This design comes from an exercise in tuning for small area on the open sky130 flow, not from production work.
At most, simulation tests tie the RTL to the original design; equivalence was not proved.
The series may have gaps, and a smaller design here may also do less where the tests do not look.
No functional check of the RTL was part of runs 2 to 4.

Fig. 1: run 1, placed cells, one color a class
Fill, decap, tap and diode cells in gray.
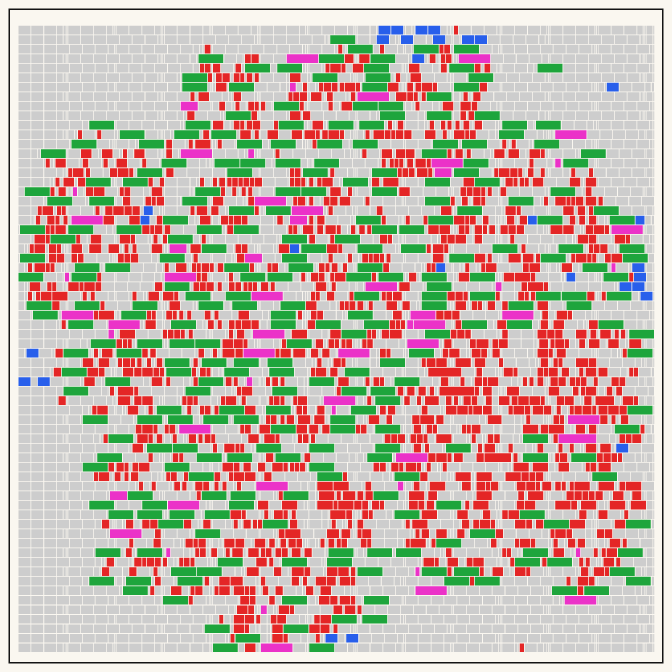
Fig. 2: run 1, critical path on the layout
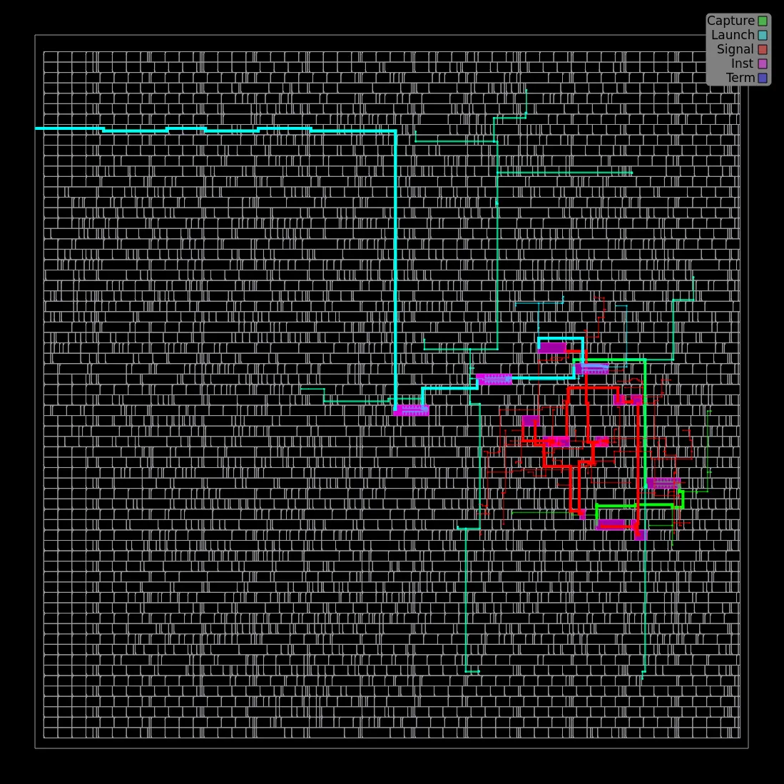
Fig. 3: run 1, routed metal per tile
Bar = 50 um. 37 x 37 tiles, from black (low) to pale yellow (high), scaled to the fullest tile. Values are wire area over tile area, all layers added.
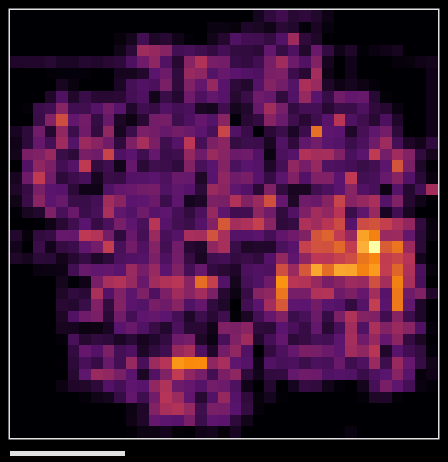
[run.sh]
#!/bin/bash
# synth_recipe.tcl (not shown) runs the flow's synth.tcl, then flattens the netlist and writes it again
# the make line also repeats each setting of config.mk as NAME=value (left out here)
make -C /OpenROAD-flow-scripts/flow DESIGN_CONFIG=/design/flow/config.mk WORK_HOME=/design/flow/orfs CLKGATE_MAP_FILE= SYNTH_SCRIPT=/design/flow/synth_recipe.tcl finish
[config.mk]
export PLATFORM = sky130hd
export DESIGN_NAME = final_top
export DESIGN_NICKNAME = final_top
export VERILOG_FILES = /design/flow/design.v
export SDC_FILE = /design/flow/constraint.sdc
export NUM_CORES = 4
export LEC_CHECK = 0
export CAP_MARGIN = 20
export CORE_MARGIN = 2
export CORE_UTILIZATION = 40
export SLEW_MARGIN = 20
[constraint.sdc]
create_clock -name core_clock -period 10.0 [get_ports {clk100}]
set_input_delay 2.0000 -clock core_clock [delete_from_list [all_inputs] [get_ports {clk100}]]
set_output_delay 2.0000 -clock core_clock [all_outputs]
set_load 0.01 [all_outputs]
[design.v]
`timescale 1ns / 1ps
module freqCounter(
	input clk100,
	input rst,
	input RPhotoT,
	input LPhotoT,
	input servoPhotoT,
	output reg [1:0] RFreq,
	output reg [1:0] LFreq,
	output reg [1:0] servoFreq
    );
	localparam MAX_COUNT = 10_000;  
	logic [26:0] counter;
	logic ROld;
	logic LOld;
	logic SOld;
	logic [15:0] RFreqCount;
	logic [15:0] LFreqCount;
	logic [15:0] servoFreqCount;
	logic [15:0] RFreqOut;
	logic [15:0] LFreqOut;
	logic [15:0] servoFreqOut;
	always @(posedge clk100) begin
		if (rst) begin
			counter <= 0;
			ROld <= 0;
			LOld <= 0;
			SOld <= 0;
			RFreqCount <= 0;
			LFreqCount <= 0;
			servoFreqCount <= 0;
			RFreqOut <= 0;
			LFreqOut <= 0;
			servoFreqOut <= 0;
		end
		else begin
		counter <= counter + 1;
		if (RPhotoT != ROld) begin
			RFreqCount <= RFreqCount + 1;
		end
		else if (LPhotoT != LOld) begin
			LFreqCount <= LFreqCount + 1;
		end
		else if (servoPhotoT != SOld) begin
			servoFreqCount <= servoFreqCount + 1;
		end
		if (counter == MAX_COUNT) begin
			counter <= 0;
			RFreqOut <= RFreqCount >> 1;
			LFreqOut <= LFreqCount >> 1;
			servoFreqOut <= servoFreqCount >> 1;
			RFreqCount <= 0;
			LFreqCount <= 0;
			servoFreqCount <= 0;
		end
		ROld <= RPhotoT;
		LOld <= LPhotoT;
		SOld <= servoPhotoT;
		end
	end
	always @(posedge clk100) begin
		if (rst) begin
			RFreq <= 2'b00;
			LFreq <= 2'b00;
			servoFreq <= 2'b00;
		end
		else begin
		if (RFreqOut > 10 && RFreqOut < 40)begin
			RFreq <= 2'b01;  
		end
		else if (RFreqOut > 40 && RFreqOut < 110) begin
			RFreq <= 2'b10;  
		end
		else begin
			RFreq <= 2'b00;  
		end
		if (LFreqOut > 10 && LFreqOut < 40)begin
			LFreq <= 2'b01;
		end
		else if (LFreqOut > 40 && LFreqOut < 110) begin
			LFreq <= 2'b10;
		end
		else begin
			LFreq <= 2'b00;
		end
		if (servoFreqOut > 10 && servoFreqOut < 40)begin
			servoFreq <= 2'b01;
		end
		else if (servoFreqOut > 40 && servoFreqOut < 110) begin
			servoFreq <= 2'b10;
		end
		else begin
			servoFreq <= 2'b00;
		end
		end
	end
endmodule
`timescale 1ns / 1ps
module servoController(
        input clk100,
        input rst,
        input [1:0] servoFreq,
        input [1:0] RFreq,
        input [1:0] LFreq,
        output reg fireSig,
        output servoOut
    );
    localparam MAX_PWM_SIGNAL = 250;  
    localparam MAX_POS = 240;  
    localparam NEUTRAL_POS = 150;  
    localparam MIN_POS = 60;  
    localparam STEP = 1;  
    localparam TIME_S = 500_000;  
    logic [19:0] pwmSize;
    logic [19:0] pulseCount;  
	logic [28:0] timer;  
    logic servoOutTemp;
	logic timerLStart;
	logic timerRStart;
	logic pauseMovement;
    always @(posedge clk100) begin
      if (rst) begin
        pwmSize <= NEUTRAL_POS;
        pulseCount <= 0;
        timer <= 0;
        servoOutTemp <= 0;
        timerLStart <= 0;
        timerRStart <= 0;
        pauseMovement <= 0;
        fireSig <= 0;
      end
      else begin
        pulseCount <= pulseCount + 1;
		if (timerLStart || timerRStart) begin
			timer <= timer + 1;
		end
        if ((pulseCount < pwmSize)) begin
            servoOutTemp <= 1'b1;
        end
        else begin
            servoOutTemp <= 1'b0;
        end
       if (pulseCount == MAX_PWM_SIGNAL) begin
        	pulseCount <= 20'd0;
			if (RFreq == 2 || timerRStart) begin
				timerRStart <= 1;
				if (servoFreq != 2 && !pauseMovement) begin
					pwmSize <= (pwmSize < MAX_POS) ? (pwmSize + STEP) : (pwmSize);
				end
			end
			else if (LFreq == 2 || timerLStart) begin
				timerLStart <= 1;
				if (servoFreq != 2 && !pauseMovement) begin
					pwmSize <= (pwmSize > MIN_POS) ? (pwmSize - STEP) : (pwmSize);
				end
				end
		end
		if (servoFreq == 2) begin
			pauseMovement <= 1;
			fireSig <= 1;
		end
		else if (pwmSize >= MAX_POS || pwmSize <= MIN_POS) begin
			pauseMovement <= 1;
			fireSig <= 1;
		end
		if (timer == TIME_S) begin
		   timerRStart <= 0;
		   timerLStart <= 0;
		   timer <= 0;
		   pwmSize <= NEUTRAL_POS;
		   pauseMovement <= 0;
		   fireSig <= 0;
	   end
      end
    end
    assign servoOut = servoOutTemp;
endmodule
`timescale 1ns/1ps
module driverController (
	input clk100,
	input rst,
	input [2:0] infraSensor,
	input motor,
	output [3:0] IN
);
localparam COAST_SPEED = 81_750;  
localparam SPIN_RIGHT = 4'b1010;
localparam SPIN_LEFT = 4'b0101;
localparam FORWARD = 4'b1001;
localparam REVERSE = 4'b0110;
localparam PAUSE = 4'b0000;
logic [16:0] widthCounter;
logic [16:0] pwmSize;
logic [3:0] inTemp;
always @(posedge clk100) begin
	if (rst) begin
		widthCounter <= 0;
		pwmSize <= COAST_SPEED;
		inTemp <= 0;
	end
	else begin
	widthCounter <= widthCounter + 1;
	if ((widthCounter < pwmSize) && !motor) begin
		case (infraSensor)
			3'b000: inTemp <= FORWARD;
			3'b001: inTemp <= SPIN_RIGHT;
			3'b010: inTemp <= FORWARD;
			3'b011: inTemp <= SPIN_RIGHT;
			3'b100: inTemp <= SPIN_LEFT;
			3'b101: inTemp <= FORWARD;
			3'b110: inTemp <= SPIN_LEFT;
			3'b111: inTemp <= FORWARD;
		endcase
	end
	else begin
		inTemp <= PAUSE;
	end
	end
end
assign IN = inTemp;
endmodule
`timescale 1ns / 1ps
module fireController(
	input clk100,
	input rst,
	input fireSig,
	output actuatorPush,
	output actuatorPull
	);
	localparam TIME_A = 400_000;  
	localparam SETUP = 0;
	localparam WAIT = 1;
	localparam PUSH_TRIG = 2;
	localparam PULL_TRIG = 3;
	logic [31:0] timer;
	logic [7:0] state;
	logic actuatorPullTemp;
	logic actuatorPushTemp;
	assign actuatorPull = actuatorPullTemp;
	assign actuatorPush = actuatorPushTemp;
	always @(posedge clk100) begin
	  if (rst) begin
		timer <= 0;
		state <= SETUP;
		actuatorPullTemp <= 0;
		actuatorPushTemp <= 0;
	  end
	  else
		case (state)
			SETUP: begin  
				if (timer < TIME_A) begin
					timer <= timer + 1;
					state <= SETUP;
				end
				actuatorPullTemp <= 1;
				if (timer == TIME_A) begin
					state <= WAIT;
					actuatorPullTemp <= 0;
					timer <= 0;
				end
			end
			WAIT: begin  
				if (fireSig) begin
					state <= PUSH_TRIG;
				end
				else begin
					timer <= 0;
					actuatorPushTemp <= 0;
					actuatorPullTemp <= 0;
					state <= WAIT;
				end
			end
			PUSH_TRIG: begin  
				if (timer < TIME_A) begin
					timer <= timer + 1;
					state <= PUSH_TRIG;
				end
				actuatorPushTemp <= 1;  
				if (timer == TIME_A) begin
					timer <= 0;
					actuatorPushTemp <= 0;
					state <= PULL_TRIG;
				end
			end
			PULL_TRIG: begin  
				if (timer < TIME_A) begin
					timer <= timer + 1;
					state <= PULL_TRIG;
				end
				actuatorPullTemp <= 1;  
				if (timer == TIME_A) begin
					timer <= 0;
					actuatorPullTemp <= 0;
					state <= WAIT;
				end
			end
		endcase
	end
endmodule
`timescale 1ns/1ps
module sevsegController(
    input clk100,
    input rst,
	input [1:0] RFreq,
    input [1:0] LFreq,
    output [6:0] seg,
    output [3:0] an
);
    typedef enum logic [1:0] {FOUR = 0, THREE = 1, TWO = 2, ONE = 3} ANODE_POS;
    ANODE_POS position;
    logic [19:0] counter;
    logic [6:0] seg_temp;
    logic [3:0] an_temp;
    always @(posedge clk100) begin
        if (rst)
            counter <= 0;
        else
            counter <= counter + 1;
    end
    assign position = ANODE_POS'(counter[19:18]);
    always @(posedge clk100) begin
        if (rst)
            an_temp <= 4'b0111;
        else
        case (position)
            FOUR:    an_temp <= 4'b0111;
            THREE:   an_temp <= 4'b1011;
            TWO:     an_temp <= 4'b1101;
            ONE:     an_temp <= 4'b1110;
            default: an_temp <= 4'b0111;
        endcase
    end
    assign an = an_temp;
    always @(posedge clk100) begin
        if (rst)
            seg_temp <= 7'b0111111;
        else
        if (RFreq == 2 || LFreq == 2) begin
            seg_temp <= 7'b1000110;  
        end
        else if (RFreq == 1 || LFreq == 1) begin
            seg_temp <= 7'b0001110;  
        end
        else begin
            seg_temp <= 7'b0111111;  
        end
    end
    assign seg = seg_temp;
endmodule
`timescale 1ns / 1ps
module final_top(
	input clk100,			 
	input rst,				 
	output servoOut,		 
	output actuatorPull,	 
	output actuatorPush,	 
	input [2:0] infraSensor,  
	input servoPhotoT,	 
	input RPhotoT,		 
	input LPhotoT,		 
	input motor,	  
	output [3:0] IN,  
	output [6:0] seg,	 
	output [3:0] an		 
	);
	wire fireSig;
	wire [1:0] RFreq;
	wire [1:0] LFreq;
	wire [1:0] servoFreq;
	sevsegController u0 (
		.*
	);
	servoController u1 (
		.*
	);
	driverController u2 (
		.*
	);
	freqCounter u3 (
		.*
	);
	fireController u4 (
		.*
	);
endmodule
==> summary.md, run 1 <==
| Metric | Value |
|---|---|
| Global-route wire length before repair | `between 40 and 50 mm` |
| Post-DR wirelength/cell | `about 13 um` |
| Area grow syn2layout | `11.4%` |
| Final setup viols | `0` |
| Inverters | `54` |
| IO Pins | `27` |
| Hold_sp | `u0.counter[0]` |
| Hold depth | `1` |
| Starting DRT DRC Count | `around 560` |
| CP required | `approximately 11000 ps` |
| Compound-gate portion of the synthesized area | `0.125` |
| Seq/Total Area, Yosys | `0.429` |
| Synth warn | `5` |
| Vias per inst | `between 5 and 6` |
| Flop-to-flop setup slack | `5440 ps` |
| DIE AREA | `34800 um^2` |
| Reg2Reg Depth | `11` |
| Pre-CTS WS | `between 5000 and 6000 ps` |
| Vias in the first global route | `between 10000 and 15000` |
| Antenna diode count | `0` |
| Largest net degree at the start of global routing | `76` |
| Number of setup buffers added after CTS | `0` |
| Hold Path Sink | `u0.counter[0]` |
| Multi-input logic area | `7130 um^2` |
| Commonest cells after routing, fill and taps aside | `dfxtp_1, nor2_1, nand2_1` |
| Seq Cell Count | `286` |
| Number of I/O port buffers | `23` |
| Mux contribution to synthesized area | `0.00525` |
| MaxCap Viol Count | `0` |
| Die Ht | `187 um` |
| Post-route DRC violation count | `0` |
| Crit path capture | `u1.pwmSize[13]` |
| Non-clk bufs | `29` |
| Cts bufs inserted | `31` |
| Detailed Place HPWL | `17.7 mm` |
| Synth top area share | `0.429` |
| CTS tree | `yes` |
| DRT Pass-1 Iters | `5` |
| CP cell instances | `inv_1 -> nand2_1 -> inv_1 -> ha_1 -> nand2_1 -> a2111oi_0 -> a31oi_1 -> a211oi_1 -> o211ai_1 -> a211o_1 -> nand2_1` |
| Part of the cycle the worst path needs | `0.456` |
| GP Congestion | `0.838` |
| Top cell category | `multi-input combinational cells` |
| Fin. max-slew vios | `0` |
| Post-Synthesis Cells | `1597` |
| Relative slew slack | `0.375` |
| Post-DP Area | `between 10000 and 15000 um^2` |
| Post-Synth XOR/XNOR Area | `0.106` |
| Clk buf depth | `3` |
| Skew final | `9.28 ps` |
| Most common cell after layout, fill and taps aside | `dfxtp_1` |
| Most used cell, CP | `nand2_1` |
| Initial antenna violation count | `0` |
| Fill count | `about 3300` |
| Vias | `around 11000` |
| Fraction of area in multi-input gates | `0.480` |
| Top cells by area, synth | `dfxtp_1, xor2_1, nor2_1, nand2_1, ha_1` |
| Synth cell count leaders | `dfxtp_1, nor2_1, nand2_1, xor2_1, a21oi_1` |
| Main synth FF type | `dfxtp_1` |
| Sequential cell area | `roughly 5700 um^2` |
| Sequential cell area share | `0.385` |
| Setup crit start kind | `flip-flop` |
| Multi-input gate count | `between 1000 and 1500` |
| Hold_buf cts | `0` |
| Crit path buf inv count | `2` |
| CP Data Arrival Time | `5070 ps` |
| Clk root buf | `clkbuf_16` |
| RSZ-0062 raised after global routing | `no` |
| Ratio of cells with drive above 1 in the final layout | `0.0472` |
| WS Path Type | `flip-flop to flip-flop` |
| Post-CTS resize count | `0` |
| Master of the slowest instance on the critical path | `nand2_1` |
| RR Endpoint | `u1.pwmSize[13]` |
| Post-DRT Antenna Nets | `0` |
| GR Overflow Total | `0` |
| Worst-Skew Late Latency | `570 ps` |
| Asr flop ratio synth | `0` |
| Clock buffers and inverters, area share | `0.0659` |
| Final hold slack | `about 440 ps` |
| Element type at the critical path end | `flip-flop` |
| Status | `complete, no violations` |
| # clk buffers | `44` |
| Top-count cell post-synth | `dfxtp_1` |
| Initial Util | `0.408` |
| Max frequency | `0.219 GHz` |
| Number of enable flip-flop cells after synthesis | `0` |
| Adder-cell share of the synthesized area | `0.0385` |
| # nets final | `~1600` |
| Post-synthesis simple-gate area fraction | `0.258` |
| Worst reg2reg path startpoint | `u1.timerRStart` |
| Largest fanout on the critical path | `27` |
Notes on Fig. 1 above:
class	color	cells	share of their area
all other logic	red	1240	51%
clock drivers and dummy loads	magenta	55	6.8%
flip-flops	green	286	40%
other buffers and delay cells	blue	29	1.9%
Finished Cell Area: 14900 um^2
Site Rows: 66
Core Util, Final: 0.455
Core Area: 32700 um^2

Notes on Fig. 2 above:
Final TNS setup: 0 ps
min cycle time layout: 4560 ps
crit path setup slack, layout: 5440 ps
final cell count without fillers: 2052

Notes on Fig. 3 above:
tiles over half the peak	4.7%
mean over tiles	0.12
fullest tile	0.64
Routed WL: 26.9 mm
Global Route Usage Sum: 0.154

run 1: state kept, by name, summed over array words and instances (netlist names), 3 cells and up:
register,count
u4.timer,32
u1.timer,29
u3.counter,27
u0.counter,20
u1.pulseCount,20
u1.pwmSize,20
u2.widthCounter,17
u3.LFreqCount,16
u3.RFreqCount,16
u3.servoFreqCount,16
u3.LFreqOut,15
u3.RFreqOut,15
u3.servoFreqOut,15
u0.an_temp,4
u2.inTemp,4
u0.seg_temp,3
run 1: cells by family after synthesis:
logic type | count (synthesis)
buffers and inverters | 126
AOI/OAI and AO/OA | 256
adders and majority gates | 41
muxes | 7
xor gates and xnor gates | 162
other | 1
and+or+nand+nor | 718
DFF | 286
run 1: layer usage:
| metal | global-route usage | up-vias | wire length [um] |
|---|---|---|---|
| met2 | 0.252 | 140 | 11900 |
| met4 | 0.0433 | 0 | 573 |
| li1 | - | 5502 | - |
| met1 | 0.213 | 4935 | 13600 |
| met5 | 0 | - | 0 |
| met3 | 0.0201 | 37 | 839 |
Fig. 4: run 1, wires at chosen ports, followed through buffers
Bar = 50 um.
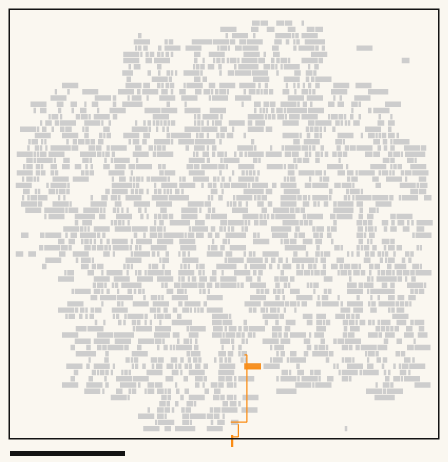

==> run 1 -> run 2 <==
==> design.v (replaced) <==
`timescale 1ns / 1ps
module final_top(
	input clk100,
	input rst,
	output servoOut,
	output actuatorPull,
	output actuatorPush,
	input [2:0] infraSensor,
	input servoPhotoT,
	input RPhotoT,
	input LPhotoT,
	input motor,
	output [3:0] IN,
	output [6:0] seg,
	output [3:0] an
	);
	localparam SETUP = 2'd0, WAIT = 2'd1, PUSH = 2'd2, PULL = 2'd3;
	logic [1:0] st;
	logic push, pull;
	wire first = (st == SETUP) && !pull;
	logic [19:0] cl;
	wire [19:0] cinc = cl + {19'd0, !first};    
	logic [3:0] in_r;
	always @(posedge clk100) begin
		if (rst) begin
			cl <= 0;
			in_r <= 4'b0000;
		end else begin
			cl <= cinc;
			if (cinc[16:0] < 17'd81750 && !motor)
				case (infraSensor)
					3'b001, 3'b011: in_r <= 4'b1010;
					3'b100, 3'b110: in_r <= 4'b0101;
					default:        in_r <= 4'b1001;
				endcase
			else
				in_r <= 4'b0000;
		end
	end
	assign an = {cl[19:18] == 2'd0 ? 1'b0 : 1'b1, cl[19:18] == 2'd1 ? 1'b0 : 1'b1,
	             cl[19:18] == 2'd2 ? 1'b0 : 1'b1, cl[19:18] == 2'd3 ? 1'b0 : 1'b1};
	assign IN = in_r;
	logic [13:0] w;
	logic ro, lo, so;
	logic [7:0] cr, cL, cs;
	logic r2, l2, af, s2;
	wire er = RPhotoT ^ ro;
	wire el = LPhotoT ^ lo;
	wire es = servoPhotoT ^ so;
	wire ir = er;
	wire il = !er && el;
	wire is_ = !er && !el && es;
	wire wend = ((w & 14'h3bdf) == (14'h2a9f & 14'h3bdf));
	wire wz = ((w & 14'h0fff) == 14'h0000);
	function automatic [7:0] sinc(input [7:0] x, input i);
		sinc = (i && x != 8'hff) ? x + 8'd1 : x;
	endfunction
	function automatic fr(input [7:0] x);
		fr = (x >= 8'd22) && (x <= 8'd79);
	endfunction
	function automatic en(input [7:0] x);
		en = (x >= 8'd82) && (x <= 8'd219);
	endfunction
	always @(posedge clk100) begin
		if (rst) begin
			w <= 0;
			ro <= 0; lo <= 0; so <= 0;
			cr <= 0; cL <= 0; cs <= 0;
			r2 <= 0; l2 <= 0; af <= 0; s2 <= 0;
		end else begin
			ro <= RPhotoT; lo <= LPhotoT; so <= servoPhotoT;
			w <= wend ? 14'd0 : {w[12:0], ~(w[0] ^ w[13])};
			if (wend) begin
			end else if (wz) begin
				cr <= {7'd0, ir}; cL <= {7'd0, il}; cs <= {7'd0, is_};
				r2 <= en(cr); l2 <= en(cL); s2 <= en(cs);
				af <= fr(cr) || fr(cL);
			end else begin
				cr <= sinc(cr, ir); cL <= sinc(cL, il); cs <= sinc(cs, is_);
			end
		end
	end
	logic isc, isd;
	always @(posedge clk100) begin
		if (rst) begin
			isc <= 0; isd <= 1;
		end else begin
			isc <= r2 || l2;
			isd <= !(r2 || l2 || af);
		end
	end
	assign seg = {isc, isd, isd, !isc, 1'b1, 1'b1, isd};
	logic [7:0] q, pos;
	logic act, dirR, fire;
	logic [10:0] k;
	wire pend = (&q[7:3]) && !q[2] && q[0];           
	wire qwrap = (&q[7:3]) && q[1] && !q[0];          
	wire send = act && (&k[10:6]) && k[3] && (q == 8'd7);   
	always @(posedge clk100) begin
		if (rst) begin
			q <= 8'd250; pos <= 8'd150; act <= 0; dirR <= 0; fire <= 0; k <= 0;
		end else begin
			q <= qwrap ? 8'd0 : q + 8'd1;
			if (send) begin
				act <= 0; dirR <= 0; fire <= 0; k <= 0; pos <= 8'd150;
			end else begin
				if (s2 || (&pos[7:4]) || (pos[7:6] == 2'b00 && pos[1:0] == 2'b00)) fire <= 1;
				if (pend) begin
					if (act) k <= k + 11'd1;
					if (r2 || dirR) begin
						dirR <= 1; act <= 1;
						if (!s2 && !fire) pos <= pos + 8'd1;
					end else if (l2 || act) begin
						act <= 1;
						if (!s2 && !fire) pos <= pos - 8'd1;
					end
				end
			end
		end
	end
	assign servoOut = q < pos;
	logic [18:0] f;
	wire term = (f == 19'h4adb0);
	always @(posedge clk100) begin
		if (rst) begin
			f <= 0; st <= SETUP; push <= 0; pull <= 0;
		end else begin
			f <= (term || st == WAIT) ? 19'd0 : {f[17:0], ~(f[0] ^ f[18])};
			push <= (st == PUSH) && !term;
			pull <= (st == PULL || st == SETUP) && !term;
			case (st)
				PUSH: if (term) st <= PULL;
				WAIT: if (fire) st <= PUSH;
				default: if (term) st <= WAIT;
			endcase
		end
	end
	assign actuatorPush = push;
	assign actuatorPull = pull;
endmodule
Fig. 5: run 2, wires at chosen ports, followed through buffers
Bar = 20 um.
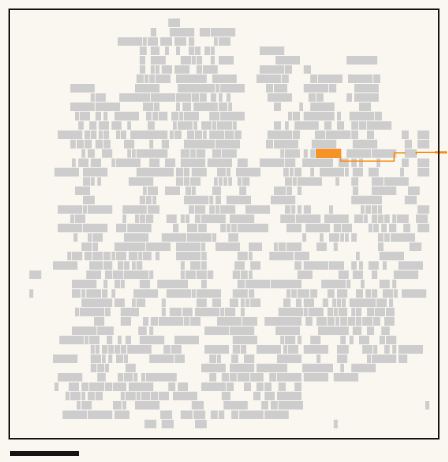
port	color	bits	direction	edge	end cells	buffers	wire
`actuatorPush`	orange	1	output	right	1	1	29.0 um
number of I/O port buffers: 23
IO Pins: 27

Fig. 6: run 2, routed metal per tile
Bar = 20 um. 25 x 25 tiles, from black (low) to pale yellow (high), scaled to the fullest tile. Values are wire area over tile area, all layers added.
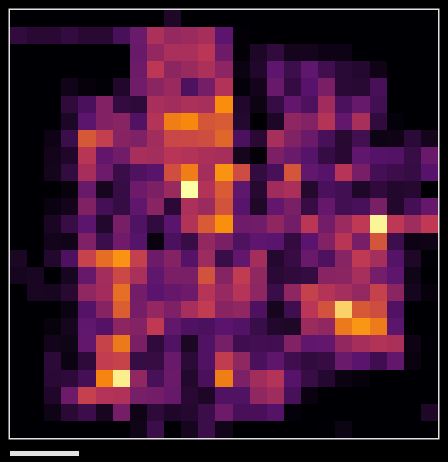
emptiest ninth of the die	top right
fullest tile	0.53
nearly empty tiles	27%
tiles over half the peak	8.8%
densest ninth of the die	middle
Routed WL: 11.3 mm
post-DR wirelength/cell: 13.1 um
vias: 4454
Global Route Usage Sum: 0.158

==> run 2 against run 1 <==
Compared with the run above: first-iteration DRC count fell by 65%; hold slack better by 2.7 ps; non-clock buffer count is 4 lower; critical path depth fell by 3; routed wire length decreased by 58%; design area decreased by 55%; flip-flop and latch count down 162; sequential share of layout area decreased by 1.8 points; highest routed layer unchanged.
==> summary.md, run 2 <==
| Metric | Value |
|---|---|
| CP Data Arrival Time | `roughly 2600 ps` |
| Cts bufs inserted | `17` |
| Crit path buf inv count | `2` |
| Finished Cell Area | `~6800 um^2` |
| Setup crit start kind | `flip-flop` |
| Inverters | `27` |
| Asr flop ratio synth | `0` |
| Top cells by area, synth | `dfxtp_1, nor2_1, ha_1, xor2_1, xnor2_1` |
| Post-CTS resize count | `0` |
| Skew final | `roughly 8.1 ps` |
| WS Path Type | `flip-flop to output port` |
| DR WL met2 | `approximately 5.5 mm` |
| Largest fanout on the critical path | `3` |
| Vias in the first global route | `around 4400` |
| Synth warn | `1` |
| Initial Util | `0.406` |
| Area grow syn2layout | `15.8%` |
| Synth top area share | `0.425` |
| Post-DRT Antenna Nets | `0` |
| Most common cell after layout, fill and taps aside | `dfxtp_1` |
| Top-count cell post-synth | `dfxtp_1` |
| Grt met2 use | `0.262` |
| Min cycle time layout | `4620 ps` |
| Number of enable flip-flop cells after synthesis | `0` |
| Clk root buf | `clkbuf_16` |
| Final cell count without fillers | `between 800 and 900` |
| GR Overflow Total | `0` |
| Site Rows | `44` |
| Part of the cycle the worst path needs | `0.462` |
| Multi-input logic area | `3110 um^2` |
| Final setup viols | `0` |
| Status | `complete, no violations` |
| Final hold slack | `approximately 450 ps` |
| Die Ht | `between 100 and 150 um` |
| Global-route met1 utilization | `0.189` |
| Synth cell count leaders | `dfxtp_1, nor2_1, xor2_1, and2_1, nand2_1` |
| Antenna diode count | `0` |
| Seq Cell Count | `roughly 120` |
| Core Area | `14400 um^2` |
| Initial antenna violation count | `0` |
| GRT met3 Usage | `0.0442` |
| Sequential cell area | `approximately 2500 um^2` |
| Crit path setup slack, layout | `between 5000 and 6000 ps` |
| Max reg flops | `20` |
| Top cell category | `multi-input combinational cells` |
| Relative slew slack | `0.402` |
| CP cell instances | `inv_1 -> ha_1 -> a21o_1 -> a21o_1 -> a211oi_1 -> o21bai_1 -> a31oi_1 -> clkdlybuf4s50_1` |
| Commonest cells after routing, fill and taps aside | `dfxtp_1, nor2_1, xor2_1` |
| Starting DRT DRC Count | `199` |
| Largest regs | `cl (20), f (19), w (14)` |
| Pre-CTS WS | `roughly 5700 ps` |
| GP Congestion | `~0.82` |
| MaxCap Viol Count | `0` |
| Max frequency | `0.217 GHz` |
| Ratio of cells with drive above 1 in the final layout | `0.0645` |
| Fin. max-slew vios | `0` |
Fig. 7: run 2, sequential cells colored by netlist name
Other sequential cells in the stronger gray, the rest of the logic in the fainter gray.
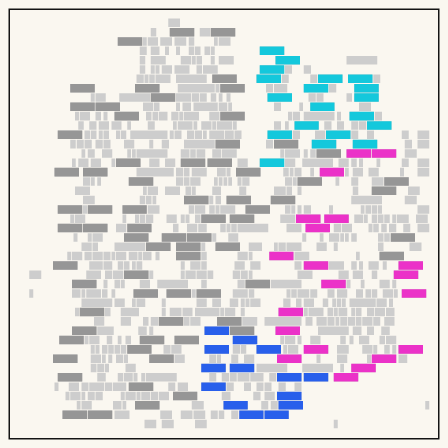
netlist name	color	sequential cells
`w`	blue	14
`cl`	magenta	20
`f`	cyan	19
not colored	71
sequential cell area share: 0.367

## run 2: changes by cell type after synthesis, moves of 41 or more
cell      previous run  this run
clkbuf_1            56        15
dfxtp_1            286       124
nor2_1             225        93
a21oi_1             96        20
xor2_1             113        36
nand3_1             70        22
nand2_1            183        32
## run 2: cells by family (layout without fill, tap and decap cells)
kind of cell / count (synthesis) / count (layout) / share of synthesized area
and+or+nand+nor: 274 / 274 / 0.245
DFF: 124 / 124 / 0.425
AOI/OAI and AO/OA: 107 / 107 / 0.127
xor gates and xnor gates: 62 / 62 / 0.0931
buffers and inverters: 57 / 82 / 0.0429
adders and majority gates: 28 / 28 / 0.0613
muxes: 3 / 3 / 0.00515
other: 1 / 2 / 0.000643
## run 2: final timing paths
path         startpoint        to  slack [ps]  cells after the start
max              pos[1]  servoOut        5380                      8
max reg2reg       st[0]   in_r[0]        7110                     11
min reg2reg          af       isd         450                      1
min                  af       isd         450                      1
Fig. 8: run 2, critical path on the layout
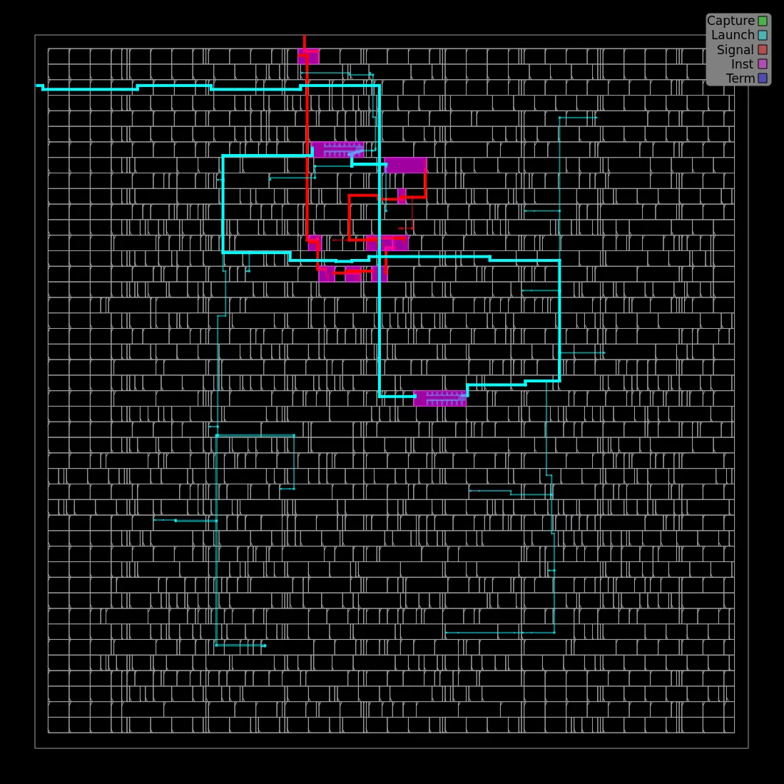

==> run 2 -> run 3 <==
--- a/config.mk
+++ b/config.mk
@@ -9,3 +9,5 @@
 export CORE_MARGIN = 2
 export CORE_UTILIZATION = 40
+export CTS_BUF_LIST = sky130_fd_sc_hd__clkbuf_4
+export CTS_CLUSTER_SIZE = 20
 export SLEW_MARGIN = 20
Fig. 9: run 3, critical path on the layout
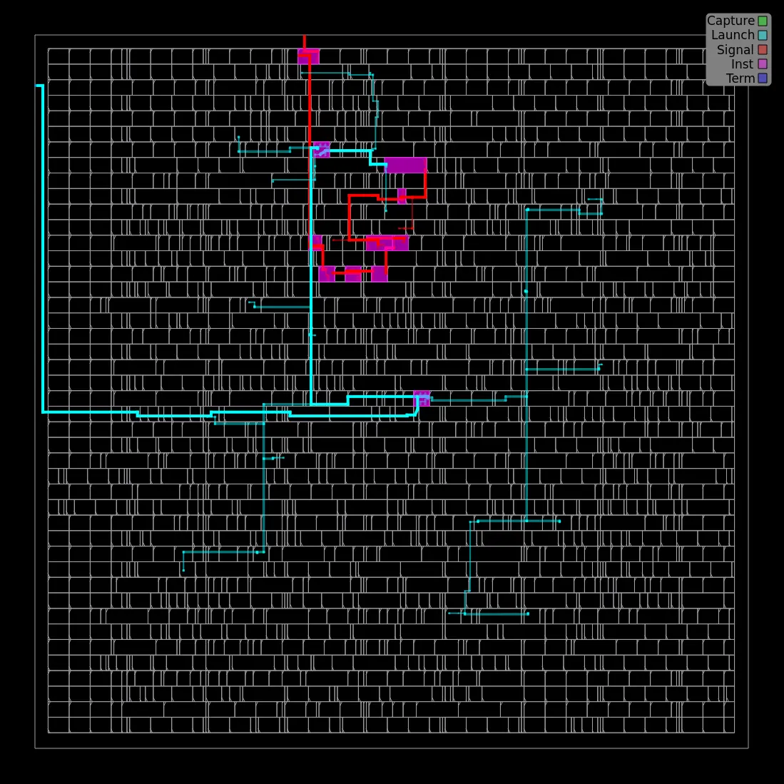
Core Util, Final: 0.450
crit path setup slack, layout: 5270 ps

Fig. 10: run 3, sequential cells colored by netlist name
Other sequential cells in the stronger gray, the rest of the logic in the fainter gray.
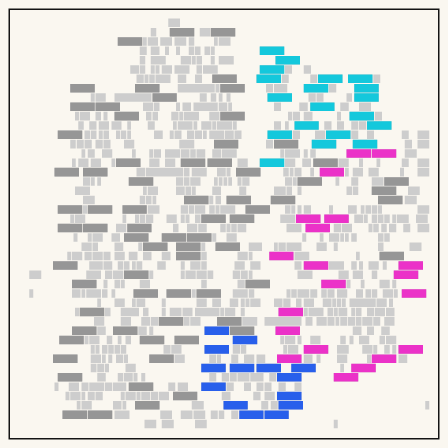
netlist name	color	sequential cells
`w`	blue	14
`f`	cyan	19
`cl`	magenta	20
not colored	71
sequential cell area: 2480 um^2
sequential cell area share: 0.384

==> run 3 against run 2 <==
Compared with the run above: first-iteration DRC count rose by 22%; setup slack worse by 110 ps; clock skew is 4.2 ps higher; maximum frequency fell by 2.4%; final cell count increased by 0.12%; register-to-register slack hardly changed; synthesized cell count stayed put.
==> summary.md, run 3 <==
| Metric | Value |
|---|---|
| Initial Util | `0.406` |
| GR Overflow Total | `0` |
| Main synth FF type | `dfxtp_1` |
| Min cycle time layout | `approximately 4700 ps` |
| Max reg flops | `20` |
| Vias | `4473` |
| Detailed Place HPWL | `between 7 and 8 mm` |
| Initial antenna violation count | `1` |
| Largest regs | `cl (20), f (19), w (14)` |
| MaxCap Viol Count | `0` |
| Met1 Wirelength | `5.34 mm` |
| Setup crit start | `pos[1]` |
| Die Ht | `around 120 um` |
| Post-Synthesis Cells | `656` |
| Worst reg2reg path startpoint | `st[0]` |
| Seq/Total Area, Yosys | `0.425` |
| # nets final | `708` |
| Synth top area share | `0.425` |
| Starting DRT DRC Count | `~240` |
| Multi-input logic area | `roughly 3100 um^2` |
| Final TNS setup | `0 ps` |
| Post-DR wirelength/cell | `~13 um` |
| Area grow syn2layout | `10.7%` |
| CTS tree | `yes` |
| Post-CTS resize count | `0` |
| Clk root buf | `clkbuf_4` |
| DR WL met2 | `5.26 mm` |
| Vias per inst | `roughly 5.2` |
| Uppermost layer routed | `met4` |
| Post-route DRC violation count | `0` |
| Setup crit start kind | `flip-flop` |
| Pre-CTS WS | `between 5000 and 6000 ps` |
| DIE AREA | `about 16000 um^2` |
| WS Path Type | `flip-flop to output port` |
| Post-DP Area | `between 6000 and 7000 um^2` |
| Commonest cells after routing, fill and taps aside | `dfxtp_1, nor2_1, xor2_1` |
| Most common cell after layout, fill and taps aside | `dfxtp_1` |
| GRT met3 Usage | `0.0417` |
| CP cell instances | `inv_1 -> ha_1 -> a21o_1 -> a21o_1 -> a211oi_1 -> o21bai_1 -> a31oi_1 -> clkdlybuf4s50_1` |
| Core Area | `14400 um^2` |
| Top-count cell post-synth | `dfxtp_1` |
| Max frequency | `around 0.21 GHz` |
| Status | `complete, no violations` |
| Worst-Skew Late Latency | `around 520 ps` |
| RSZ-0062 raised after global routing | `no` |
| Element type at the critical path end | `output port` |
| IO Pins | `27` |
| Clk buf depth | `2` |
| Cts bufs inserted | `17` |
| Largest net degree at the start of global routing | `between 40 and 50` |
| CP required | `around 8000 ps` |
| Fill count | `about 1400` |
| Routed WL | `approximately 11 mm` |
| Global-route wire length before repair | `between 15 and 20 mm` |
Fig. 11: run 3, wires at chosen ports, followed through buffers
Bar = 20 um.
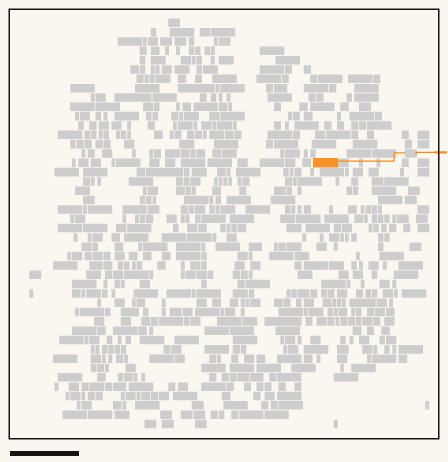
port	color	bits	direction	edge	end cells	buffers	wire
`actuatorPush`	orange	1	output	right	1	1	28.6 um

[run 3: layout make-up]
cell class	instances	share of cell area
inverter	27	0.0157
clock buffer	20	0.0232
antenna	1	0.000387
timing repair buffer	25	0.0372
tap	184	0.0356
sequential	124	0.384
multi-input combinational	476	0.481
clock inverter	10	0.0230
[run 3: worst reg2reg max path, cell delays in order (launching register included)]
cell and delay, ps:
dfxtp_1 390, inv_1 90, ha_1 200, nand2b_1 100, ha_1 160, ha_1 380, nand3b_1 130, o21ai_0 190
a32oi_1 110, or4_1 580, a211oi_2 320, o21ai_1 130
[run 3: path summary, 6_finish.rpt]
kind / depth (start not counted) / slack [ps] / endpoint
max: 8 / 5270 / servoOut
min: 1 / 450 / isd
max reg2reg: 11 / 7110 / in_r[1]
min reg2reg: 1 / 450 / isd
[run 3: cell families after synthesis]
family,share of synthesized area
AND/OR/NAND/NOR,0.245
XOR/XNOR,0.0931
adder cells (fa/ha/maj),0.0613
multiplexers,0.00515
flip-flops,0.425
AO/OA/AOI/OAI,0.127
buffers and inverters,0.0429
other,0.000643
Fig. 12: run 3, routed metal per tile
Bar = 20 um. 25 x 25 tiles, from black (low) to pale yellow (high), scaled to the fullest tile. Values are wire area over tile area, all layers added.
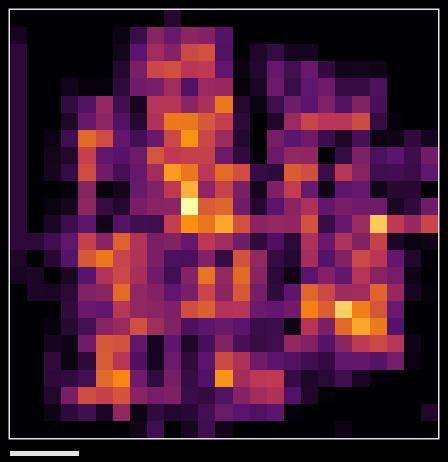

==> run 3 -> run 4 <==
--- a/design.v
+++ b/design.v
@@ -28,5 +28,5 @@
 		end else begin
 			cl <= cinc;
-			if (cinc[16:0] < 17'd81750 && !motor)
+			if ((cl[16:0] < 17'd81749 || (&cl[16:0])) && !motor)
 				case (infraSensor)
 					3'b001, 3'b011: in_r <= 4'b1010;
@@ -106,6 +106,7 @@
 			end else begin
 				if (s2 || (&pos[7:4]) || (pos[7:6] == 2'b00 && pos[1:0] == 2'b00)) fire <= 1;
+				if (!act) k <= 0;
+				else if (pend) k <= k + 11'd1;
 				if (pend) begin
-					if (act) k <= k + 11'd1;
 					if (r2 || dirR) begin
 						dirR <= 1; act <= 1;
--- a/config.mk
+++ b/config.mk
@@ -10,4 +10,5 @@
 export CORE_UTILIZATION = 40
 export CTS_BUF_LIST = sky130_fd_sc_hd__clkbuf_4
-export CTS_CLUSTER_SIZE = 20
+export CTS_CLUSTER_DIAMETER = 200
+export CTS_CLUSTER_SIZE = 40
 export SLEW_MARGIN = 20
Fig. 13: run 4, routed metal per tile
Bar = 20 um. 24 x 24 tiles, from black (low) to pale yellow (high), scaled to the fullest tile. Values are wire area over tile area, all layers added.
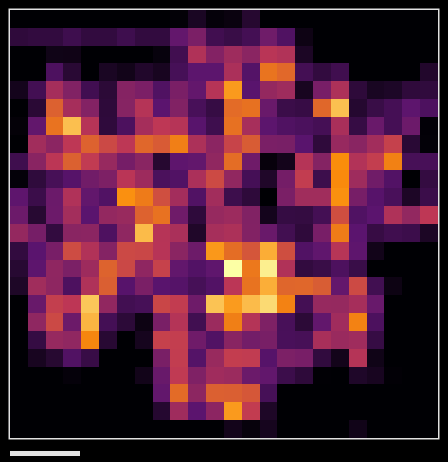
tiles over half the peak	15%
fullest tile	0.43
emptiest ninth of the die	bottom right
Global Route Usage Sum: 0.150
vias: 4280

Fig. 14: run 4, wires at chosen ports, followed through buffers
Bar = 20 um.
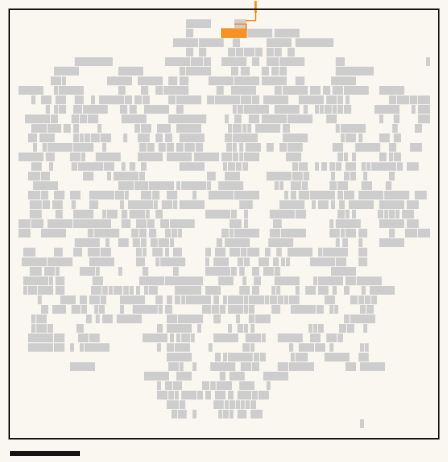
port	color	bits	direction	edge	end cells	buffers	wire
`actuatorPush`	orange	1	output	top	1	1	10.5 um

Fig. 15: run 4, placed cells, one color a class
Fill, decap, tap and diode cells in gray.
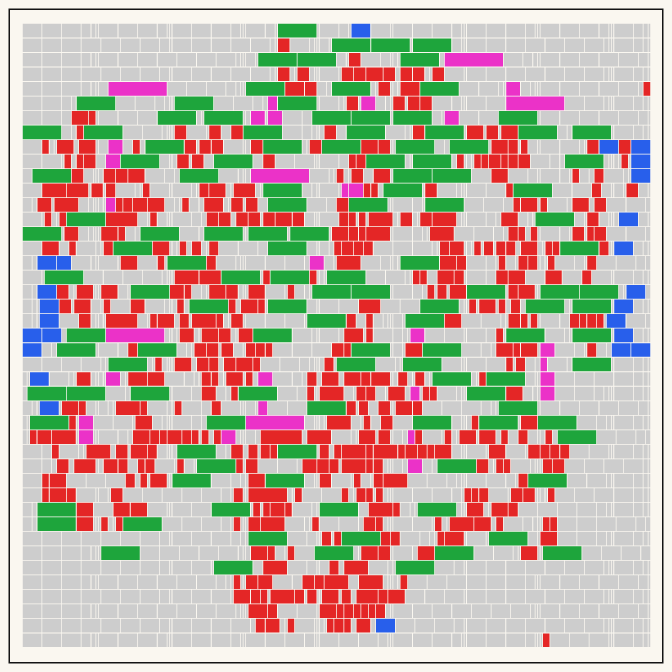
class	color	cells	share of their area
flip-flops	green	124	41%
all other logic	red	474	49%
clock drivers and dummy loads	magenta	32	5.8%
other buffers and delay cells	blue	24	3.9%
sequential cell area share: 0.395
Finished Cell Area: 6290 um^2
Site Rows: 43

==> run 4 against run 3 <==
Compared with the run above: design area is 2.6% lower; first-iteration DRC count decreased by 15%; die area fell by 4.1%; synthesized area down 4.2%; still clean on timing, DRC and antenna; setup slack improved by 34 ps; non-clock buffer count shrank 1; critical endpoint unchanged; critical path depth is 2 lower; hold slack worse by 7.4 ps; sequential share of layout area is 1.0 points higher.
==> summary.md, run 4 <==
| Metric | Value |
|---|---|
| # nets final | `a little under 700` |
| Worst-Skew Late Latency | `520 ps` |
| Global-route wire length before repair | `between 15 and 20 mm` |
| Post-DRT Antenna Nets | `0` |
| Hold Path Sink | `isd` |
| Global-route met1 utilization | `0.184` |
| Uppermost layer routed | `met4` |
| Largest regs | `cl (20), f (19), w (14)` |
| Hold depth | `1` |
| GRT busiest layer | `met2` |
| Relative slew slack | `0.472` |
| Final cell count without fillers | `834` |
| Synth top area share | `0.444` |
| Slew @ Worst Pin | `787 ps` |
| Number of enable flip-flop cells after synthesis | `0` |
| Top cells by area, synth | `dfxtp_1, xor2_1, nor2_1, ha_1, and2_1` |
| Max reg flops | `20` |
| Starting DRT DRC Count | `~210` |
| Hold_buf cts | `0` |
| RSZ-0062 raised after global routing | `no` |
| Post-CTS resize count | `0` |
| Pre-CTS WS | `just under 6000 ps` |
| Min cycle time layout | `4700 ps` |
| Cts bufs inserted | `17` |
| Number of I/O port buffers | `23` |
| GRT met3 Usage | `0.0440` |
| Element type at the critical path end | `output port` |
| DRT Pass-1 Iters | `4` |
| Number of setup buffers added after CTS | `0` |
| Post-DP Area | `5940 um^2` |
| Worst reg2reg path startpoint | `r2` |
| Largest family of logic cells by synthesized area | `simple AND/OR/NAND/NOR gates` |
| Largest net degree at the start of global routing | `43` |
| Part of the cycle the worst path needs | `0.470` |
| Core Area | `between 10000 and 15000 um^2` |
| Synth warn | `1` |
| Final hold slack | `between 400 and 500 ps` |
| Adder-cell share of the synthesized area | `0.0618` |
| Post-synthesis simple-gate area fraction | `0.248` |
| Reg2Reg Depth | `9` |
| Vias per inst | `5.13` |
| Clk buf depth | `2` |
| Hold_sp | `af` |
| Fin. max-slew vios | `0` |
| Final setup viols | `0` |
| DR WL met2 | `around 4.8 mm` |
| Core Util, Final | `0.457` |
| Flop-to-flop setup slack | `approximately 7500 ps` |
| Max frequency | `0.213 GHz` |
| Asr flop ratio synth | `0` |
| Die Ht | `122 um` |
| Area grow syn2layout | `12.6%` |
| Largest fanout on the critical path | `8` |
| Reg with most FFs | `cl` |
| GP Congestion | `between 0.8 and 0.9` |
| Met1 Wirelength | `about 5 mm` |
| Crit path setup slack, layout | `around 5300 ps` |
| Status | `complete, no violations` |
| Antenna diode count | `0` |
| Setup crit start | `q[2]` |
| Initial antenna violation count | `0` |
| Ratio of cells with drive above 1 in the final layout | `0.0627` |
| Grt met2 use | `0.250` |
| Routed WL | `between 10 and 15 mm` |
| Most common cell after layout, fill and taps aside | `dfxtp_1` |
| Met3 WL | `377 um` |
| Final TNS setup | `0 ps` |
| Synth cell count leaders | `dfxtp_1, nor2_1, xor2_1, nand2_1, and2_1` |
| Top-count cell post-synth | `dfxtp_1` |
| Detailed Place HPWL | `7.19 mm` |
| Seq/Total Area, Yosys | `0.444` |
| Initial Util | `0.406` |
| WS Path Type | `flip-flop to output port` |
| GR Overflow Total | `0` |
| MaxCap Viol Count | `0` |
| IO Pins | `27` |
| Main synth FF type | `dfxtp_1` |
| CTS tree | `yes` |
| Post-Synthesis Cells | `just over 600` |
| Post-route DRC violation count | `0` |
[run 4: cell count changes after synthesis, sizes merged, moves of 3 or more]
cell / change
a21o: -3
xor2: +5
a211oi: -5
buf: -7
xnor2: -9
nor2: -6
nor3: +6
a31oi: -3
inv: -3
[run 4: how the worst max path moves through the flow]
stage / endpoint / slack (ps)
after floorplan: servoOut / 6550
after global placement: servoOut / 5860
after detailed placement: servoOut / 5810
after CTS: servoOut / 5210
after global routing: servoOut / 5100
final: servoOut / 5300
[run 4: critical path, cell delays in order (launching register included)]
cell	delay, ps
dfxtp_1	520
ha_1	280
a21boi_0	120
o21ai_0	160
a21oi_1	90
o41ai_1	390
clkdlybuf4s50_1	630
[run 4: area by class of cell]
class	count	area, um^2	area share
flip-flops and latches	124	2480	0.395
clock inverters	15	226	0.0360
clock buffers	17	128	0.0203
inverters	24	90.1	0.0143
well taps	180	225	0.0358
multi-input cells	450	2900	0.461
repair buffers	24	238	0.0378
Fig. 16: run 4, critical path on the layout
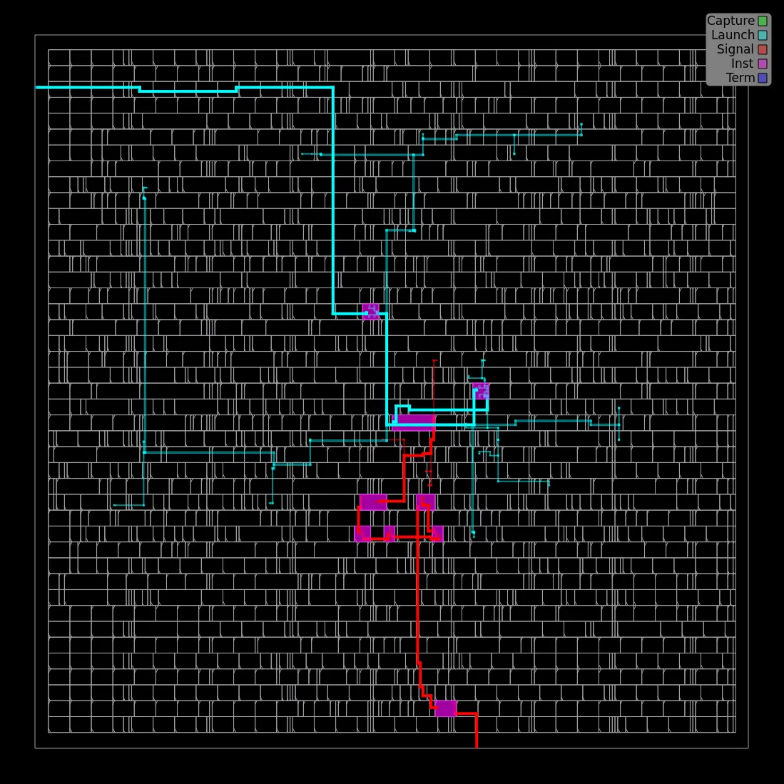

==> run 4 -> run 5 <==
==> design.v (replaced) <==
`timescale 1ns / 1ps
module final_top(
	input clk100,
	input rst,
	output servoOut,
	output actuatorPull,
	output actuatorPush,
	input [2:0] infraSensor,
	input servoPhotoT,
	input RPhotoT,
	input LPhotoT,
	input motor,
	output [3:0] IN,
	output [6:0] seg,
	output [3:0] an
	);
	logic [19:0] c;
	logic [3:0] an_r;
	logic [3:0] in_r;
	always @(posedge clk100) begin
		if (rst) begin
			c <= 0;
			an_r <= 4'b0111;
			in_r <= 4'b0000;
		end else begin
			c <= c + 1;
			case (c[19:18])
				2'd0: an_r <= 4'b0111;
				2'd1: an_r <= 4'b1011;
				2'd2: an_r <= 4'b1101;
				default: an_r <= 4'b1110;
			endcase
			if (c[16:0] < 17'd81750 && !motor)
				case (infraSensor)
					3'b001, 3'b011: in_r <= 4'b1010;
					3'b100, 3'b110: in_r <= 4'b0101;
					default:        in_r <= 4'b1001;
				endcase
			else
				in_r <= 4'b0000;
		end
	end
	assign an = an_r;
	assign IN = in_r;
	logic [13:0] w;
	logic ro, lo, so;
	logic [7:0] cr, cl, cs;
	logic r2, l2, af, s2;
	wire er = RPhotoT ^ ro;
	wire el = LPhotoT ^ lo;
	wire es = servoPhotoT ^ so;
	wire ir = er;
	wire il = !er && el;
	wire is_ = !er && !el && es;
	wire wend = (w == 14'd10000);
	wire wz = (w == 14'd0);
	function automatic [7:0] sinc(input [7:0] x, input i);
		sinc = (i && x != 8'hff) ? x + 8'd1 : x;
	endfunction
	function automatic fr(input [7:0] x);
		fr = (x >= 8'd22) && (x <= 8'd79);
	endfunction
	function automatic en(input [7:0] x);
		en = (x >= 8'd82) && (x <= 8'd219);
	endfunction
	always @(posedge clk100) begin
		if (rst) begin
			w <= 0;
			ro <= 0; lo <= 0; so <= 0;
			cr <= 0; cl <= 0; cs <= 0;
			r2 <= 0; l2 <= 0; af <= 0; s2 <= 0;
		end else begin
			ro <= RPhotoT; lo <= LPhotoT; so <= servoPhotoT;
			w <= wend ? 14'd0 : w + 14'd1;
			if (wend) begin
			end else if (wz) begin
				cr <= {7'd0, ir}; cl <= {7'd0, il}; cs <= {7'd0, is_};
				r2 <= en(cr); l2 <= en(cl); s2 <= en(cs);
				af <= fr(cr) || fr(cl);
			end else begin
				cr <= sinc(cr, ir); cl <= sinc(cl, il); cs <= sinc(cs, is_);
			end
		end
	end
	logic isc, isd;
	always @(posedge clk100) begin
		if (rst) begin
			isc <= 0; isd <= 1;
		end else begin
			isc <= r2 || l2;
			isd <= !(r2 || l2 || af);
		end
	end
	assign seg = {isc, isd, isd, !isc, 1'b1, 1'b1, isd};
	logic [7:0] p, pos;
	logic sv, act, dirR, fire;
	logic [10:0] k;
	wire pend = (p == 8'd250);
	wire send = act && (k == 11'd1992) && (p == 8'd8);
	always @(posedge clk100) begin
		if (rst) begin
			p <= 0; pos <= 8'd150; sv <= 0; act <= 0; dirR <= 0; fire <= 0; k <= 0;
		end else begin
			p <= pend ? 8'd0 : p + 8'd1;
			sv <= p < pos;
			if (send) begin
				act <= 0; dirR <= 0; fire <= 0; k <= 0; pos <= 8'd150;
			end else begin
				if (s2 || pos == 8'd240 || pos == 8'd60) fire <= 1;
				if (pend) begin
					if (act) k <= k + 11'd1;
					if (r2 || dirR) begin
						dirR <= 1; act <= 1;
						if (!s2 && !fire) pos <= pos + 8'd1;
					end else if (l2 || act) begin
						act <= 1;
						if (!s2 && !fire) pos <= pos - 8'd1;
					end
				end
			end
		end
	end
	assign servoOut = sv;
	localparam WAIT = 2'd0, PUSH = 2'd1, PULL = 2'd2;
	logic [18:0] f;
	logic [1:0] st;
	logic push, pull;
	wire term = (f == 19'd400000);
	always @(posedge clk100) begin
		if (rst) begin
			f <= 0; st <= PULL; push <= 0; pull <= 0;
		end else begin
			case (st)
				PUSH: if (term) begin f <= 0; push <= 0; st <= PULL; end
				      else begin f <= f + 19'd1; push <= 1; end
				PULL: if (term) begin f <= 0; pull <= 0; st <= WAIT; end
				      else begin f <= f + 19'd1; pull <= 1; end
				default: begin
					f <= 0; push <= 0; pull <= 0;
					if (fire) st <= PUSH;
				end
			endcase
		end
	end
	assign actuatorPush = push;
	assign actuatorPull = pull;
endmodule
--- a/config.mk
+++ b/config.mk
@@ -9,6 +9,3 @@
 export CORE_MARGIN = 2
 export CORE_UTILIZATION = 40
-export CTS_BUF_LIST = sky130_fd_sc_hd__clkbuf_4
-export CTS_CLUSTER_DIAMETER = 200
-export CTS_CLUSTER_SIZE = 40
 export SLEW_MARGIN = 20
Fig. 17: run 5, critical path on the layout
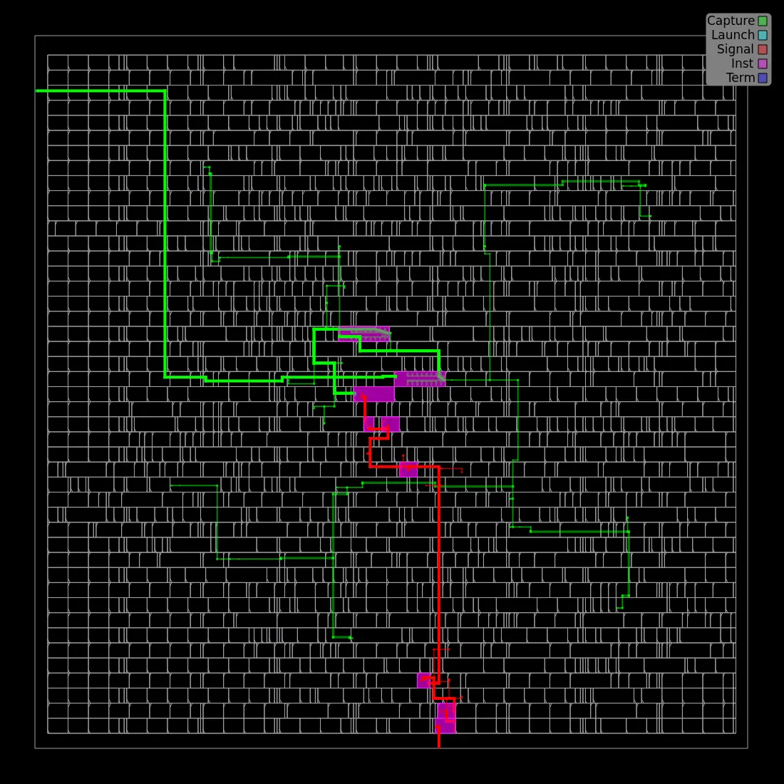
min cycle time layout: 3760 ps
crit path setup slack, layout: 6240 ps

Fig. 18: run 5, sequential cells colored by netlist name
Other sequential cells in the stronger gray, the rest of the logic in the fainter gray.
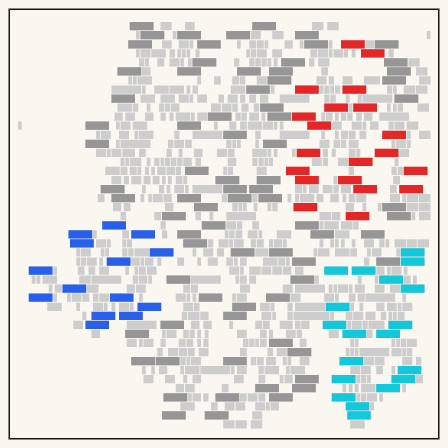
sequential cell area: 2580 um^2
sequential cell area share: 0.363
Core Util, Final: 0.468

Fig. 19: run 5, placed cells, one color a class
Fill, decap, tap and diode cells in gray.
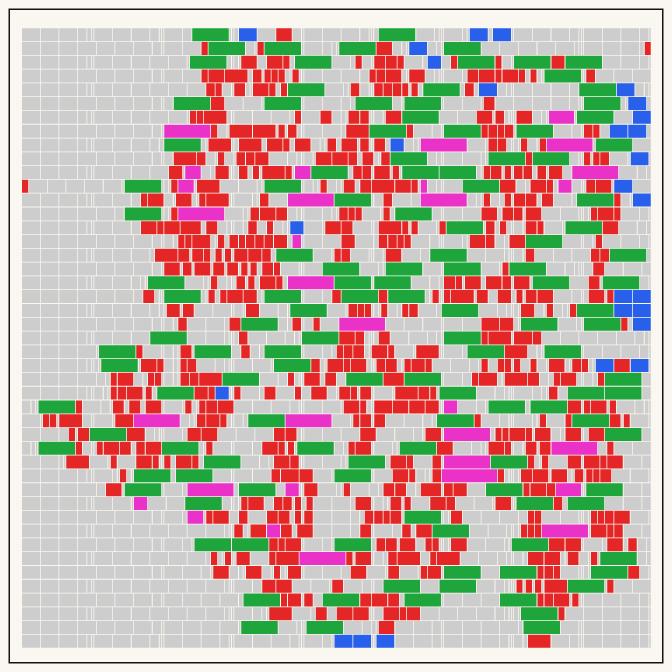
class	color	cells	share of their area
other buffers and delay cells	blue	27	3.8%
flip-flops	green	129	38%
all other logic	red	569	50%
clock drivers and dummy loads	magenta	31	8.2%
Core Area: 15200 um^2
Site Rows: 45
Finished Cell Area: 7120 um^2

==> run 5 against run 4 <==
Compared with the run above: maximum frequency up 25%; die area rose by 11%; setup slack better by 940 ps; clock skew fell by 5.9 ps; critical path type is now input port to flip-flop; flip-flop and latch count increased by 5; clock-buffer cell count rose by 3; critical path depth is the same.
==> summary.md, run 5 <==
| Metric | Value |
|---|---|
| Status | `complete, no violations` |
| Reg with most FFs | `c` |
| Crit path max-delay family | `simple AND/OR/NAND/NOR gates` |
| Clk root buf | `clkbuf_16` |
| Slowest stage delay, CP | `a little under 600 ps` |
| WS Path Type | `input port to flip-flop` |
| DRT Pass-1 Iters | `5` |
| Post-DR wirelength/cell | `approximately 13 um` |
| Post-route DRC violation count | `0` |
| Worst reg2reg path startpoint | `w[0]` |
| DR WL met2 | `a little under 6 mm` |
| Most common cell after layout, fill and taps aside | `dfxtp_1` |
| Cts bufs inserted | `17` |
| Post-CTS resize count | `0` |
| GR Overflow Total | `0` |
| Detailed Place HPWL | `about 8.3 mm` |
| RR Endpoint | `cl[2]` |
| Largest regs | `c (20), f (19), w (14)` |
| Setup crit start kind | `input port` |
| Flop-to-flop setup slack | `between 7000 and 8000 ps` |
| Final hold slack | `about 440 ps` |
| Max reg flops | `20` |
| Die Ht | `~130 um` |
| Largest net degree at the start of global routing | `45` |
| Met1 Wirelength | `5.61 mm` |
| Number of I/O port buffers | `23` |
| Final setup viols | `0` |
| Synth top area share | `0.416` |
| Number of enable flip-flop cells after synthesis | `0` |
| CP required | `10260 ps` |
| Number of setup buffers added after CTS | `0` |
| Final cell count without fillers | `approximately 940` |
| Area grow syn2layout | `14.6%` |
| Final TNS setup | `0 ps` |
| DIE AREA | `between 15000 and 20000 um^2` |
| GRT met3 Usage | `0.0520` |
| Post-DRT Antenna Nets | `0` |
| Relative slew slack | `0.409` |
| Fin. max-slew vios | `0` |
| Hold_buf cts | `0` |
| Initial antenna violation count | `0` |
| Initial Util | `0.409` |
| Top cells by area, synth | `dfxtp_1, xnor2_1, nor2_1, ha_1, xor2_1` |
| Vias | `~5000` |
| Antenna diode count | `0` |
| CP cell instances | `clkdlybuf4s50_1 -> xor2_1 -> or3_1 -> nor4b_1 -> a31o_2 -> a21oi_1` |
| Clk buf depth | `2` |
| GRT busiest layer | `met2` |
| CTS tree | `yes` |
| Ratio of cells with drive above 1 in the final layout | `0.0648` |
| Grt met2 use | `0.271` |
| CP Data Arrival Time | `approximately 4000 ps` |
| Worst-Skew Late Latency | `420 ps` |
| Main synth FF type | `dfxtp_1` |
| Seq/Total Area, Yosys | `0.416` |
| Element type at the critical path end | `flip-flop` |
| Slew @ Worst Pin | `873 ps` |
| IO Pins | `27` |
| Crit path buf inv count | `1` |
| RSZ-0062 raised after global routing | `no` |
| Multi-input logic area | `around 3300 um^2` |
| Global-route wire length before repair | `21.4 mm` |
| Largest fanout on the critical path | `6` |
| Part of the cycle the worst path needs | `0.376` |
| GP Congestion | `0.838` |
## run 5: how the worst min path moves through the flow
stage	startpoint	to	slack, ps	cells after the start
after CTS	c[0]	c[0]	440	1
after detailed placement	c[0]	c[0]	430	1
final	c[0]	c[0]	440	1
after global routing	c[0]	c[0]	470	1
after floorplan	c[0]	c[0]	410	1
after global placement	c[0]	c[0]	430	1
## run 5: cell families after synthesis
group           synth area share
mux                      0.00665
xor+xnor                   0.121
buf+inv                   0.0504
other cells             0.000604
flops                      0.416
compound gates            0.0912
fa+ha+maj                 0.0544
simple gates               0.260
## run 5: cell type report
cell class	count	share of cell area
clock buffers	20	0.0642
clock inverters	11	0.0151
inverters	38	0.0200
multi-input cells	531	0.468
flip-flops and latches	129	0.363
well taps	188	0.0331
repair buffers	27	0.0366
Fig. 20: run 5, routed metal per tile
Bar = 50 um. 26 x 26 tiles, from black (low) to pale yellow (high), scaled to the fullest tile. Values are wire area over tile area, all layers added.
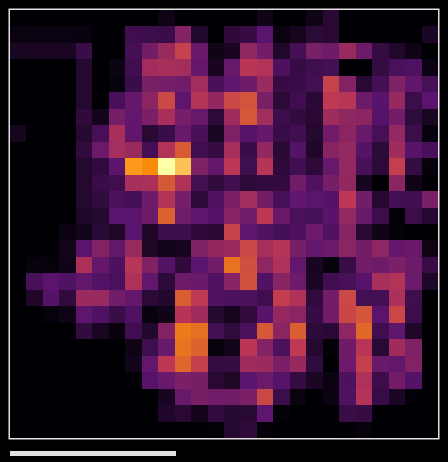

--- run 6 (changed files replaced; the others as in run 5) ---
==> design.v <==
`timescale 1ns / 1ps
module final_top(
	input clk100,
	input rst,
	output servoOut,
	output actuatorPull,
	output actuatorPush,
	input [2:0] infraSensor,
	input servoPhotoT,
	input RPhotoT,
	input LPhotoT,
	input motor,
	output [3:0] IN,
	output [6:0] seg,
	output [3:0] an
	);
	localparam SETUP = 2'd0, WAIT = 2'd1, PUSH = 2'd2, PULL = 2'd3;
	logic [1:0] st;
	logic push, pull;
	wire first = (st == SETUP) && !pull;
	logic [16:0] dd;
	logic [2:0] hi;
	logic en_r;
	logic [3:0] in_r;
	wire dz16 = (dd[15:0] == 16'd0);
	wire dd_zero = dz16 && !dd[16];
	wire dd_last = dz16 && dd[16];                       
	wire dd_clr = ((dd & 17'h1ff6f) == 17'h11346);       
	always @(posedge clk100) begin
		if (rst) begin
			dd <= 0;
			hi <= 0;
			en_r <= 1;
			in_r <= 4'b0000;
		end else begin
			dd <= {dd[15:0], dd[16] ^ dd[13] ^ dz16};
			if (dd_zero && !first) hi <= hi + 3'd1;
			if (dd_clr) en_r <= 0;
			else if (dd_last) en_r <= 1;
			if (en_r && !motor)
				case (infraSensor)
					3'b001, 3'b011: in_r <= 4'b1010;
					3'b100, 3'b110: in_r <= 4'b0101;
					default:        in_r <= 4'b1001;
				endcase
			else
				in_r <= 4'b0000;
		end
	end
	assign an = {hi[2:1] != 2'd0, hi[2:1] != 2'd1, hi[2:1] != 2'd2, hi[2:1] != 2'd3};
	assign IN = in_r;
	logic [13:0] w;
	logic ro, lo, so;
	logic [7:0] cr, cL, cs;
	logic r2, l2, af, s2;
	wire er = RPhotoT ^ ro;
	wire el = LPhotoT ^ lo;
	wire es = servoPhotoT ^ so;
	wire ir = er;
	wire il = !er && el;
	wire is_ = !er && !el && es;
	wire wend = ((w & 14'h3bdf) == (14'h2a9f & 14'h3bdf));
	wire wz = ((w & 14'h0fff) == 14'h0000);
	function automatic [7:0] cnext(input [7:0] c, input i);
		logic e;
		integer b;
		begin
			e = i && !wend && !(&c);
			cnext[0] = wz ? i : (c[0] ^ e);
			for (b = 1; b < 8; b = b + 1)
				cnext[b] = !wz && (c[b] ^ (e && (&(c | ~((8'd1 << b) - 8'd1)))));
		end
	endfunction
	function automatic fr(input [7:0] x);
		fr = (x >= 8'd22) && (x <= 8'd79);
	endfunction
	function automatic en(input [7:0] x);
		en = (x >= 8'd82) && (x <= 8'd219);
	endfunction
	always @(posedge clk100) begin
		if (rst) begin
			w <= 0;
			ro <= 0; lo <= 0; so <= 0;
			cr <= 0; cL <= 0; cs <= 0;
			r2 <= 0; l2 <= 0; af <= 0; s2 <= 0;
		end else begin
			ro <= RPhotoT; lo <= LPhotoT; so <= servoPhotoT;
			w <= wend ? 14'd0 : {w[12:0], ~(w[0] ^ w[13])};
			cr <= cnext(cr, ir); cL <= cnext(cL, il); cs <= cnext(cs, is_);
			if (wz) begin
				r2 <= en(cr); l2 <= en(cL); s2 <= en(cs);
				af <= fr(cr) || fr(cL);
			end
		end
	end
	logic isc, isd;
	always @(posedge clk100) begin
		if (rst) begin
			isc <= 0; isd <= 1;
		end else begin
			isc <= r2 || l2;
			isd <= !(r2 || l2 || af);
		end
	end
	assign seg = {isc, isd, isd, !isc, 1'b1, 1'b1, isd};
	logic [7:0] q, P;
	logic sv, act, dirR, fire;
	logic [10:0] k;
	wire pend  = ((q & 8'hf7) == 8'hf0);    
	wire q8    = ((q & 8'hfe) == 8'hfe);    
	wire q0    = ((q & 8'h7f) == 8'h00);    
	wire pos240 = ((P & 8'h3f) == 8'h00);   
	wire pos60  = ((P & 8'hde) == 8'h00);   
	wire send = act && (k == 11'h5f9) && q8;  
	wire [7:0] Pfwd = {P[6:0], P[7] ^ ~(P[2] & P[6])};
	wire [7:0] Pbwd = {P[0] ^ ~(P[3] & P[7]), P[7:1]};
	always @(posedge clk100) begin
		if (rst) begin
			q <= 8'h00; P <= 8'h33; sv <= 0; act <= 0; dirR <= 0; fire <= 0; k <= 0;
		end else begin
			q <= pend ? 8'h00 : {q[6:0], q[7] ^ ~(q[2] & q[6])};
			if (q0) sv <= 1;
			else if (q == P) sv <= 0;
			if (send) begin
				act <= 0; dirR <= 0; fire <= 0; k <= 0; P <= 8'h33;
			end else begin
				if (s2 || pos240 || pos60) fire <= 1;
				if (!act) k <= 0;
				else if (pend) k <= {k[9:0], ~(k[1] ^ k[10])};
				if (pend) begin
					if (r2 || dirR) begin
						dirR <= 1; act <= 1;
						if (!s2 && !fire) P <= Pfwd;
					end else if (l2 || act) begin
						act <= 1;
						if (!s2 && !fire) P <= Pbwd;
					end
				end
			end
		end
	end
	assign servoOut = sv;
	logic [18:0] f;
	wire term = ((f & 19'h5ffff) == 19'h4adb0);
	always @(posedge clk100) begin
		if (rst) begin
			f <= 0; st <= SETUP; push <= 0; pull <= 0;
		end else begin
			f <= (term || st == WAIT) ? 19'd0 : {f[17:0], ~(f[0] ^ f[18])};
			push <= (st == PUSH) && !term;
			pull <= (st == PULL || st == SETUP) && !term;
			case (st)
				PUSH: if (term) st <= PULL;
				WAIT: if (fire) st <= PUSH;
				default: if (term) st <= WAIT;
			endcase
		end
	end
	assign actuatorPush = push;
	assign actuatorPull = pull;
endmodule
Fig. 21: run 6, routed metal per tile
Bar = 20 um. 23 x 23 tiles, from black (low) to pale yellow (high), scaled to the fullest tile. Values are wire area over tile area, all layers added.
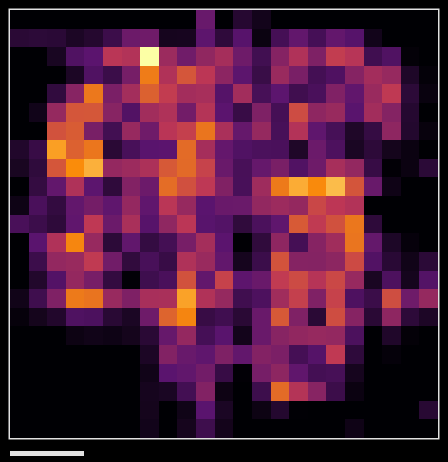
mean over tiles	0.11
tiles over half the peak	12%
fullest tile	0.48
vias: 3660
Routed WL: 9.59 mm

Fig. 22: run 6, sequential cells colored by netlist name
Other sequential cells in the stronger gray, the rest of the logic in the fainter gray.
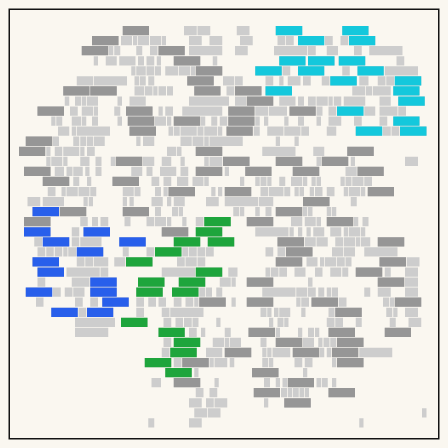
netlist name	color	sequential cells
`f`	cyan	19
`w`	blue	14
`dd`	green	17
not colored	76
Core Util, Final: 0.488
sequential cell area: 2520 um^2
sequential cell area share: 0.427

Fig. 23: run 6, critical path on the layout
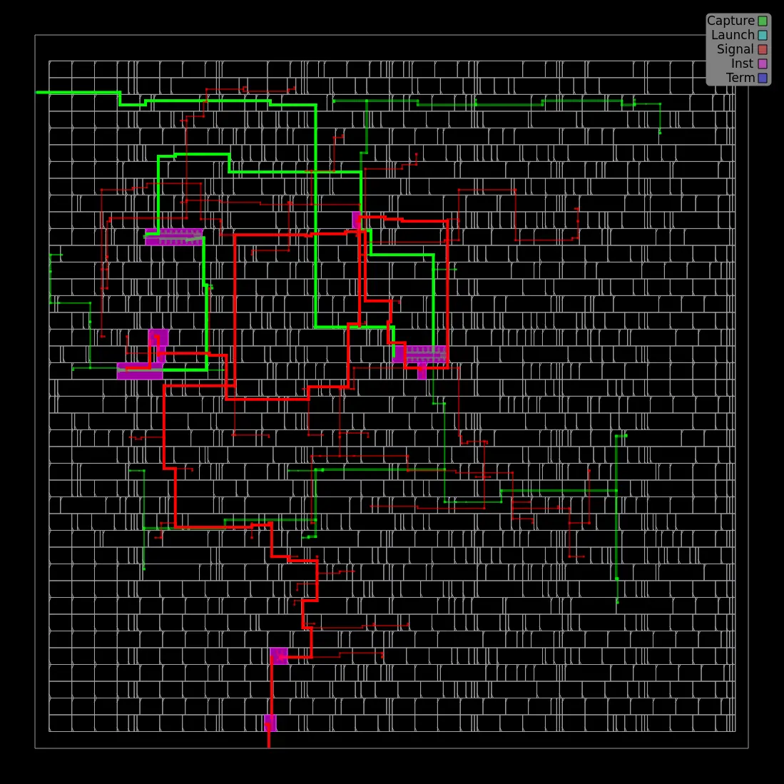
crit path setup slack, layout: 6450 ps
min cycle time layout: 3550 ps
final cell count without fillers: 739

==> run 6 against run 5 <==
Compared with the run above: clock-buffer cell count is 5 higher; routed wire length is 21% lower; critical endpoint is now cr[3]; clock skew is 1.9 ps lower; utilization is 2.0 points higher; flip-flop and latch count is 3 lower; maximum frequency is 5.9% higher; critical path type unchanged; non-clock buffer count is 3 lower; synthesized cell count is 26% lower; largest cell class is now flip-flops and latches; synthesized area is 20% lower; design area is 17% lower.
==> summary.md, run 6 <==
| Metric | Value |
|---|---|
| Status | `complete, no violations` |
| Slowest stage delay, CP | `about 650 ps` |
| IO Pins | `27` |
| DR WL met2 | `roughly 4.4 mm` |
| Global Route Usage Sum | `0.156` |
| Global-route met1 utilization | `0.194` |
| Starting DRT DRC Count | `between 200 and 250` |
| Uppermost layer routed | `met4` |
| Cts bufs inserted | `17` |
| Met1 Wirelength | `~4.7 mm` |
| Final TNS setup | `0 ps` |
| Vias per inst | `about 5.0` |
| GR Overflow Total | `0` |
| Post-Synth XOR/XNOR Area | `0.0611` |
| Master of the slowest instance on the critical path | `nand2_1` |
| Syn Std Cell Area | `~5000 um^2` |
| Hold depth | `1` |
| Flop-to-flop setup slack | `7350 ps` |
| Post-DR wirelength/cell | `about 13 um` |
| Synth top area share | `0.505` |
| Hold Path Sink | `f[18]` |
| Post-DRT Antenna Nets | `0` |
| Number of setup buffers added after CTS | `0` |
| CTS tree | `yes` |
| Reg2Reg Depth | `5` |
| Global-route wire length before repair | `16.3 mm` |
| Number of I/O port buffers | `23` |
| Final setup viols | `0` |
| Post-synthesis simple-gate area fraction | `0.274` |
| Number of enable flip-flop cells after synthesis | `0` |
| Reg with most FFs | `f` |
| Largest fanout on the critical path | `50` |
| Most common cell after layout, fill and taps aside | `dfxtp_1` |
| Crit path max-delay family | `buffers and inverters` |
| Largest net degree at the start of global routing | `51` |
| Crit path depth | `6` |
| Die Ht | `116 um` |
| Largest family of logic cells by synthesized area | `simple AND/OR/NAND/NOR gates` |
| Ratio of cells with drive above 1 in the final layout | `0.0771` |
| Site Rows | `40` |
| # nets final | `575` |
| Detailed Place HPWL | `roughly 6.3 mm` |
| Asr flop ratio synth | `0` |
| Met3 WL | `around 350 um` |
| Max reg flops | `19` |
| Slew @ Worst Pin | `776 ps` |
| WS Path Type | `input port to flip-flop` |
| Fin. max-slew vios | `0` |
| Area grow syn2layout | `18.4%` |
| Largest regs | `f (19), dd (17), w (14)` |
| RSZ-0062 raised after global routing | `no` |
| Mean Syn Cell Area | `between 9 and 10 um^2` |
| Grt met2 use | `0.249` |
| Worst reg2reg path startpoint | `w[4]` |
| Multi-input logic area | `2300 um^2` |
| CP cell instances | `buf_2 -> buf_4 -> inv_1 -> nand2_1 -> nor2_1 -> a31o_2` |
| Main synth FF type | `dfxtp_1` |
| Clk root buf | `clkbuf_16` |
| CP required | `a little over 10000 ps` |
| Crit path capture | `cr[3]` |
| Hold_buf cts | `0` |
| Synth cell count leaders | `dfxtp_1, nor2_1, nand2_1, a21oi_1, and2_1` |
| GP Congestion | `approximately 0.85` |
| Post-Synthesis Cells | `around 540` |
| Commonest cells after routing, fill and taps aside | `dfxtp_1, nor2_1, nand2_1` |
| Relative slew slack | `0.482` |
| Part of the cycle the worst path needs | `0.355` |
| GRT met3 Usage | `0.0523` |
| Fill count | `roughly 1200` |
| Skew final | `roughly 7.4 ps` |
| Setup crit start | `rst` |
| Finished Cell Area | `~6000 um^2` |
| Post-route DRC violation count | `0` |
| GRT busiest layer | `met2` |
| Adder-cell share of the synthesized area | `0.0175` |
| Max frequency | `roughly 0.28 GHz` |
| Post-DP Area | `between 5000 and 6000 um^2` |
| Hold_sp | `f[17]` |
| Clk buf depth | `2` |
| MaxCap Viol Count | `0` |
## run 6: cell types whose count changed after synthesis, moves of 14 or more
cell,change
nor2b_1,+20
nand3_1,-28
nand4_1,-14
xnor2_1,-28
ha_1,-20
inv_1,-28
nor2_1,-64
xor2_1,-25
and2_1,+26
## run 6: worst register-to-register path: cells and delay by family, from the launching register on
kind	cells	cell delay, ps
simple gates	4	1950
compound gates	1	270
flops	1	320
## run 6: layout make-up
| type | count | share of cell area |
|---|---|---|
| inverter | 10 | 0.00635 |
| clock inverter | 6 | 0.0178 |
| multi-input combinational | 380 | 0.389 |
| sequential | 126 | 0.427 |
| clock buffer | 25 | 0.0855 |
| tap | 168 | 0.0356 |
| timing repair buffer | 24 | 0.0394 |
## run 6: metrics by stage
stage | setup WS (ps) | hold slack [ps]
2_1_floorplan | 6740 | 406
3_3_place_gp | 6030 | 409
3_5_place_dp | 6010 | 414
4_1_cts | 6450 | 425
5_1_grt | 6240 | 450
6_report | 6450 | 421
## run 6: cell families after synthesis
kind of cell,after synthesis
flip-flops,126
AO/OA/AOI/OAI,78
buffers and inverters,37
XOR/XNOR,34
AND/OR/NAND/NOR,255
multiplexers,4
adder cells (fa/ha/maj),7
other,1
Fig. 24: run 6, wires at chosen ports, followed through buffers
Bar = 20 um.
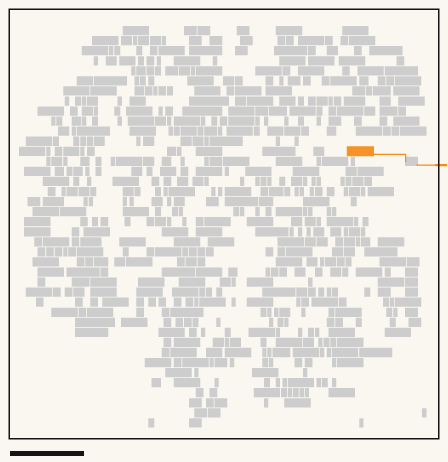

==> run 6 -> run 7 <==
==> flow/run.sh (new file) <==
#!/bin/bash
# Layout flow: the standard synthesis, then an area-oriented re-mapping of the
# combinational logic between the registers (registers, their names and cells are
# untouched; the result is proven equivalent to the standard netlist before use),
# then the standard floorplan..finish with single-drive port buffers and a clock
# tree without dummy loads. Each tool's output goes to its own log here.
set -euo pipefail
W=$(pwd)
RES=$W/orfs/results/$FLOW_PLATFORM/final_top/base
LIB=$FLOW_HOME/platforms/$FLOW_PLATFORM/lib/sky130_fd_sc_hd__tt_025C_1v80.lib
YOSYS=${YOSYS_EXE:-/OpenROAD-flow-scripts/tools/install/yosys/bin/yosys}
[[ -x $YOSYS ]] || YOSYS=$(command -v yosys)

# 1. standard synthesis
bash standard.sh synth > $W/log_1_standard_synth.log 2>&1

# 2. re-map the combinational logic for area
mkdir -p $W/remap
cp $RES/1_2_yosys.v $W/remap/in.v
DU=""
for c in $(sed -n '/^export DONT_USE_CELLS/,/^#/p' $FLOW_HOME/platforms/$FLOW_PLATFORM/config.mk | grep -o 'sky130_fd_sc_hd__[a-z0-9_]*'); do
  DU="$DU -dont_use $c"
done
cat > $W/remap/flat.ys <<EOS
read_liberty -overwrite -ignore_miss_func $LIB
read_verilog $W/remap/in.v
hierarchy -top $FLOW_TOP
blackbox sky130_fd_sc_hd__dfxtp_1
flatten
rename -hide w:*.*
opt_clean -purge
select -module $FLOW_TOP
write_verilog -noattr -selected $W/remap/flat.v
EOS
cat > $W/remap/map.ys <<EOS
read_liberty -lib $LIB
read_verilog $W/remap/flat.v
hierarchy -top $FLOW_TOP
techmap
opt -fast
abc -liberty $LIB $DU -script +strash;&get,-n;&deepsyn,-T,${DEEPSYN_T:-20};&dch;&nf,-a,-R,1000;&put
opt_clean -purge
splitnets
hilomap -singleton -hicell sky130_fd_sc_hd__conb_1 HI -locell sky130_fd_sc_hd__conb_1 LO
insbuf -buf sky130_fd_sc_hd__buf_1 A X
opt_clean -purge
stat -liberty $LIB
write_verilog -noattr -noexpr -nohex -nodec $W/remap/out.v
EOS
cat > $W/remap/equiv.ys <<EOS
read_liberty -overwrite -ignore_miss_func $LIB
blackbox sky130_fd_sc_hd__dfxtp_1
read_verilog $W/remap/in.v
rename $FLOW_TOP gold
read_verilog $W/remap/out.v
rename $FLOW_TOP gate
flatten gold gate
opt_clean
equiv_make gold gate eq
hierarchy -top eq
equiv_simple
equiv_status -assert
EOS
remapped=0
if $YOSYS -l $W/log_2_remap_flat.log -q $W/remap/flat.ys > /dev/null 2>&1 &&
   $YOSYS -l $W/log_2_remap_map.log -q $W/remap/map.ys > /dev/null 2>&1 &&
   $YOSYS -l $W/log_2_remap_equiv.log -q $W/remap/equiv.ys > /dev/null 2>&1 &&
   [[ $(grep -c 'sky130_fd_sc_hd__dfxtp' $W/remap/in.v) == $(grep -c 'sky130_fd_sc_hd__dfxtp' $W/remap/out.v) ]]; then
  cp $W/remap/out.v $RES/1_2_yosys.v
  rm -f $RES/1_synth.odb $RES/1_synth.sdc
  bash standard.sh synth > $W/log_2_remap_odb.log 2>&1
  remapped=1
fi
echo "remapped=$remapped"

# 3. floorplan .. finish
export BUFFER_PORTS_ARGS="-buffer_cell sky130_fd_sc_hd__buf_1"
export CTS_ARGS="-sink_clustering_enable -repair_clock_nets -dont_use_dummy_load -buf_list ${CTS_BUFS:-sky130_fd_sc_hd__clkbuf_4}"
bash standard.sh finish > $W/log_3_standard_finish.log 2>&1
==> standard.sh (new file) <==
#!/bin/bash
# synth_recipe.tcl (not shown) runs the flow's synth.tcl, then flattens the netlist and writes it again
# the make line also repeats each setting of config.mk as NAME=value (left out here)
make -C /OpenROAD-flow-scripts/flow DESIGN_CONFIG=/design/flow/config.mk WORK_HOME=/design/flow/orfs CLKGATE_MAP_FILE= SYNTH_SCRIPT=/design/flow/synth_recipe.tcl "${@:-finish}"
removed: run.sh
Fig. 25: run 7, wires at chosen ports, followed through buffers
Bar = 20 um.
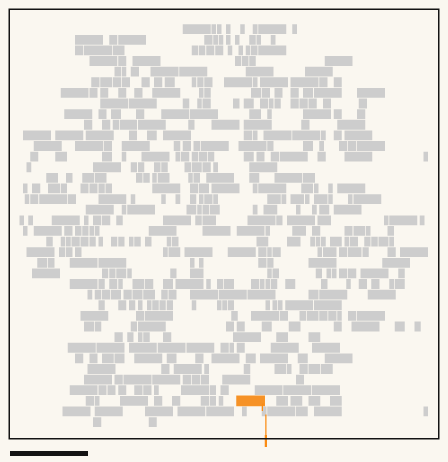
port	color	bits	direction	edge	end cells	buffers	wire
`actuatorPush`	orange	1	output	bottom	1	1	7.80 um

Fig. 26: run 7, critical path on the layout
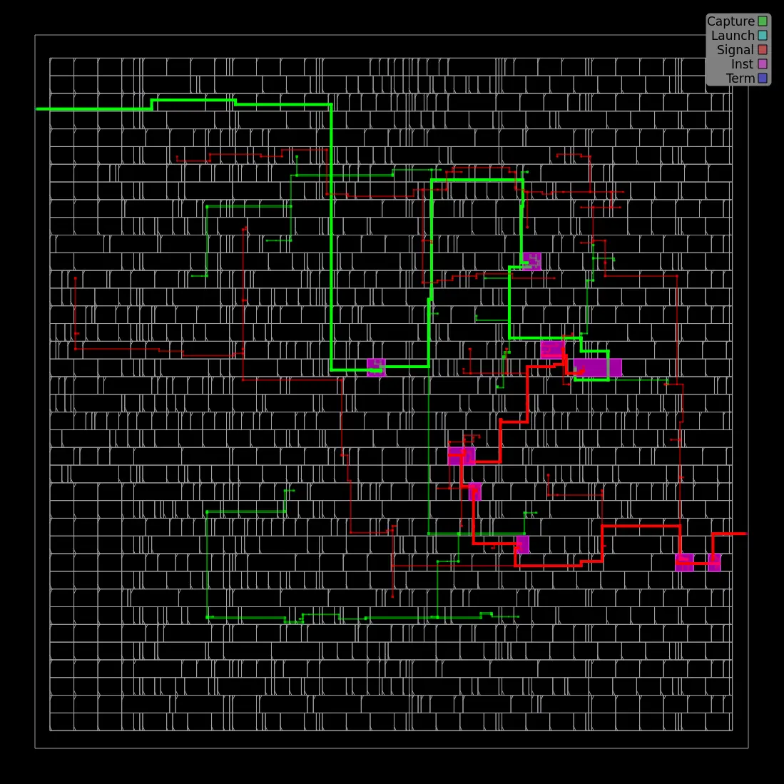
final cell count without fillers: 644
Core Util, Final: 0.448
crit path setup slack, layout: 6200 ps
min cycle time layout: 3800 ps

Fig. 27: run 7, placed cells, one color a class
Fill, decap, tap and diode cells in gray.
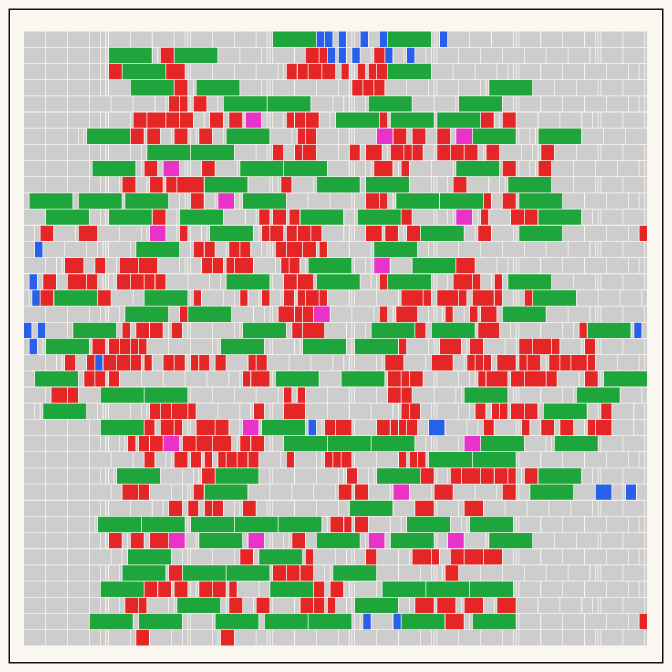
class	color	cells	share of their area
flip-flops	green	126	54%
other buffers and delay cells	blue	25	2.2%
cells driving clock nets	magenta	17	2.7%
all other logic	red	336	41%
Site Rows: 38
Core Area: 10800 um^2
Finished Cell Area: 4860 um^2

==> run 7 against run 6 <==
Compared with the run above: utilization is 4.0 points lower; maximum frequency is 6.4% lower; setup slack worse by 240 ps; highest routed layer unchanged.
==> summary.md, run 7 <==
| Metric | Value |
|---|---|
| Uppermost layer routed | `met4` |
| Hold_sp | `f[17]` |
| Status | `complete, no violations` |
| Initial antenna violation count | `0` |
| Setup crit start kind | `input port` |
| Global Route Usage Sum | `0.152` |
| Reg with most FFs | `f` |
| Post-DP Area | `about 4700 um^2` |
| Relative slew slack | `0.415` |
| Met1 Wirelength | `a little over 4 mm` |
| Final hold slack | `between 400 and 500 ps` |
| Post-CTS resize count | `0` |
| Fin. max-slew vios | `0` |
| Clk buf depth | `2` |
| RR Endpoint | `P[0]` |
| IO Pins | `27` |
| Flop-to-flop setup slack | `between 7000 and 8000 ps` |
| Starting DRT DRC Count | `170` |
| Antenna diode count | `0` |
| Syn Std Cell Area | `roughly 4500 um^2` |
| GP Congestion | `roughly 0.78` |
| Mean Syn Cell Area | `approximately 9.6 um^2` |
| Vias | `3373` |
| Hold_buf cts | `0` |
| DRT Pass-1 Iters | `5` |
| Post-route DRC violation count | `0` |
| Post-DRT Antenna Nets | `0` |
| Largest regs | `f (19), dd (17), w (14)` |
| CP Data Arrival Time | `around 4200 ps` |
| Met3 WL | `314 um` |
| Final TNS setup | `0 ps` |
| Number of setup buffers added after CTS | `0` |
| Final setup viols | `0` |
| CTS tree | `yes` |
| Hold Path Sink | `f[18]` |
| Initial Util | `0.412` |
| Max reg flops | `19` |
| Commonest cells after routing, fill and taps aside | `dfxtp_1, nor2_1, nor2b_1` |
| Largest net degree at the start of global routing | `between 40 and 50` |
| Clk root buf | `clkbuf_4` |
| Pre-CTS WS | `roughly 5700 ps` |
| CP required | `a little over 10000 ps` |
| Synth warn | `1` |
| Ratio of cells with drive above 1 in the final layout | `0.0417` |
| Largest fanout on the critical path | `40` |
| Post-DR wirelength/cell | `roughly 13 um` |
| Element type at the critical path end | `flip-flop` |
| WS Path Type | `input port to flip-flop` |
| Max frequency | `0.263 GHz` |
| Number of I/O port buffers | `23` |
## run 7: worst max-delay path, stage by stage
cell and delay, ps:
clkbuf_2 80, buf_4 260, a21oi_1 360, nand3_1 150
or3_1 360, nor3_1 670, a222oi_1 260
## run 7: how the worst max path moves through the flow
stage / start / end / cells past startpoint
2_1_floorplan: rst / P[0] / 5
3_5_place_dp: rst / P[0] / 7
6_report: rst / P[0] / 7
5_1_grt: rst / P[6] / 8
3_3_place_gp: rst / P[0] / 7
4_1_cts: rst / P[0] / 7
## run 7: layout make-up
class                      instances  area [um^2]
sequential                       126         2520
inverter                          22         82.6
tap                              140          175
multi-input combinational        314         1850
fill                            1093         5980
timing repair buffer              25          103
clock buffer                      17          128
## run 7: routing by layer
layer,vias to the layer above,global-route usage
met1,1566,0.197
met2,54,0.224
met4,0,0.0678
met5,-,0
li1,1747,-
met3,6,0.0587
Fig. 28: run 7, routed metal per tile
Bar = 20 um. 22 x 22 tiles, from black (low) to pale yellow (high), scaled to the fullest tile. Values are wire area over tile area, all layers added.
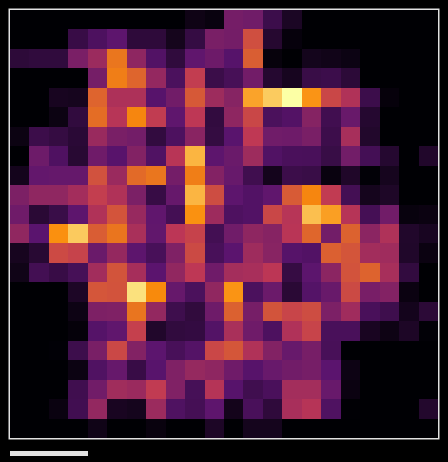

==> run 7 -> run 8 <==
--- a/design.v
+++ b/design.v
@@ -22,5 +22,5 @@
 	logic [2:0] hi;
 	logic en_r;
-	logic [3:0] in_r;
+	logic ina, inb;       
 	wire dz16 = (dd[15:0] == 16'd0);
 	wire dd_zero = dz16 && !dd[16];
@@ -32,5 +32,5 @@
 			hi <= 0;
 			en_r <= 1;
-			in_r <= 4'b0000;
+			ina <= 0; inb <= 0;
 		end else begin
 			dd <= {dd[15:0], dd[16] ^ dd[13] ^ dz16};
@@ -38,16 +38,10 @@
 			if (dd_clr) en_r <= 0;
 			else if (dd_last) en_r <= 1;
-			if (en_r && !motor)
-				case (infraSensor)
-					3'b001, 3'b011: in_r <= 4'b1010;
-					3'b100, 3'b110: in_r <= 4'b0101;
-					default:        in_r <= 4'b1001;
-				endcase
-			else
-				in_r <= 4'b0000;
+			ina <= en_r && !motor && !(infraSensor == 3'b001 || infraSensor == 3'b011);
+			inb <= en_r && !motor && !(infraSensor == 3'b100 || infraSensor == 3'b110);
 		end
 	end
 	assign an = {hi[2:1] != 2'd0, hi[2:1] != 2'd1, hi[2:1] != 2'd2, hi[2:1] != 2'd3};
-	assign IN = in_r;
+	assign IN = {inb, ina && !inb, !ina && inb, ina};
 	logic [13:0] w;
 	logic ro, lo, so;
@@ -104,35 +98,38 @@
 	end
 	assign seg = {isc, isd, isd, !isc, 1'b1, 1'b1, isd};
-	logic [7:0] q, P;
+	logic [7:0] q, u;
 	logic sv, act, dirR, fire;
 	logic [10:0] k;
-	wire pend  = ((q & 8'hf7) == 8'hf0);    
-	wire q8    = ((q & 8'hfe) == 8'hfe);    
-	wire q0    = ((q & 8'h7f) == 8'h00);    
-	wire pos240 = ((P & 8'h3f) == 8'h00);   
-	wire pos60  = ((P & 8'hde) == 8'h00);   
-	wire send = act && (k == 11'h5f9) && q8;  
-	wire [7:0] Pfwd = {P[6:0], P[7] ^ ~(P[2] & P[6])};
-	wire [7:0] Pbwd = {P[0] ^ ~(P[3] & P[7]), P[7:1]};
+	function automatic [7:0] st1(input [7:0] x);
+		st1 = {x[6:0], x[7] ^ (x[0] & ~(x[1] & x[2]))};
+	endfunction
+	wire pend  = (q == 8'h81);                 
+	wire q8    = (q == 8'h03);                 
+	wire q0    = ((q & 8'hfd) == 8'h00);       
+	wire u0    = ((u & 8'hfd) == 8'h00);       
+	wire u11   = ((u & 8'he3) == 8'h00);       
+	wire u191  = ((u & 8'hdc) == 8'h00);       
+	wire send = act && (k == 11'h5f9) && q8;   
 	always @(posedge clk100) begin
 		if (rst) begin
-			q <= 8'h00; P <= 8'h33; sv <= 0; act <= 0; dirR <= 0; fire <= 0; k <= 0;
+			q <= 8'h02; u <= 8'hd7; sv <= 0; act <= 0; dirR <= 0; fire <= 0; k <= 0;
 		end else begin
-			q <= pend ? 8'h00 : {q[6:0], q[7] ^ ~(q[2] & q[6])};
+			q <= st1(q);
 			if (q0) sv <= 1;
-			else if (q == P) sv <= 0;
+			else if (u0) sv <= 0;
 			if (send) begin
-				act <= 0; dirR <= 0; fire <= 0; k <= 0; P <= 8'h33;
+				act <= 0; dirR <= 0; fire <= 0; k <= 0; u <= 8'hb5;
 			end else begin
-				if (s2 || pos240 || pos60) fire <= 1;
+				if (s2 || (q0 && (u11 || u191))) fire <= 1;
 				if (!act) k <= 0;
 				else if (pend) k <= {k[9:0], ~(k[1] ^ k[10])};
+				u <= st1(u);
 				if (pend) begin
 					if (r2 || dirR) begin
 						dirR <= 1; act <= 1;
-						if (!s2 && !fire) P <= Pfwd;
+						if (!s2 && !fire) u <= u;
 					end else if (l2 || act) begin
 						act <= 1;
-						if (!s2 && !fire) P <= Pbwd;
+						if (!s2 && !fire) u <= st1(st1(u));
 					end
 				end
--- a/config.mk
+++ b/config.mk
@@ -8,4 +8,5 @@
 export CAP_MARGIN = 20
 export CORE_MARGIN = 2
-export CORE_UTILIZATION = 40
+export CORE_UTILIZATION = 70
+export PLACE_DENSITY = 0.85
 export SLEW_MARGIN = 20
Fig. 29: run 8, routed metal per tile
Bar = 20 um. 17 x 17 tiles, from black (low) to pale yellow (high), scaled to the fullest tile. Values are wire area over tile area, all layers added.
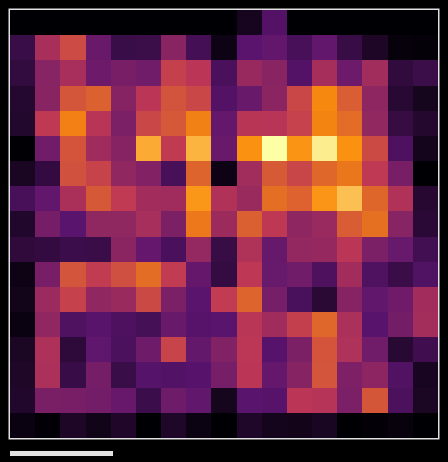
mean over tiles	0.18
emptiest ninth of the die	bottom left
nearly empty tiles	8.7%
post-DR wirelength/cell: 14.1 um
vias: 3325
Routed WL: 8.00 mm

Fig. 30: run 8, critical path on the layout
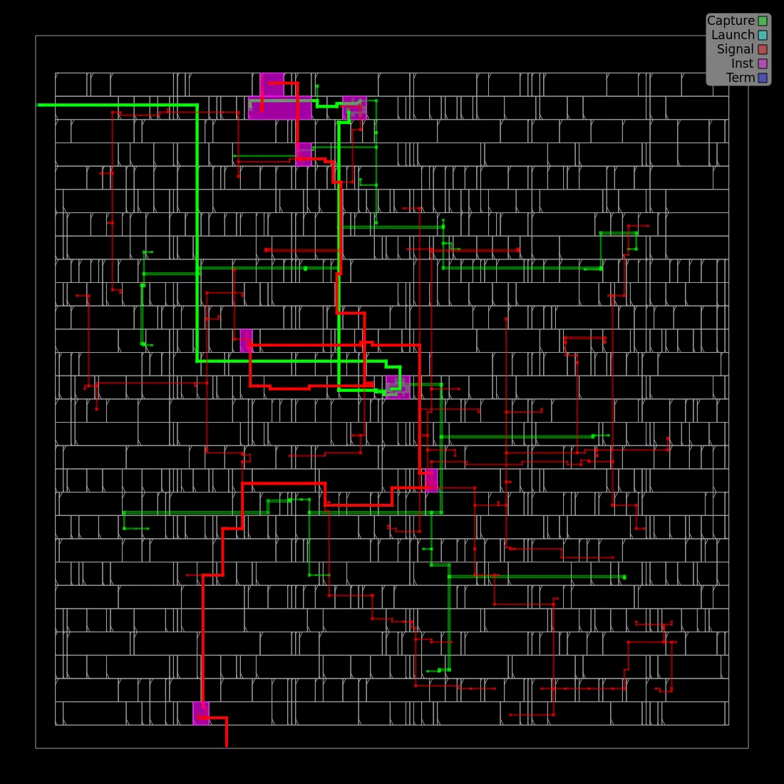
final cell count without fillers: 568
min cycle time layout: 3760 ps

Fig. 31: run 8, placed cells, one color a class
Fill, decap, tap and diode cells in gray.
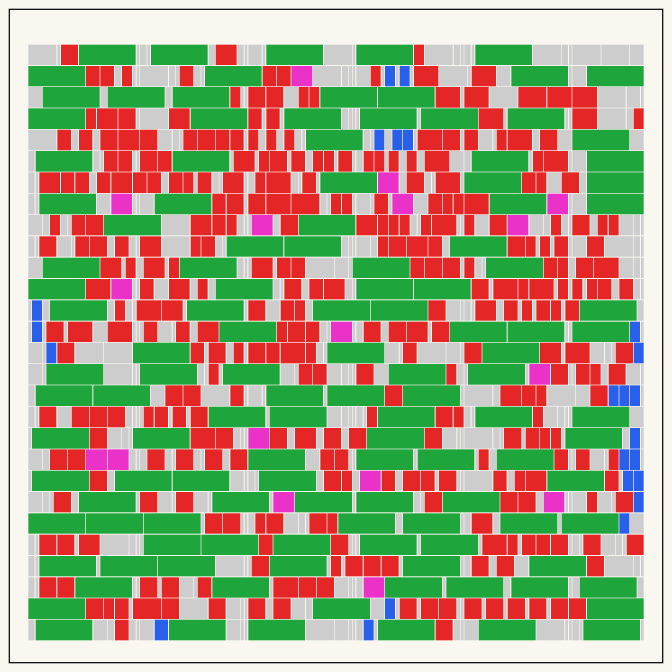
Finished Cell Area: 4680 um^2
Core Area: 5990 um^2
Core Util, Final: 0.781
Site Rows: 28

==> run 8 against run 7 <==
Compared with the run above: still clean; utilization up 33 points; critical endpoint is now cL[5]; first-iteration DRC count down 1.2%; critical path depth down 2; flip-flop and latch count down 2; maximum frequency up 0.98%; routed wire length down 4.1%.
==> summary.md, run 8 <==
| Metric | Value |
|---|---|
| DR WL met2 | `3.84 mm` |
| Vias per inst | `5.85` |
| MaxCap Viol Count | `0` |
| Pre-CTS WS | `5760 ps` |
| Ratio of cells with drive above 1 in the final layout | `0.0365` |
| Clk buf depth | `2` |
| Detailed Place HPWL | `between 5 and 6 mm` |
| # nets final | `around 500` |
| Max frequency | `0.266 GHz` |
| Die Ht | `approximately 83 um` |
| Syn Std Cell Area | `4400 um^2` |
| Post-CTS resize count | `0` |
| Largest regs | `f (19), dd (17), w (14)` |
| Slew @ Worst Pin | `between 1000 and 1500 ps` |
| Hold_buf cts | `0` |
| Element type at the critical path end | `flip-flop` |
| Worst-Skew Late Latency | `around 500 ps` |
| Status | `complete, no violations` |
| Flop-to-flop setup slack | `~7600 ps` |
| CP required | `between 10000 and 15000 ps` |
| Hold_sp | `af` |
| Reg with most FFs | `f` |
| Largest fanout on the critical path | `46` |
| Number of I/O port buffers | `23` |
| Vias in the first global route | `~3200` |
| CP cell instances | `clkbuf_2 -> clkinv_1 -> nand2_1 -> a21oi_1 -> o21a_1` |
| Fill count | `about 440` |
| Initial Util | `0.734` |
| Global-route met1 utilization | `0.293` |
| DIE AREA | `6930 um^2` |
| Final hold slack | `approximately 440 ps` |
| Skew final | `about 38 ps` |
| Number of setup buffers added after CTS | `0` |
| RSZ-0062 raised after global routing | `no` |
| WS Path Type | `input port to flip-flop` |
run 8: changes by cell type in the layout (fill, tap and decap cells not counted), sizes merged, moves of 3 or more:
cell | previous run | this run
clkinv | 22 | 11
a222oi | 9 | 0
and3 | 17 | 8
nor2 | 34 | 39
nor2b | 32 | 37
o21a | 4 | 9
nand4 | 9 | 5
nor3 | 24 | 20
o21ai | 19 | 15
and2 | 30 | 33
or4 | 0 | 3
run 8: final cells by class:
| type | instances | area share |
|---|---|---|
| inverter | 11 | 0.00883 |
| clock buffer | 17 | 0.0273 |
| tap | 75 | 0.0201 |
| multi-input combinational | 318 | 0.394 |
| timing repair buffer | 23 | 0.0187 |
| sequential | 124 | 0.531 |
run 8: worst max-delay path, delay by kind of cell:
family                 cells  cell delay [ps]
and+or+nand+nor            1              630
AOI/OAI and AO/OA          2              220
buffers and inverters      2             1270
run 8: per-stage QoR:
stage	area (um^2)	util
2_1_floorplan	4400	-
3_3_place_gp	4550	0.760
3_5_place_dp	4550	0.760
4_1_cts	4680	0.781
5_1_grt	4680	0.781
6_report	4680	0.781
Fig. 32: run 8, sequential cells colored by netlist name
Other sequential cells in the stronger gray, the rest of the logic in the fainter gray.
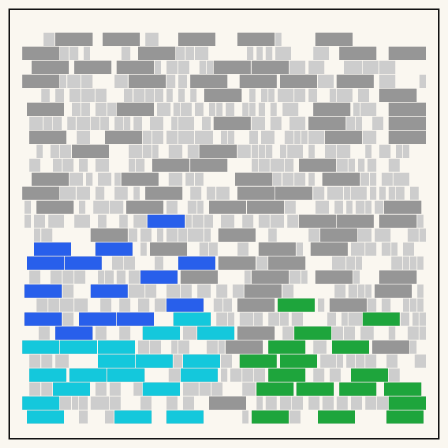

==> run 8 -> run 9 <==
--- a/config.mk
+++ b/config.mk
@@ -8,5 +8,4 @@
 export CAP_MARGIN = 20
 export CORE_MARGIN = 2
-export CORE_UTILIZATION = 70
-export PLACE_DENSITY = 0.85
+export CORE_UTILIZATION = 40
 export SLEW_MARGIN = 20
Fig. 33: run 9, sequential cells colored by netlist name
Other sequential cells in the stronger gray, the rest of the logic in the fainter gray.
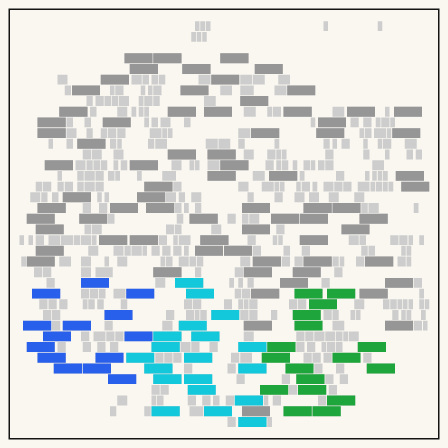
sequential cell area: 2480 um^2
sequential cell area share: 0.520

Fig. 34: run 9, wires at chosen ports, followed through buffers
Bar = 20 um.
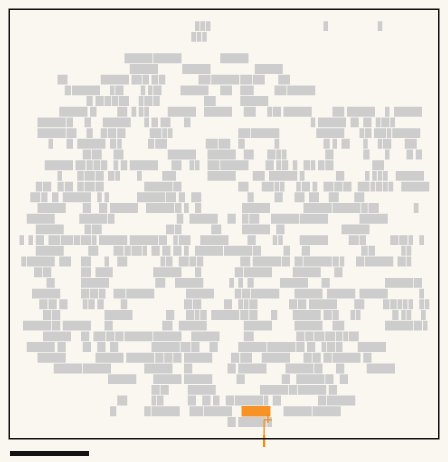
port	color	bits	direction	edge	end cells	buffers	wire
`actuatorPush`	orange	1	output	bottom	1	1	8.60 um

==> run 9 against run 8 <==
Compared with the run above: final cell count grew 12%; sequential share of layout area shrank 1.1 points; hold slack about the same; first-iteration DRC count decreased by 32%; design area increased by 2.0%; critical path type unchanged; critical endpoint is now cL[7]; largest cell class unchanged.
==> summary.md, run 9 <==
| Metric | Value |
|---|---|
| Status | `complete, no violations` |
| CTS tree | `yes` |
| Skew final | `around 38 ps` |
| Fraction of area in multi-input gates | `0.388` |
| Fin. max-slew vios | `0` |
| Vias in the first global route | `3023` |
| Vias per inst | `around 5.1` |
| Master of the slowest instance on the critical path | `nor3b_1` |
| Min cycle time layout | `around 3600 ps` |
| # nets final | `just over 500` |
| Clk buf depth | `2` |
| Largest regs | `f (19), dd (17), w (14)` |
| CP Data Arrival Time | `4000 ps` |
| Crit path buf inv count | `1` |
| Initial antenna violation count | `0` |
| Antenna diode count | `0` |
| Global-route wire length before repair | `between 10 and 15 mm` |
| Global Route Usage Sum | `0.145` |
| CP cell instances | `buf_1 -> xor2_1 -> nor3b_1 -> nand2_1 -> a31oi_1 -> and2_0 -> nor2b_1 -> and3_1 -> nor2_1 -> nor2_1` |
| Most common cell after layout, fill and taps aside | `dfxtp_1` |
| Number of I/O port buffers | `23` |
| Non-clk bufs | `24` |
| Seq Cell Count | `124` |
| Clk root buf | `clkbuf_4` |
| Cts bufs inserted | `17` |
| Final setup viols | `0` |
| Final hold slack | `~440 ps` |
| Initial Util | `0.407` |
| DIE AREA | `~12000 um^2` |
| Routed WL | `7.87 mm` |
| Clock buffers and inverters, area share | `0.0267` |
| Post-DRT Antenna Nets | `0` |
| RSZ-0062 raised after global routing | `no` |
| Area grow syn2layout | `8.60%` |
| GR Overflow Total | `0` |
| WS Path Type | `input port to flip-flop` |
| Post-Synthesis Cells | `460` |
| GP Congestion | `between 0.7 and 0.8` |
| IO Pins | `27` |
| Mean Syn Cell Area | `roughly 9.6 um^2` |
| # clk buffers | `17` |
| Ratio of cells with drive above 1 in the final layout | `0.0405` |
| Non-clk buf share | `0.0199` |
| Multi-input gate count | `between 300 and 400` |
| Post-route DRC violation count | `0` |
| Tapcell Cnt | `between 100 and 150` |
| DRT Pass-1 Iters | `4` |
| Slowest stage delay, CP | `410 ps` |
| Number of setup buffers added after CTS | `0` |
| Inverters | `11` |
| Synth warn | `1` |
| Setup crit start kind | `input port` |
| Slew @ Worst Pin | `~850 ps` |
| MaxCap Viol Count | `0` |
| Post-CTS resize count | `0` |
| Vias | `3240` |
| Final cell count without fillers | `roughly 630` |
| Post-DR wirelength/cell | `around 12 um` |
| Fill count | `1067` |
Fig. 35: run 9, placed cells, one color a class
Fill, decap, tap and diode cells in gray.
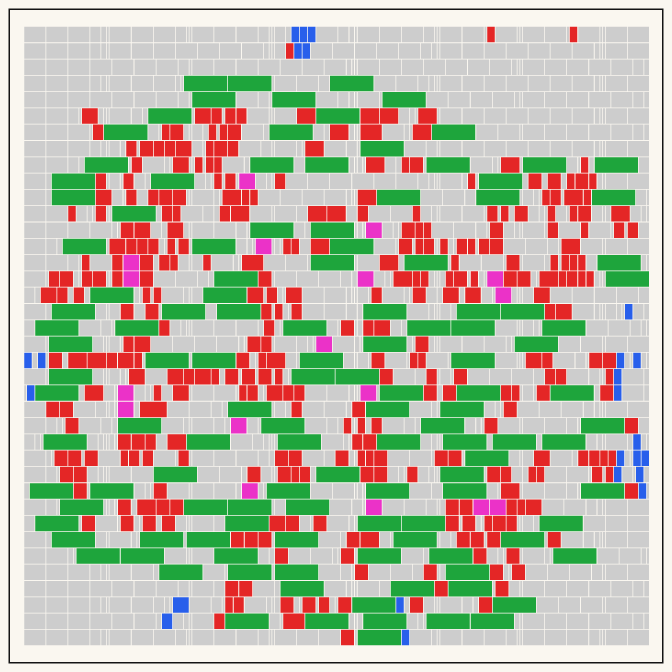
Finished Cell Area: 4770 um^2
Core Util, Final: 0.442
Core Area: 10800 um^2
Site Rows: 38

## run 9: cell count changes in the layout (fill, tap and decap cells not counted), sizes merged
cell	change
buf	+1
## run 9: layer usage
layer,vias to the layer above,part of all wire,track usage
met1,1501,0.51,0.186
met5,-,0,0
met3,9,0.033,0.0484
li1,1690,-,-
met4,0,0.011,0.0522
met2,40,0.45,0.229
## run 9: through the flow
step | area [um^2] | worst slack, ps | util
floorplan | 4400 | 6420 | -
global placement | 4640 | 5980 | 0.430
detailed placement | 4640 | 5930 | 0.430
CTS | 4770 | 6430 | 0.442
global route | 4770 | 6190 | 0.442
finish | 4770 | 6400 | 0.442
## run 9: path summary, 6_finish.rpt
path                               from  endpoint  slack, ps  cells past startpoint
worst max-delay path            LPhotoT     cL[7]       6400                     10
worst min-delay path              f[16]     f[17]        440                      1
worst max register to register     w[6]     cL[7]       7670                     11
worst min register to register    f[16]     f[17]        440                      1
Fig. 36: run 9, routed metal per tile
Bar = 20 um. 22 x 22 tiles, from black (low) to pale yellow (high), scaled to the fullest tile. Values are wire area over tile area, all layers added.
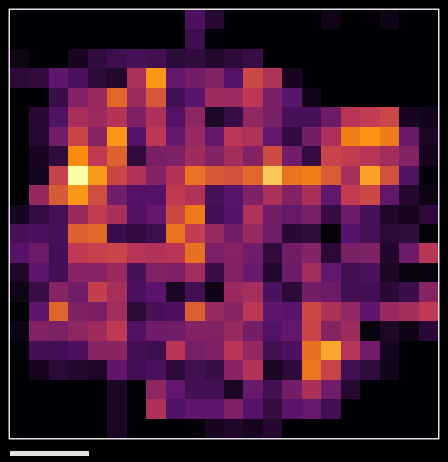

==> run 9 -> run 10 <==
--- a/design.v
+++ b/design.v
@@ -19,5 +19,6 @@
 	logic push, pull;
 	wire first = (st == SETUP) && !pull;
-	logic [16:0] dd;
+	logic [16:0] ddp;
+	wire [16:0] dd = ddp ^ 17'h15555;
 	logic [2:0] hi;
 	logic en_r;
@@ -29,10 +30,10 @@
 	always @(posedge clk100) begin
 		if (rst) begin
-			dd <= 0;
+			ddp <= 17'h15555;
 			hi <= 0;
 			en_r <= 1;
 			ina <= 0; inb <= 0;
 		end else begin
-			dd <= {dd[15:0], dd[16] ^ dd[13] ^ dz16};
+			ddp <= {dd[15:0], dd[16] ^ dd[13] ^ dz16} ^ 17'h15555;
 			if (dd_zero && !first) hi <= hi + 3'd1;
 			if (dd_clr) en_r <= 0;
@@ -44,6 +45,8 @@
 	assign an = {hi[2:1] != 2'd0, hi[2:1] != 2'd1, hi[2:1] != 2'd2, hi[2:1] != 2'd3};
 	assign IN = {inb, ina && !inb, !ina && inb, ina};
-	logic [13:0] w;
-	logic ro, lo, so;
+	logic [13:0] wp;
+	wire [13:0] w = wp ^ 14'h1555;
+	logic ron, lon, son;    
+	wire ro = !ron, lo = !lon, so = !son;
 	logic [7:0] cr, cL, cs;
 	logic r2, l2, af, s2;
@@ -74,11 +77,11 @@
 	always @(posedge clk100) begin
 		if (rst) begin
-			w <= 0;
-			ro <= 0; lo <= 0; so <= 0;
+			wp <= 14'h1555;
+			ron <= 1; lon <= 1; son <= 1;
 			cr <= 0; cL <= 0; cs <= 0;
 			r2 <= 0; l2 <= 0; af <= 0; s2 <= 0;
 		end else begin
-			ro <= RPhotoT; lo <= LPhotoT; so <= servoPhotoT;
-			w <= wend ? 14'd0 : {w[12:0], ~(w[0] ^ w[13])};
+			ron <= !RPhotoT; lon <= !LPhotoT; son <= !servoPhotoT;
+			wp <= (wend ? 14'd0 : {w[12:0], ~(w[0] ^ w[13])}) ^ 14'h1555;
 			cr <= cnext(cr, ir); cL <= cnext(cL, il); cs <= cnext(cs, is_);
 			if (wz) begin
@@ -98,7 +101,10 @@
 	end
 	assign seg = {isc, isd, isd, !isc, 1'b1, 1'b1, isd};
-	logic [7:0] q, u;
+	logic [7:0] qp, up;
+	wire [7:0] u = up ^ 8'h55;
+	wire [7:0] q = qp ^ 8'h55;
 	logic sv, act, dirR, fire;
-	logic [10:0] k;
+	logic [10:0] kp;
+	wire [10:0] k = kp ^ 11'h555;
 	function automatic [7:0] st1(input [7:0] x);
 		st1 = {x[6:0], x[7] ^ (x[0] & ~(x[1] & x[2]))};
@@ -113,23 +119,23 @@
 	always @(posedge clk100) begin
 		if (rst) begin
-			q <= 8'h02; u <= 8'hd7; sv <= 0; act <= 0; dirR <= 0; fire <= 0; k <= 0;
+			qp <= 8'h02 ^ 8'h55; up <= 8'hd7 ^ 8'h55; sv <= 0; act <= 0; dirR <= 0; fire <= 0; kp <= 11'h555;
 		end else begin
-			q <= st1(q);
+			qp <= st1(q) ^ 8'h55;
 			if (q0) sv <= 1;
 			else if (u0) sv <= 0;
 			if (send) begin
-				act <= 0; dirR <= 0; fire <= 0; k <= 0; u <= 8'hb5;
+				act <= 0; dirR <= 0; fire <= 0; kp <= 11'h555; up <= 8'hb5 ^ 8'h55;
 			end else begin
 				if (s2 || (q0 && (u11 || u191))) fire <= 1;
-				if (!act) k <= 0;
-				else if (pend) k <= {k[9:0], ~(k[1] ^ k[10])};
-				u <= st1(u);
+				if (!act) kp <= 11'h555;
+				else if (pend) kp <= {k[9:0], ~(k[1] ^ k[10])} ^ 11'h555;
+				up <= st1(u) ^ 8'h55;
 				if (pend) begin
 					if (r2 || dirR) begin
 						dirR <= 1; act <= 1;
-						if (!s2 && !fire) u <= u;
+						if (!s2 && !fire) up <= up;
 					end else if (l2 || act) begin
 						act <= 1;
-						if (!s2 && !fire) u <= st1(st1(u));
+						if (!s2 && !fire) up <= st1(st1(u)) ^ 8'h55;
 					end
 				end
@@ -138,11 +144,12 @@
 	end
 	assign servoOut = sv;
-	logic [18:0] f;
+	logic [18:0] fp;
+	wire [18:0] f = fp ^ 19'h55555;
 	wire term = ((f & 19'h5ffff) == 19'h4adb0);
 	always @(posedge clk100) begin
 		if (rst) begin
-			f <= 0; st <= SETUP; push <= 0; pull <= 0;
+			fp <= 19'h55555; st <= SETUP; push <= 0; pull <= 0;
 		end else begin
-			f <= (term || st == WAIT) ? 19'd0 : {f[17:0], ~(f[0] ^ f[18])};
+			fp <= ((term || st == WAIT) ? 19'd0 : {f[17:0], ~(f[0] ^ f[18])}) ^ 19'h55555;
 			push <= (st == PUSH) && !term;
 			pull <= (st == PULL || st == SETUP) && !term;
Fig. 37: run 10, routed metal per tile
Bar = 20 um. 22 x 22 tiles, from black (low) to pale yellow (high), scaled to the fullest tile. Values are wire area over tile area, all layers added.
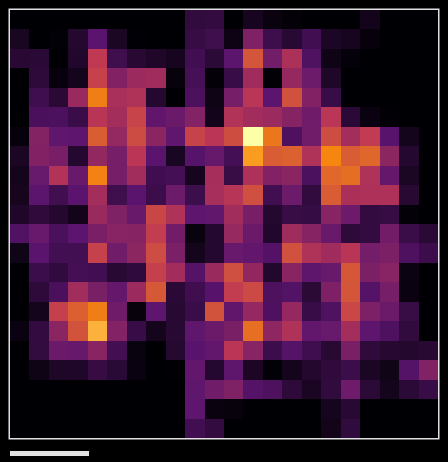
Global Route Usage Sum: 0.151
vias: 3366
post-DR wirelength/cell: 12.3 um
Routed WL: 8.02 mm

Fig. 38: run 10, sequential cells colored by netlist name
Other sequential cells in the stronger gray, the rest of the logic in the fainter gray.
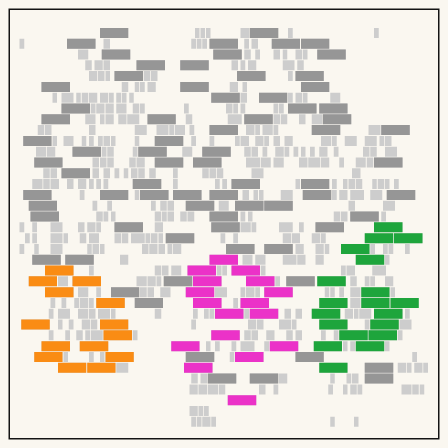
Core Util, Final: 0.451
sequential cell area share: 0.531

==> run 10 against run 9 <==
Compared with the run above: still clean on timing, DRC and antenna; maximum frequency is 3.8% lower; via count rose by 3.9%; synthesized cell count grew 5.2%; setup slack lost 140 ps; critical path depth down 3; sequential share of layout area up 1.1 points; flip-flop and latch count stayed put; die area decreased by 1.9%; clock skew fell by 7.8 ps; first-iteration DRC count is 4.4% higher.
==> summary.md, run 10 <==
| Metric | Value |
|---|---|
| Vias in the first global route | `about 3200` |
| Element type at the critical path end | `flip-flop` |
| Area grow syn2layout | `8.51%` |
| Largest fanout on the critical path | `39` |
| Setup crit start kind | `input port` |
| Post-DRT Antenna Nets | `0` |
| Worst reg2reg path startpoint | `qp[4]` |
| Commonest cells after routing, fill and taps aside | `dfxtp_1, nor2_1, nand2_1` |
| Core Area | `approximately 10000 um^2` |
| Status | `complete, no violations` |
| Multi-input logic area | `between 1500 and 2000 um^2` |
| Clk root buf | `clkbuf_4` |
| Met1 Wirelength | `about 4 mm` |
| Number of setup buffers added after CTS | `0` |
| Fill count | `between 1000 and 1500` |
| GRT busiest layer | `met2` |
| Starting DRT DRC Count | `119` |
| Hold_sp | `fp[17]` |
| # nets final | `around 530` |
| CP required | `around 10000 ps` |
| Post-route DRC violation count | `0` |
| Slew @ Worst Pin | `959 ps` |
| Synth warn | `1` |
| Clk buf depth | `2` |
| Min cycle time layout | `between 3000 and 4000 ps` |
| GP Congestion | `roughly 0.80` |
| Uppermost layer routed | `met4` |
| Skew final | `about 30 ps` |
| DR WL met2 | `~3.7 mm` |
| Final TNS setup | `0 ps` |
| Max reg flops | `19` |
| Fin. max-slew vios | `0` |
| Setup crit start | `rst` |
| GR Overflow Total | `0` |
| Largest net degree at the start of global routing | `40` |
| Post-Synthesis Cells | `484` |
| Flop-to-flop setup slack | `about 7500 ps` |
| Part of the cycle the worst path needs | `0.375` |
| Initial Util | `0.415` |
| Grt met2 use | `0.241` |
| DIE AREA | `around 12000 um^2` |
| Global-route met1 utilization | `0.188` |
| Most common cell after layout, fill and taps aside | `dfxtp_1` |
| Initial antenna violation count | `0` |
| Final setup viols | `0` |
| CP Data Arrival Time | `between 4000 and 5000 ps` |
| Syn Std Cell Area | `approximately 4300 um^2` |
| CTS tree | `yes` |
| GRT met3 Usage | `0.0587` |
| Site Rows | `37` |
| Post-CTS resize count | `0` |
| Max frequency | `about 0.27 GHz` |
| Global-route wire length before repair | `between 10 and 15 mm` |
| Largest regs | `fp (19), ddp (17), wp (14)` |
| Number of I/O port buffers | `23` |
| IO Pins | `27` |
| RSZ-0062 raised after global routing | `no` |
| Die Ht | `108 um` |
| Hold_buf cts | `0` |
| WS Path Type | `input port to flip-flop` |
| MaxCap Viol Count | `0` |
Fig. 39: run 10, wires at chosen ports, followed through buffers
Bar = 20 um.
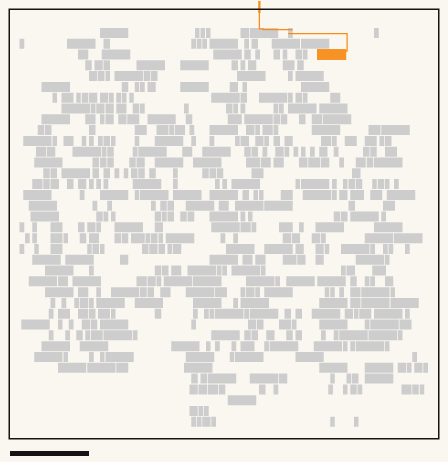
port	color	bits	direction	edge	end cells	buffers	wire
`actuatorPush`	orange	1	output	top	1	1	32.5 um

## run 10: cell types whose count changed in the layout (fill, tap and decap cells not counted), moves of 9 or more
cell     previous run  this run
a22o_1             12         1
a21oi_1            31        42
nor2b_1            37         8
nand2_1            25        64
o21ai_0            15        24
and2_0             33         8
nor2_1             39        83
## run 10: critical path, cell delays in order
cell and delay, ps:
clkbuf_2 80, buf_4 370, clkinv_1 650, nand2_1 710, nor2_1 110, a21oi_1 140, nor2_1 50
## run 10: through the flow
stage                     cells  utilization  cell area, um^2  setup WS (ps)  hold slack (ps)
after global placement      637        0.438             4550           5740              354
after floorplan             485            -             4310           6450              343
after CTS                   654        0.451             4670           6220              362
final                       654        0.451             4670           6250              357
after detailed placement    637        0.438             4550           5700              353
after global routing        654        0.451             4670           6030              363
## run 10: final cells by class
class / count / share of cell area
timing repair buffer: 24 / 0.0203
inverter: 11 / 0.00884
sequential: 124 / 0.531
clock buffer: 17 / 0.0273
tap: 136 / 0.0364
multi-input combinational: 342 / 0.376
## run 10: final timing paths
path | to | depth (start not counted)
min | fp[18] | 1
max | cL[0] | 7
max reg2reg | up[3] | 8
min reg2reg | fp[18] | 1

-- static timing again, ports no longer ideal --
How much do the figures lean on ideal ports? The routed layouts below were timed once more, with nothing changed but the port constraints.
Step 1: set_driving_cell puts a clkbuf_16 on clk100 and a buf_2 on each other input, an assumption about the parent block.
Step 2 moves the port delays by t, midway between the first and last clock arrival at a register: inputs arrive t later, outputs are due t later. That takes back most of the time a late clock gives input paths.
a / b / c = ideal ports / drivers / drivers and shift; a / b = the first two.
run | t (ns) | slack for setup (ns) | slew at the worst register clock pin (ns) | worst data-port slew with drivers (ns)
run 1 | 0.608 | 5.438 / 5.438 / 5.438 | 0.06 / 0.06 | 0.03
run 2 | 0.456 | 5.382 / 5.338 / 5.672 | 0.05 / 0.05 | 0.03
run 3 | 0.551 | 5.268 / 5.234 / 5.659 | 0.11 / 0.11 | 0.03
run 4 | 0.540 | 5.302 / 5.272 / 5.812 | 0.11 / 0.11 | 0.03
run 5 | 0.449 | 6.238 / 6.256 / 5.807 | 0.06 / 0.06 | 0.03
run 6 | 0.446 | 6.448 / 6.438 / 6.022 | 0.06 / 0.06 | 0.03
run 7 | 0.516 | 6.204 / 6.214 / 5.699 | 0.11 / 0.11 | 0.03
run 8 | 0.523 | 6.241 / 6.250 / 5.727 | 0.11 / 0.11 | 0.03
run 9 | 0.493 | 6.397 / 6.404 / 5.911 | 0.12 / 0.12 | 0.03
run 10 | 0.512 | 6.254 / 6.259 / 5.748 | 0.10 / 0.10 | 0.03
After both steps setup and hold are still met in every run listed. For run 8, which loses most, drivers alone change the setup slack by +0.009 ns; drivers and shift together by -0.514 ns.
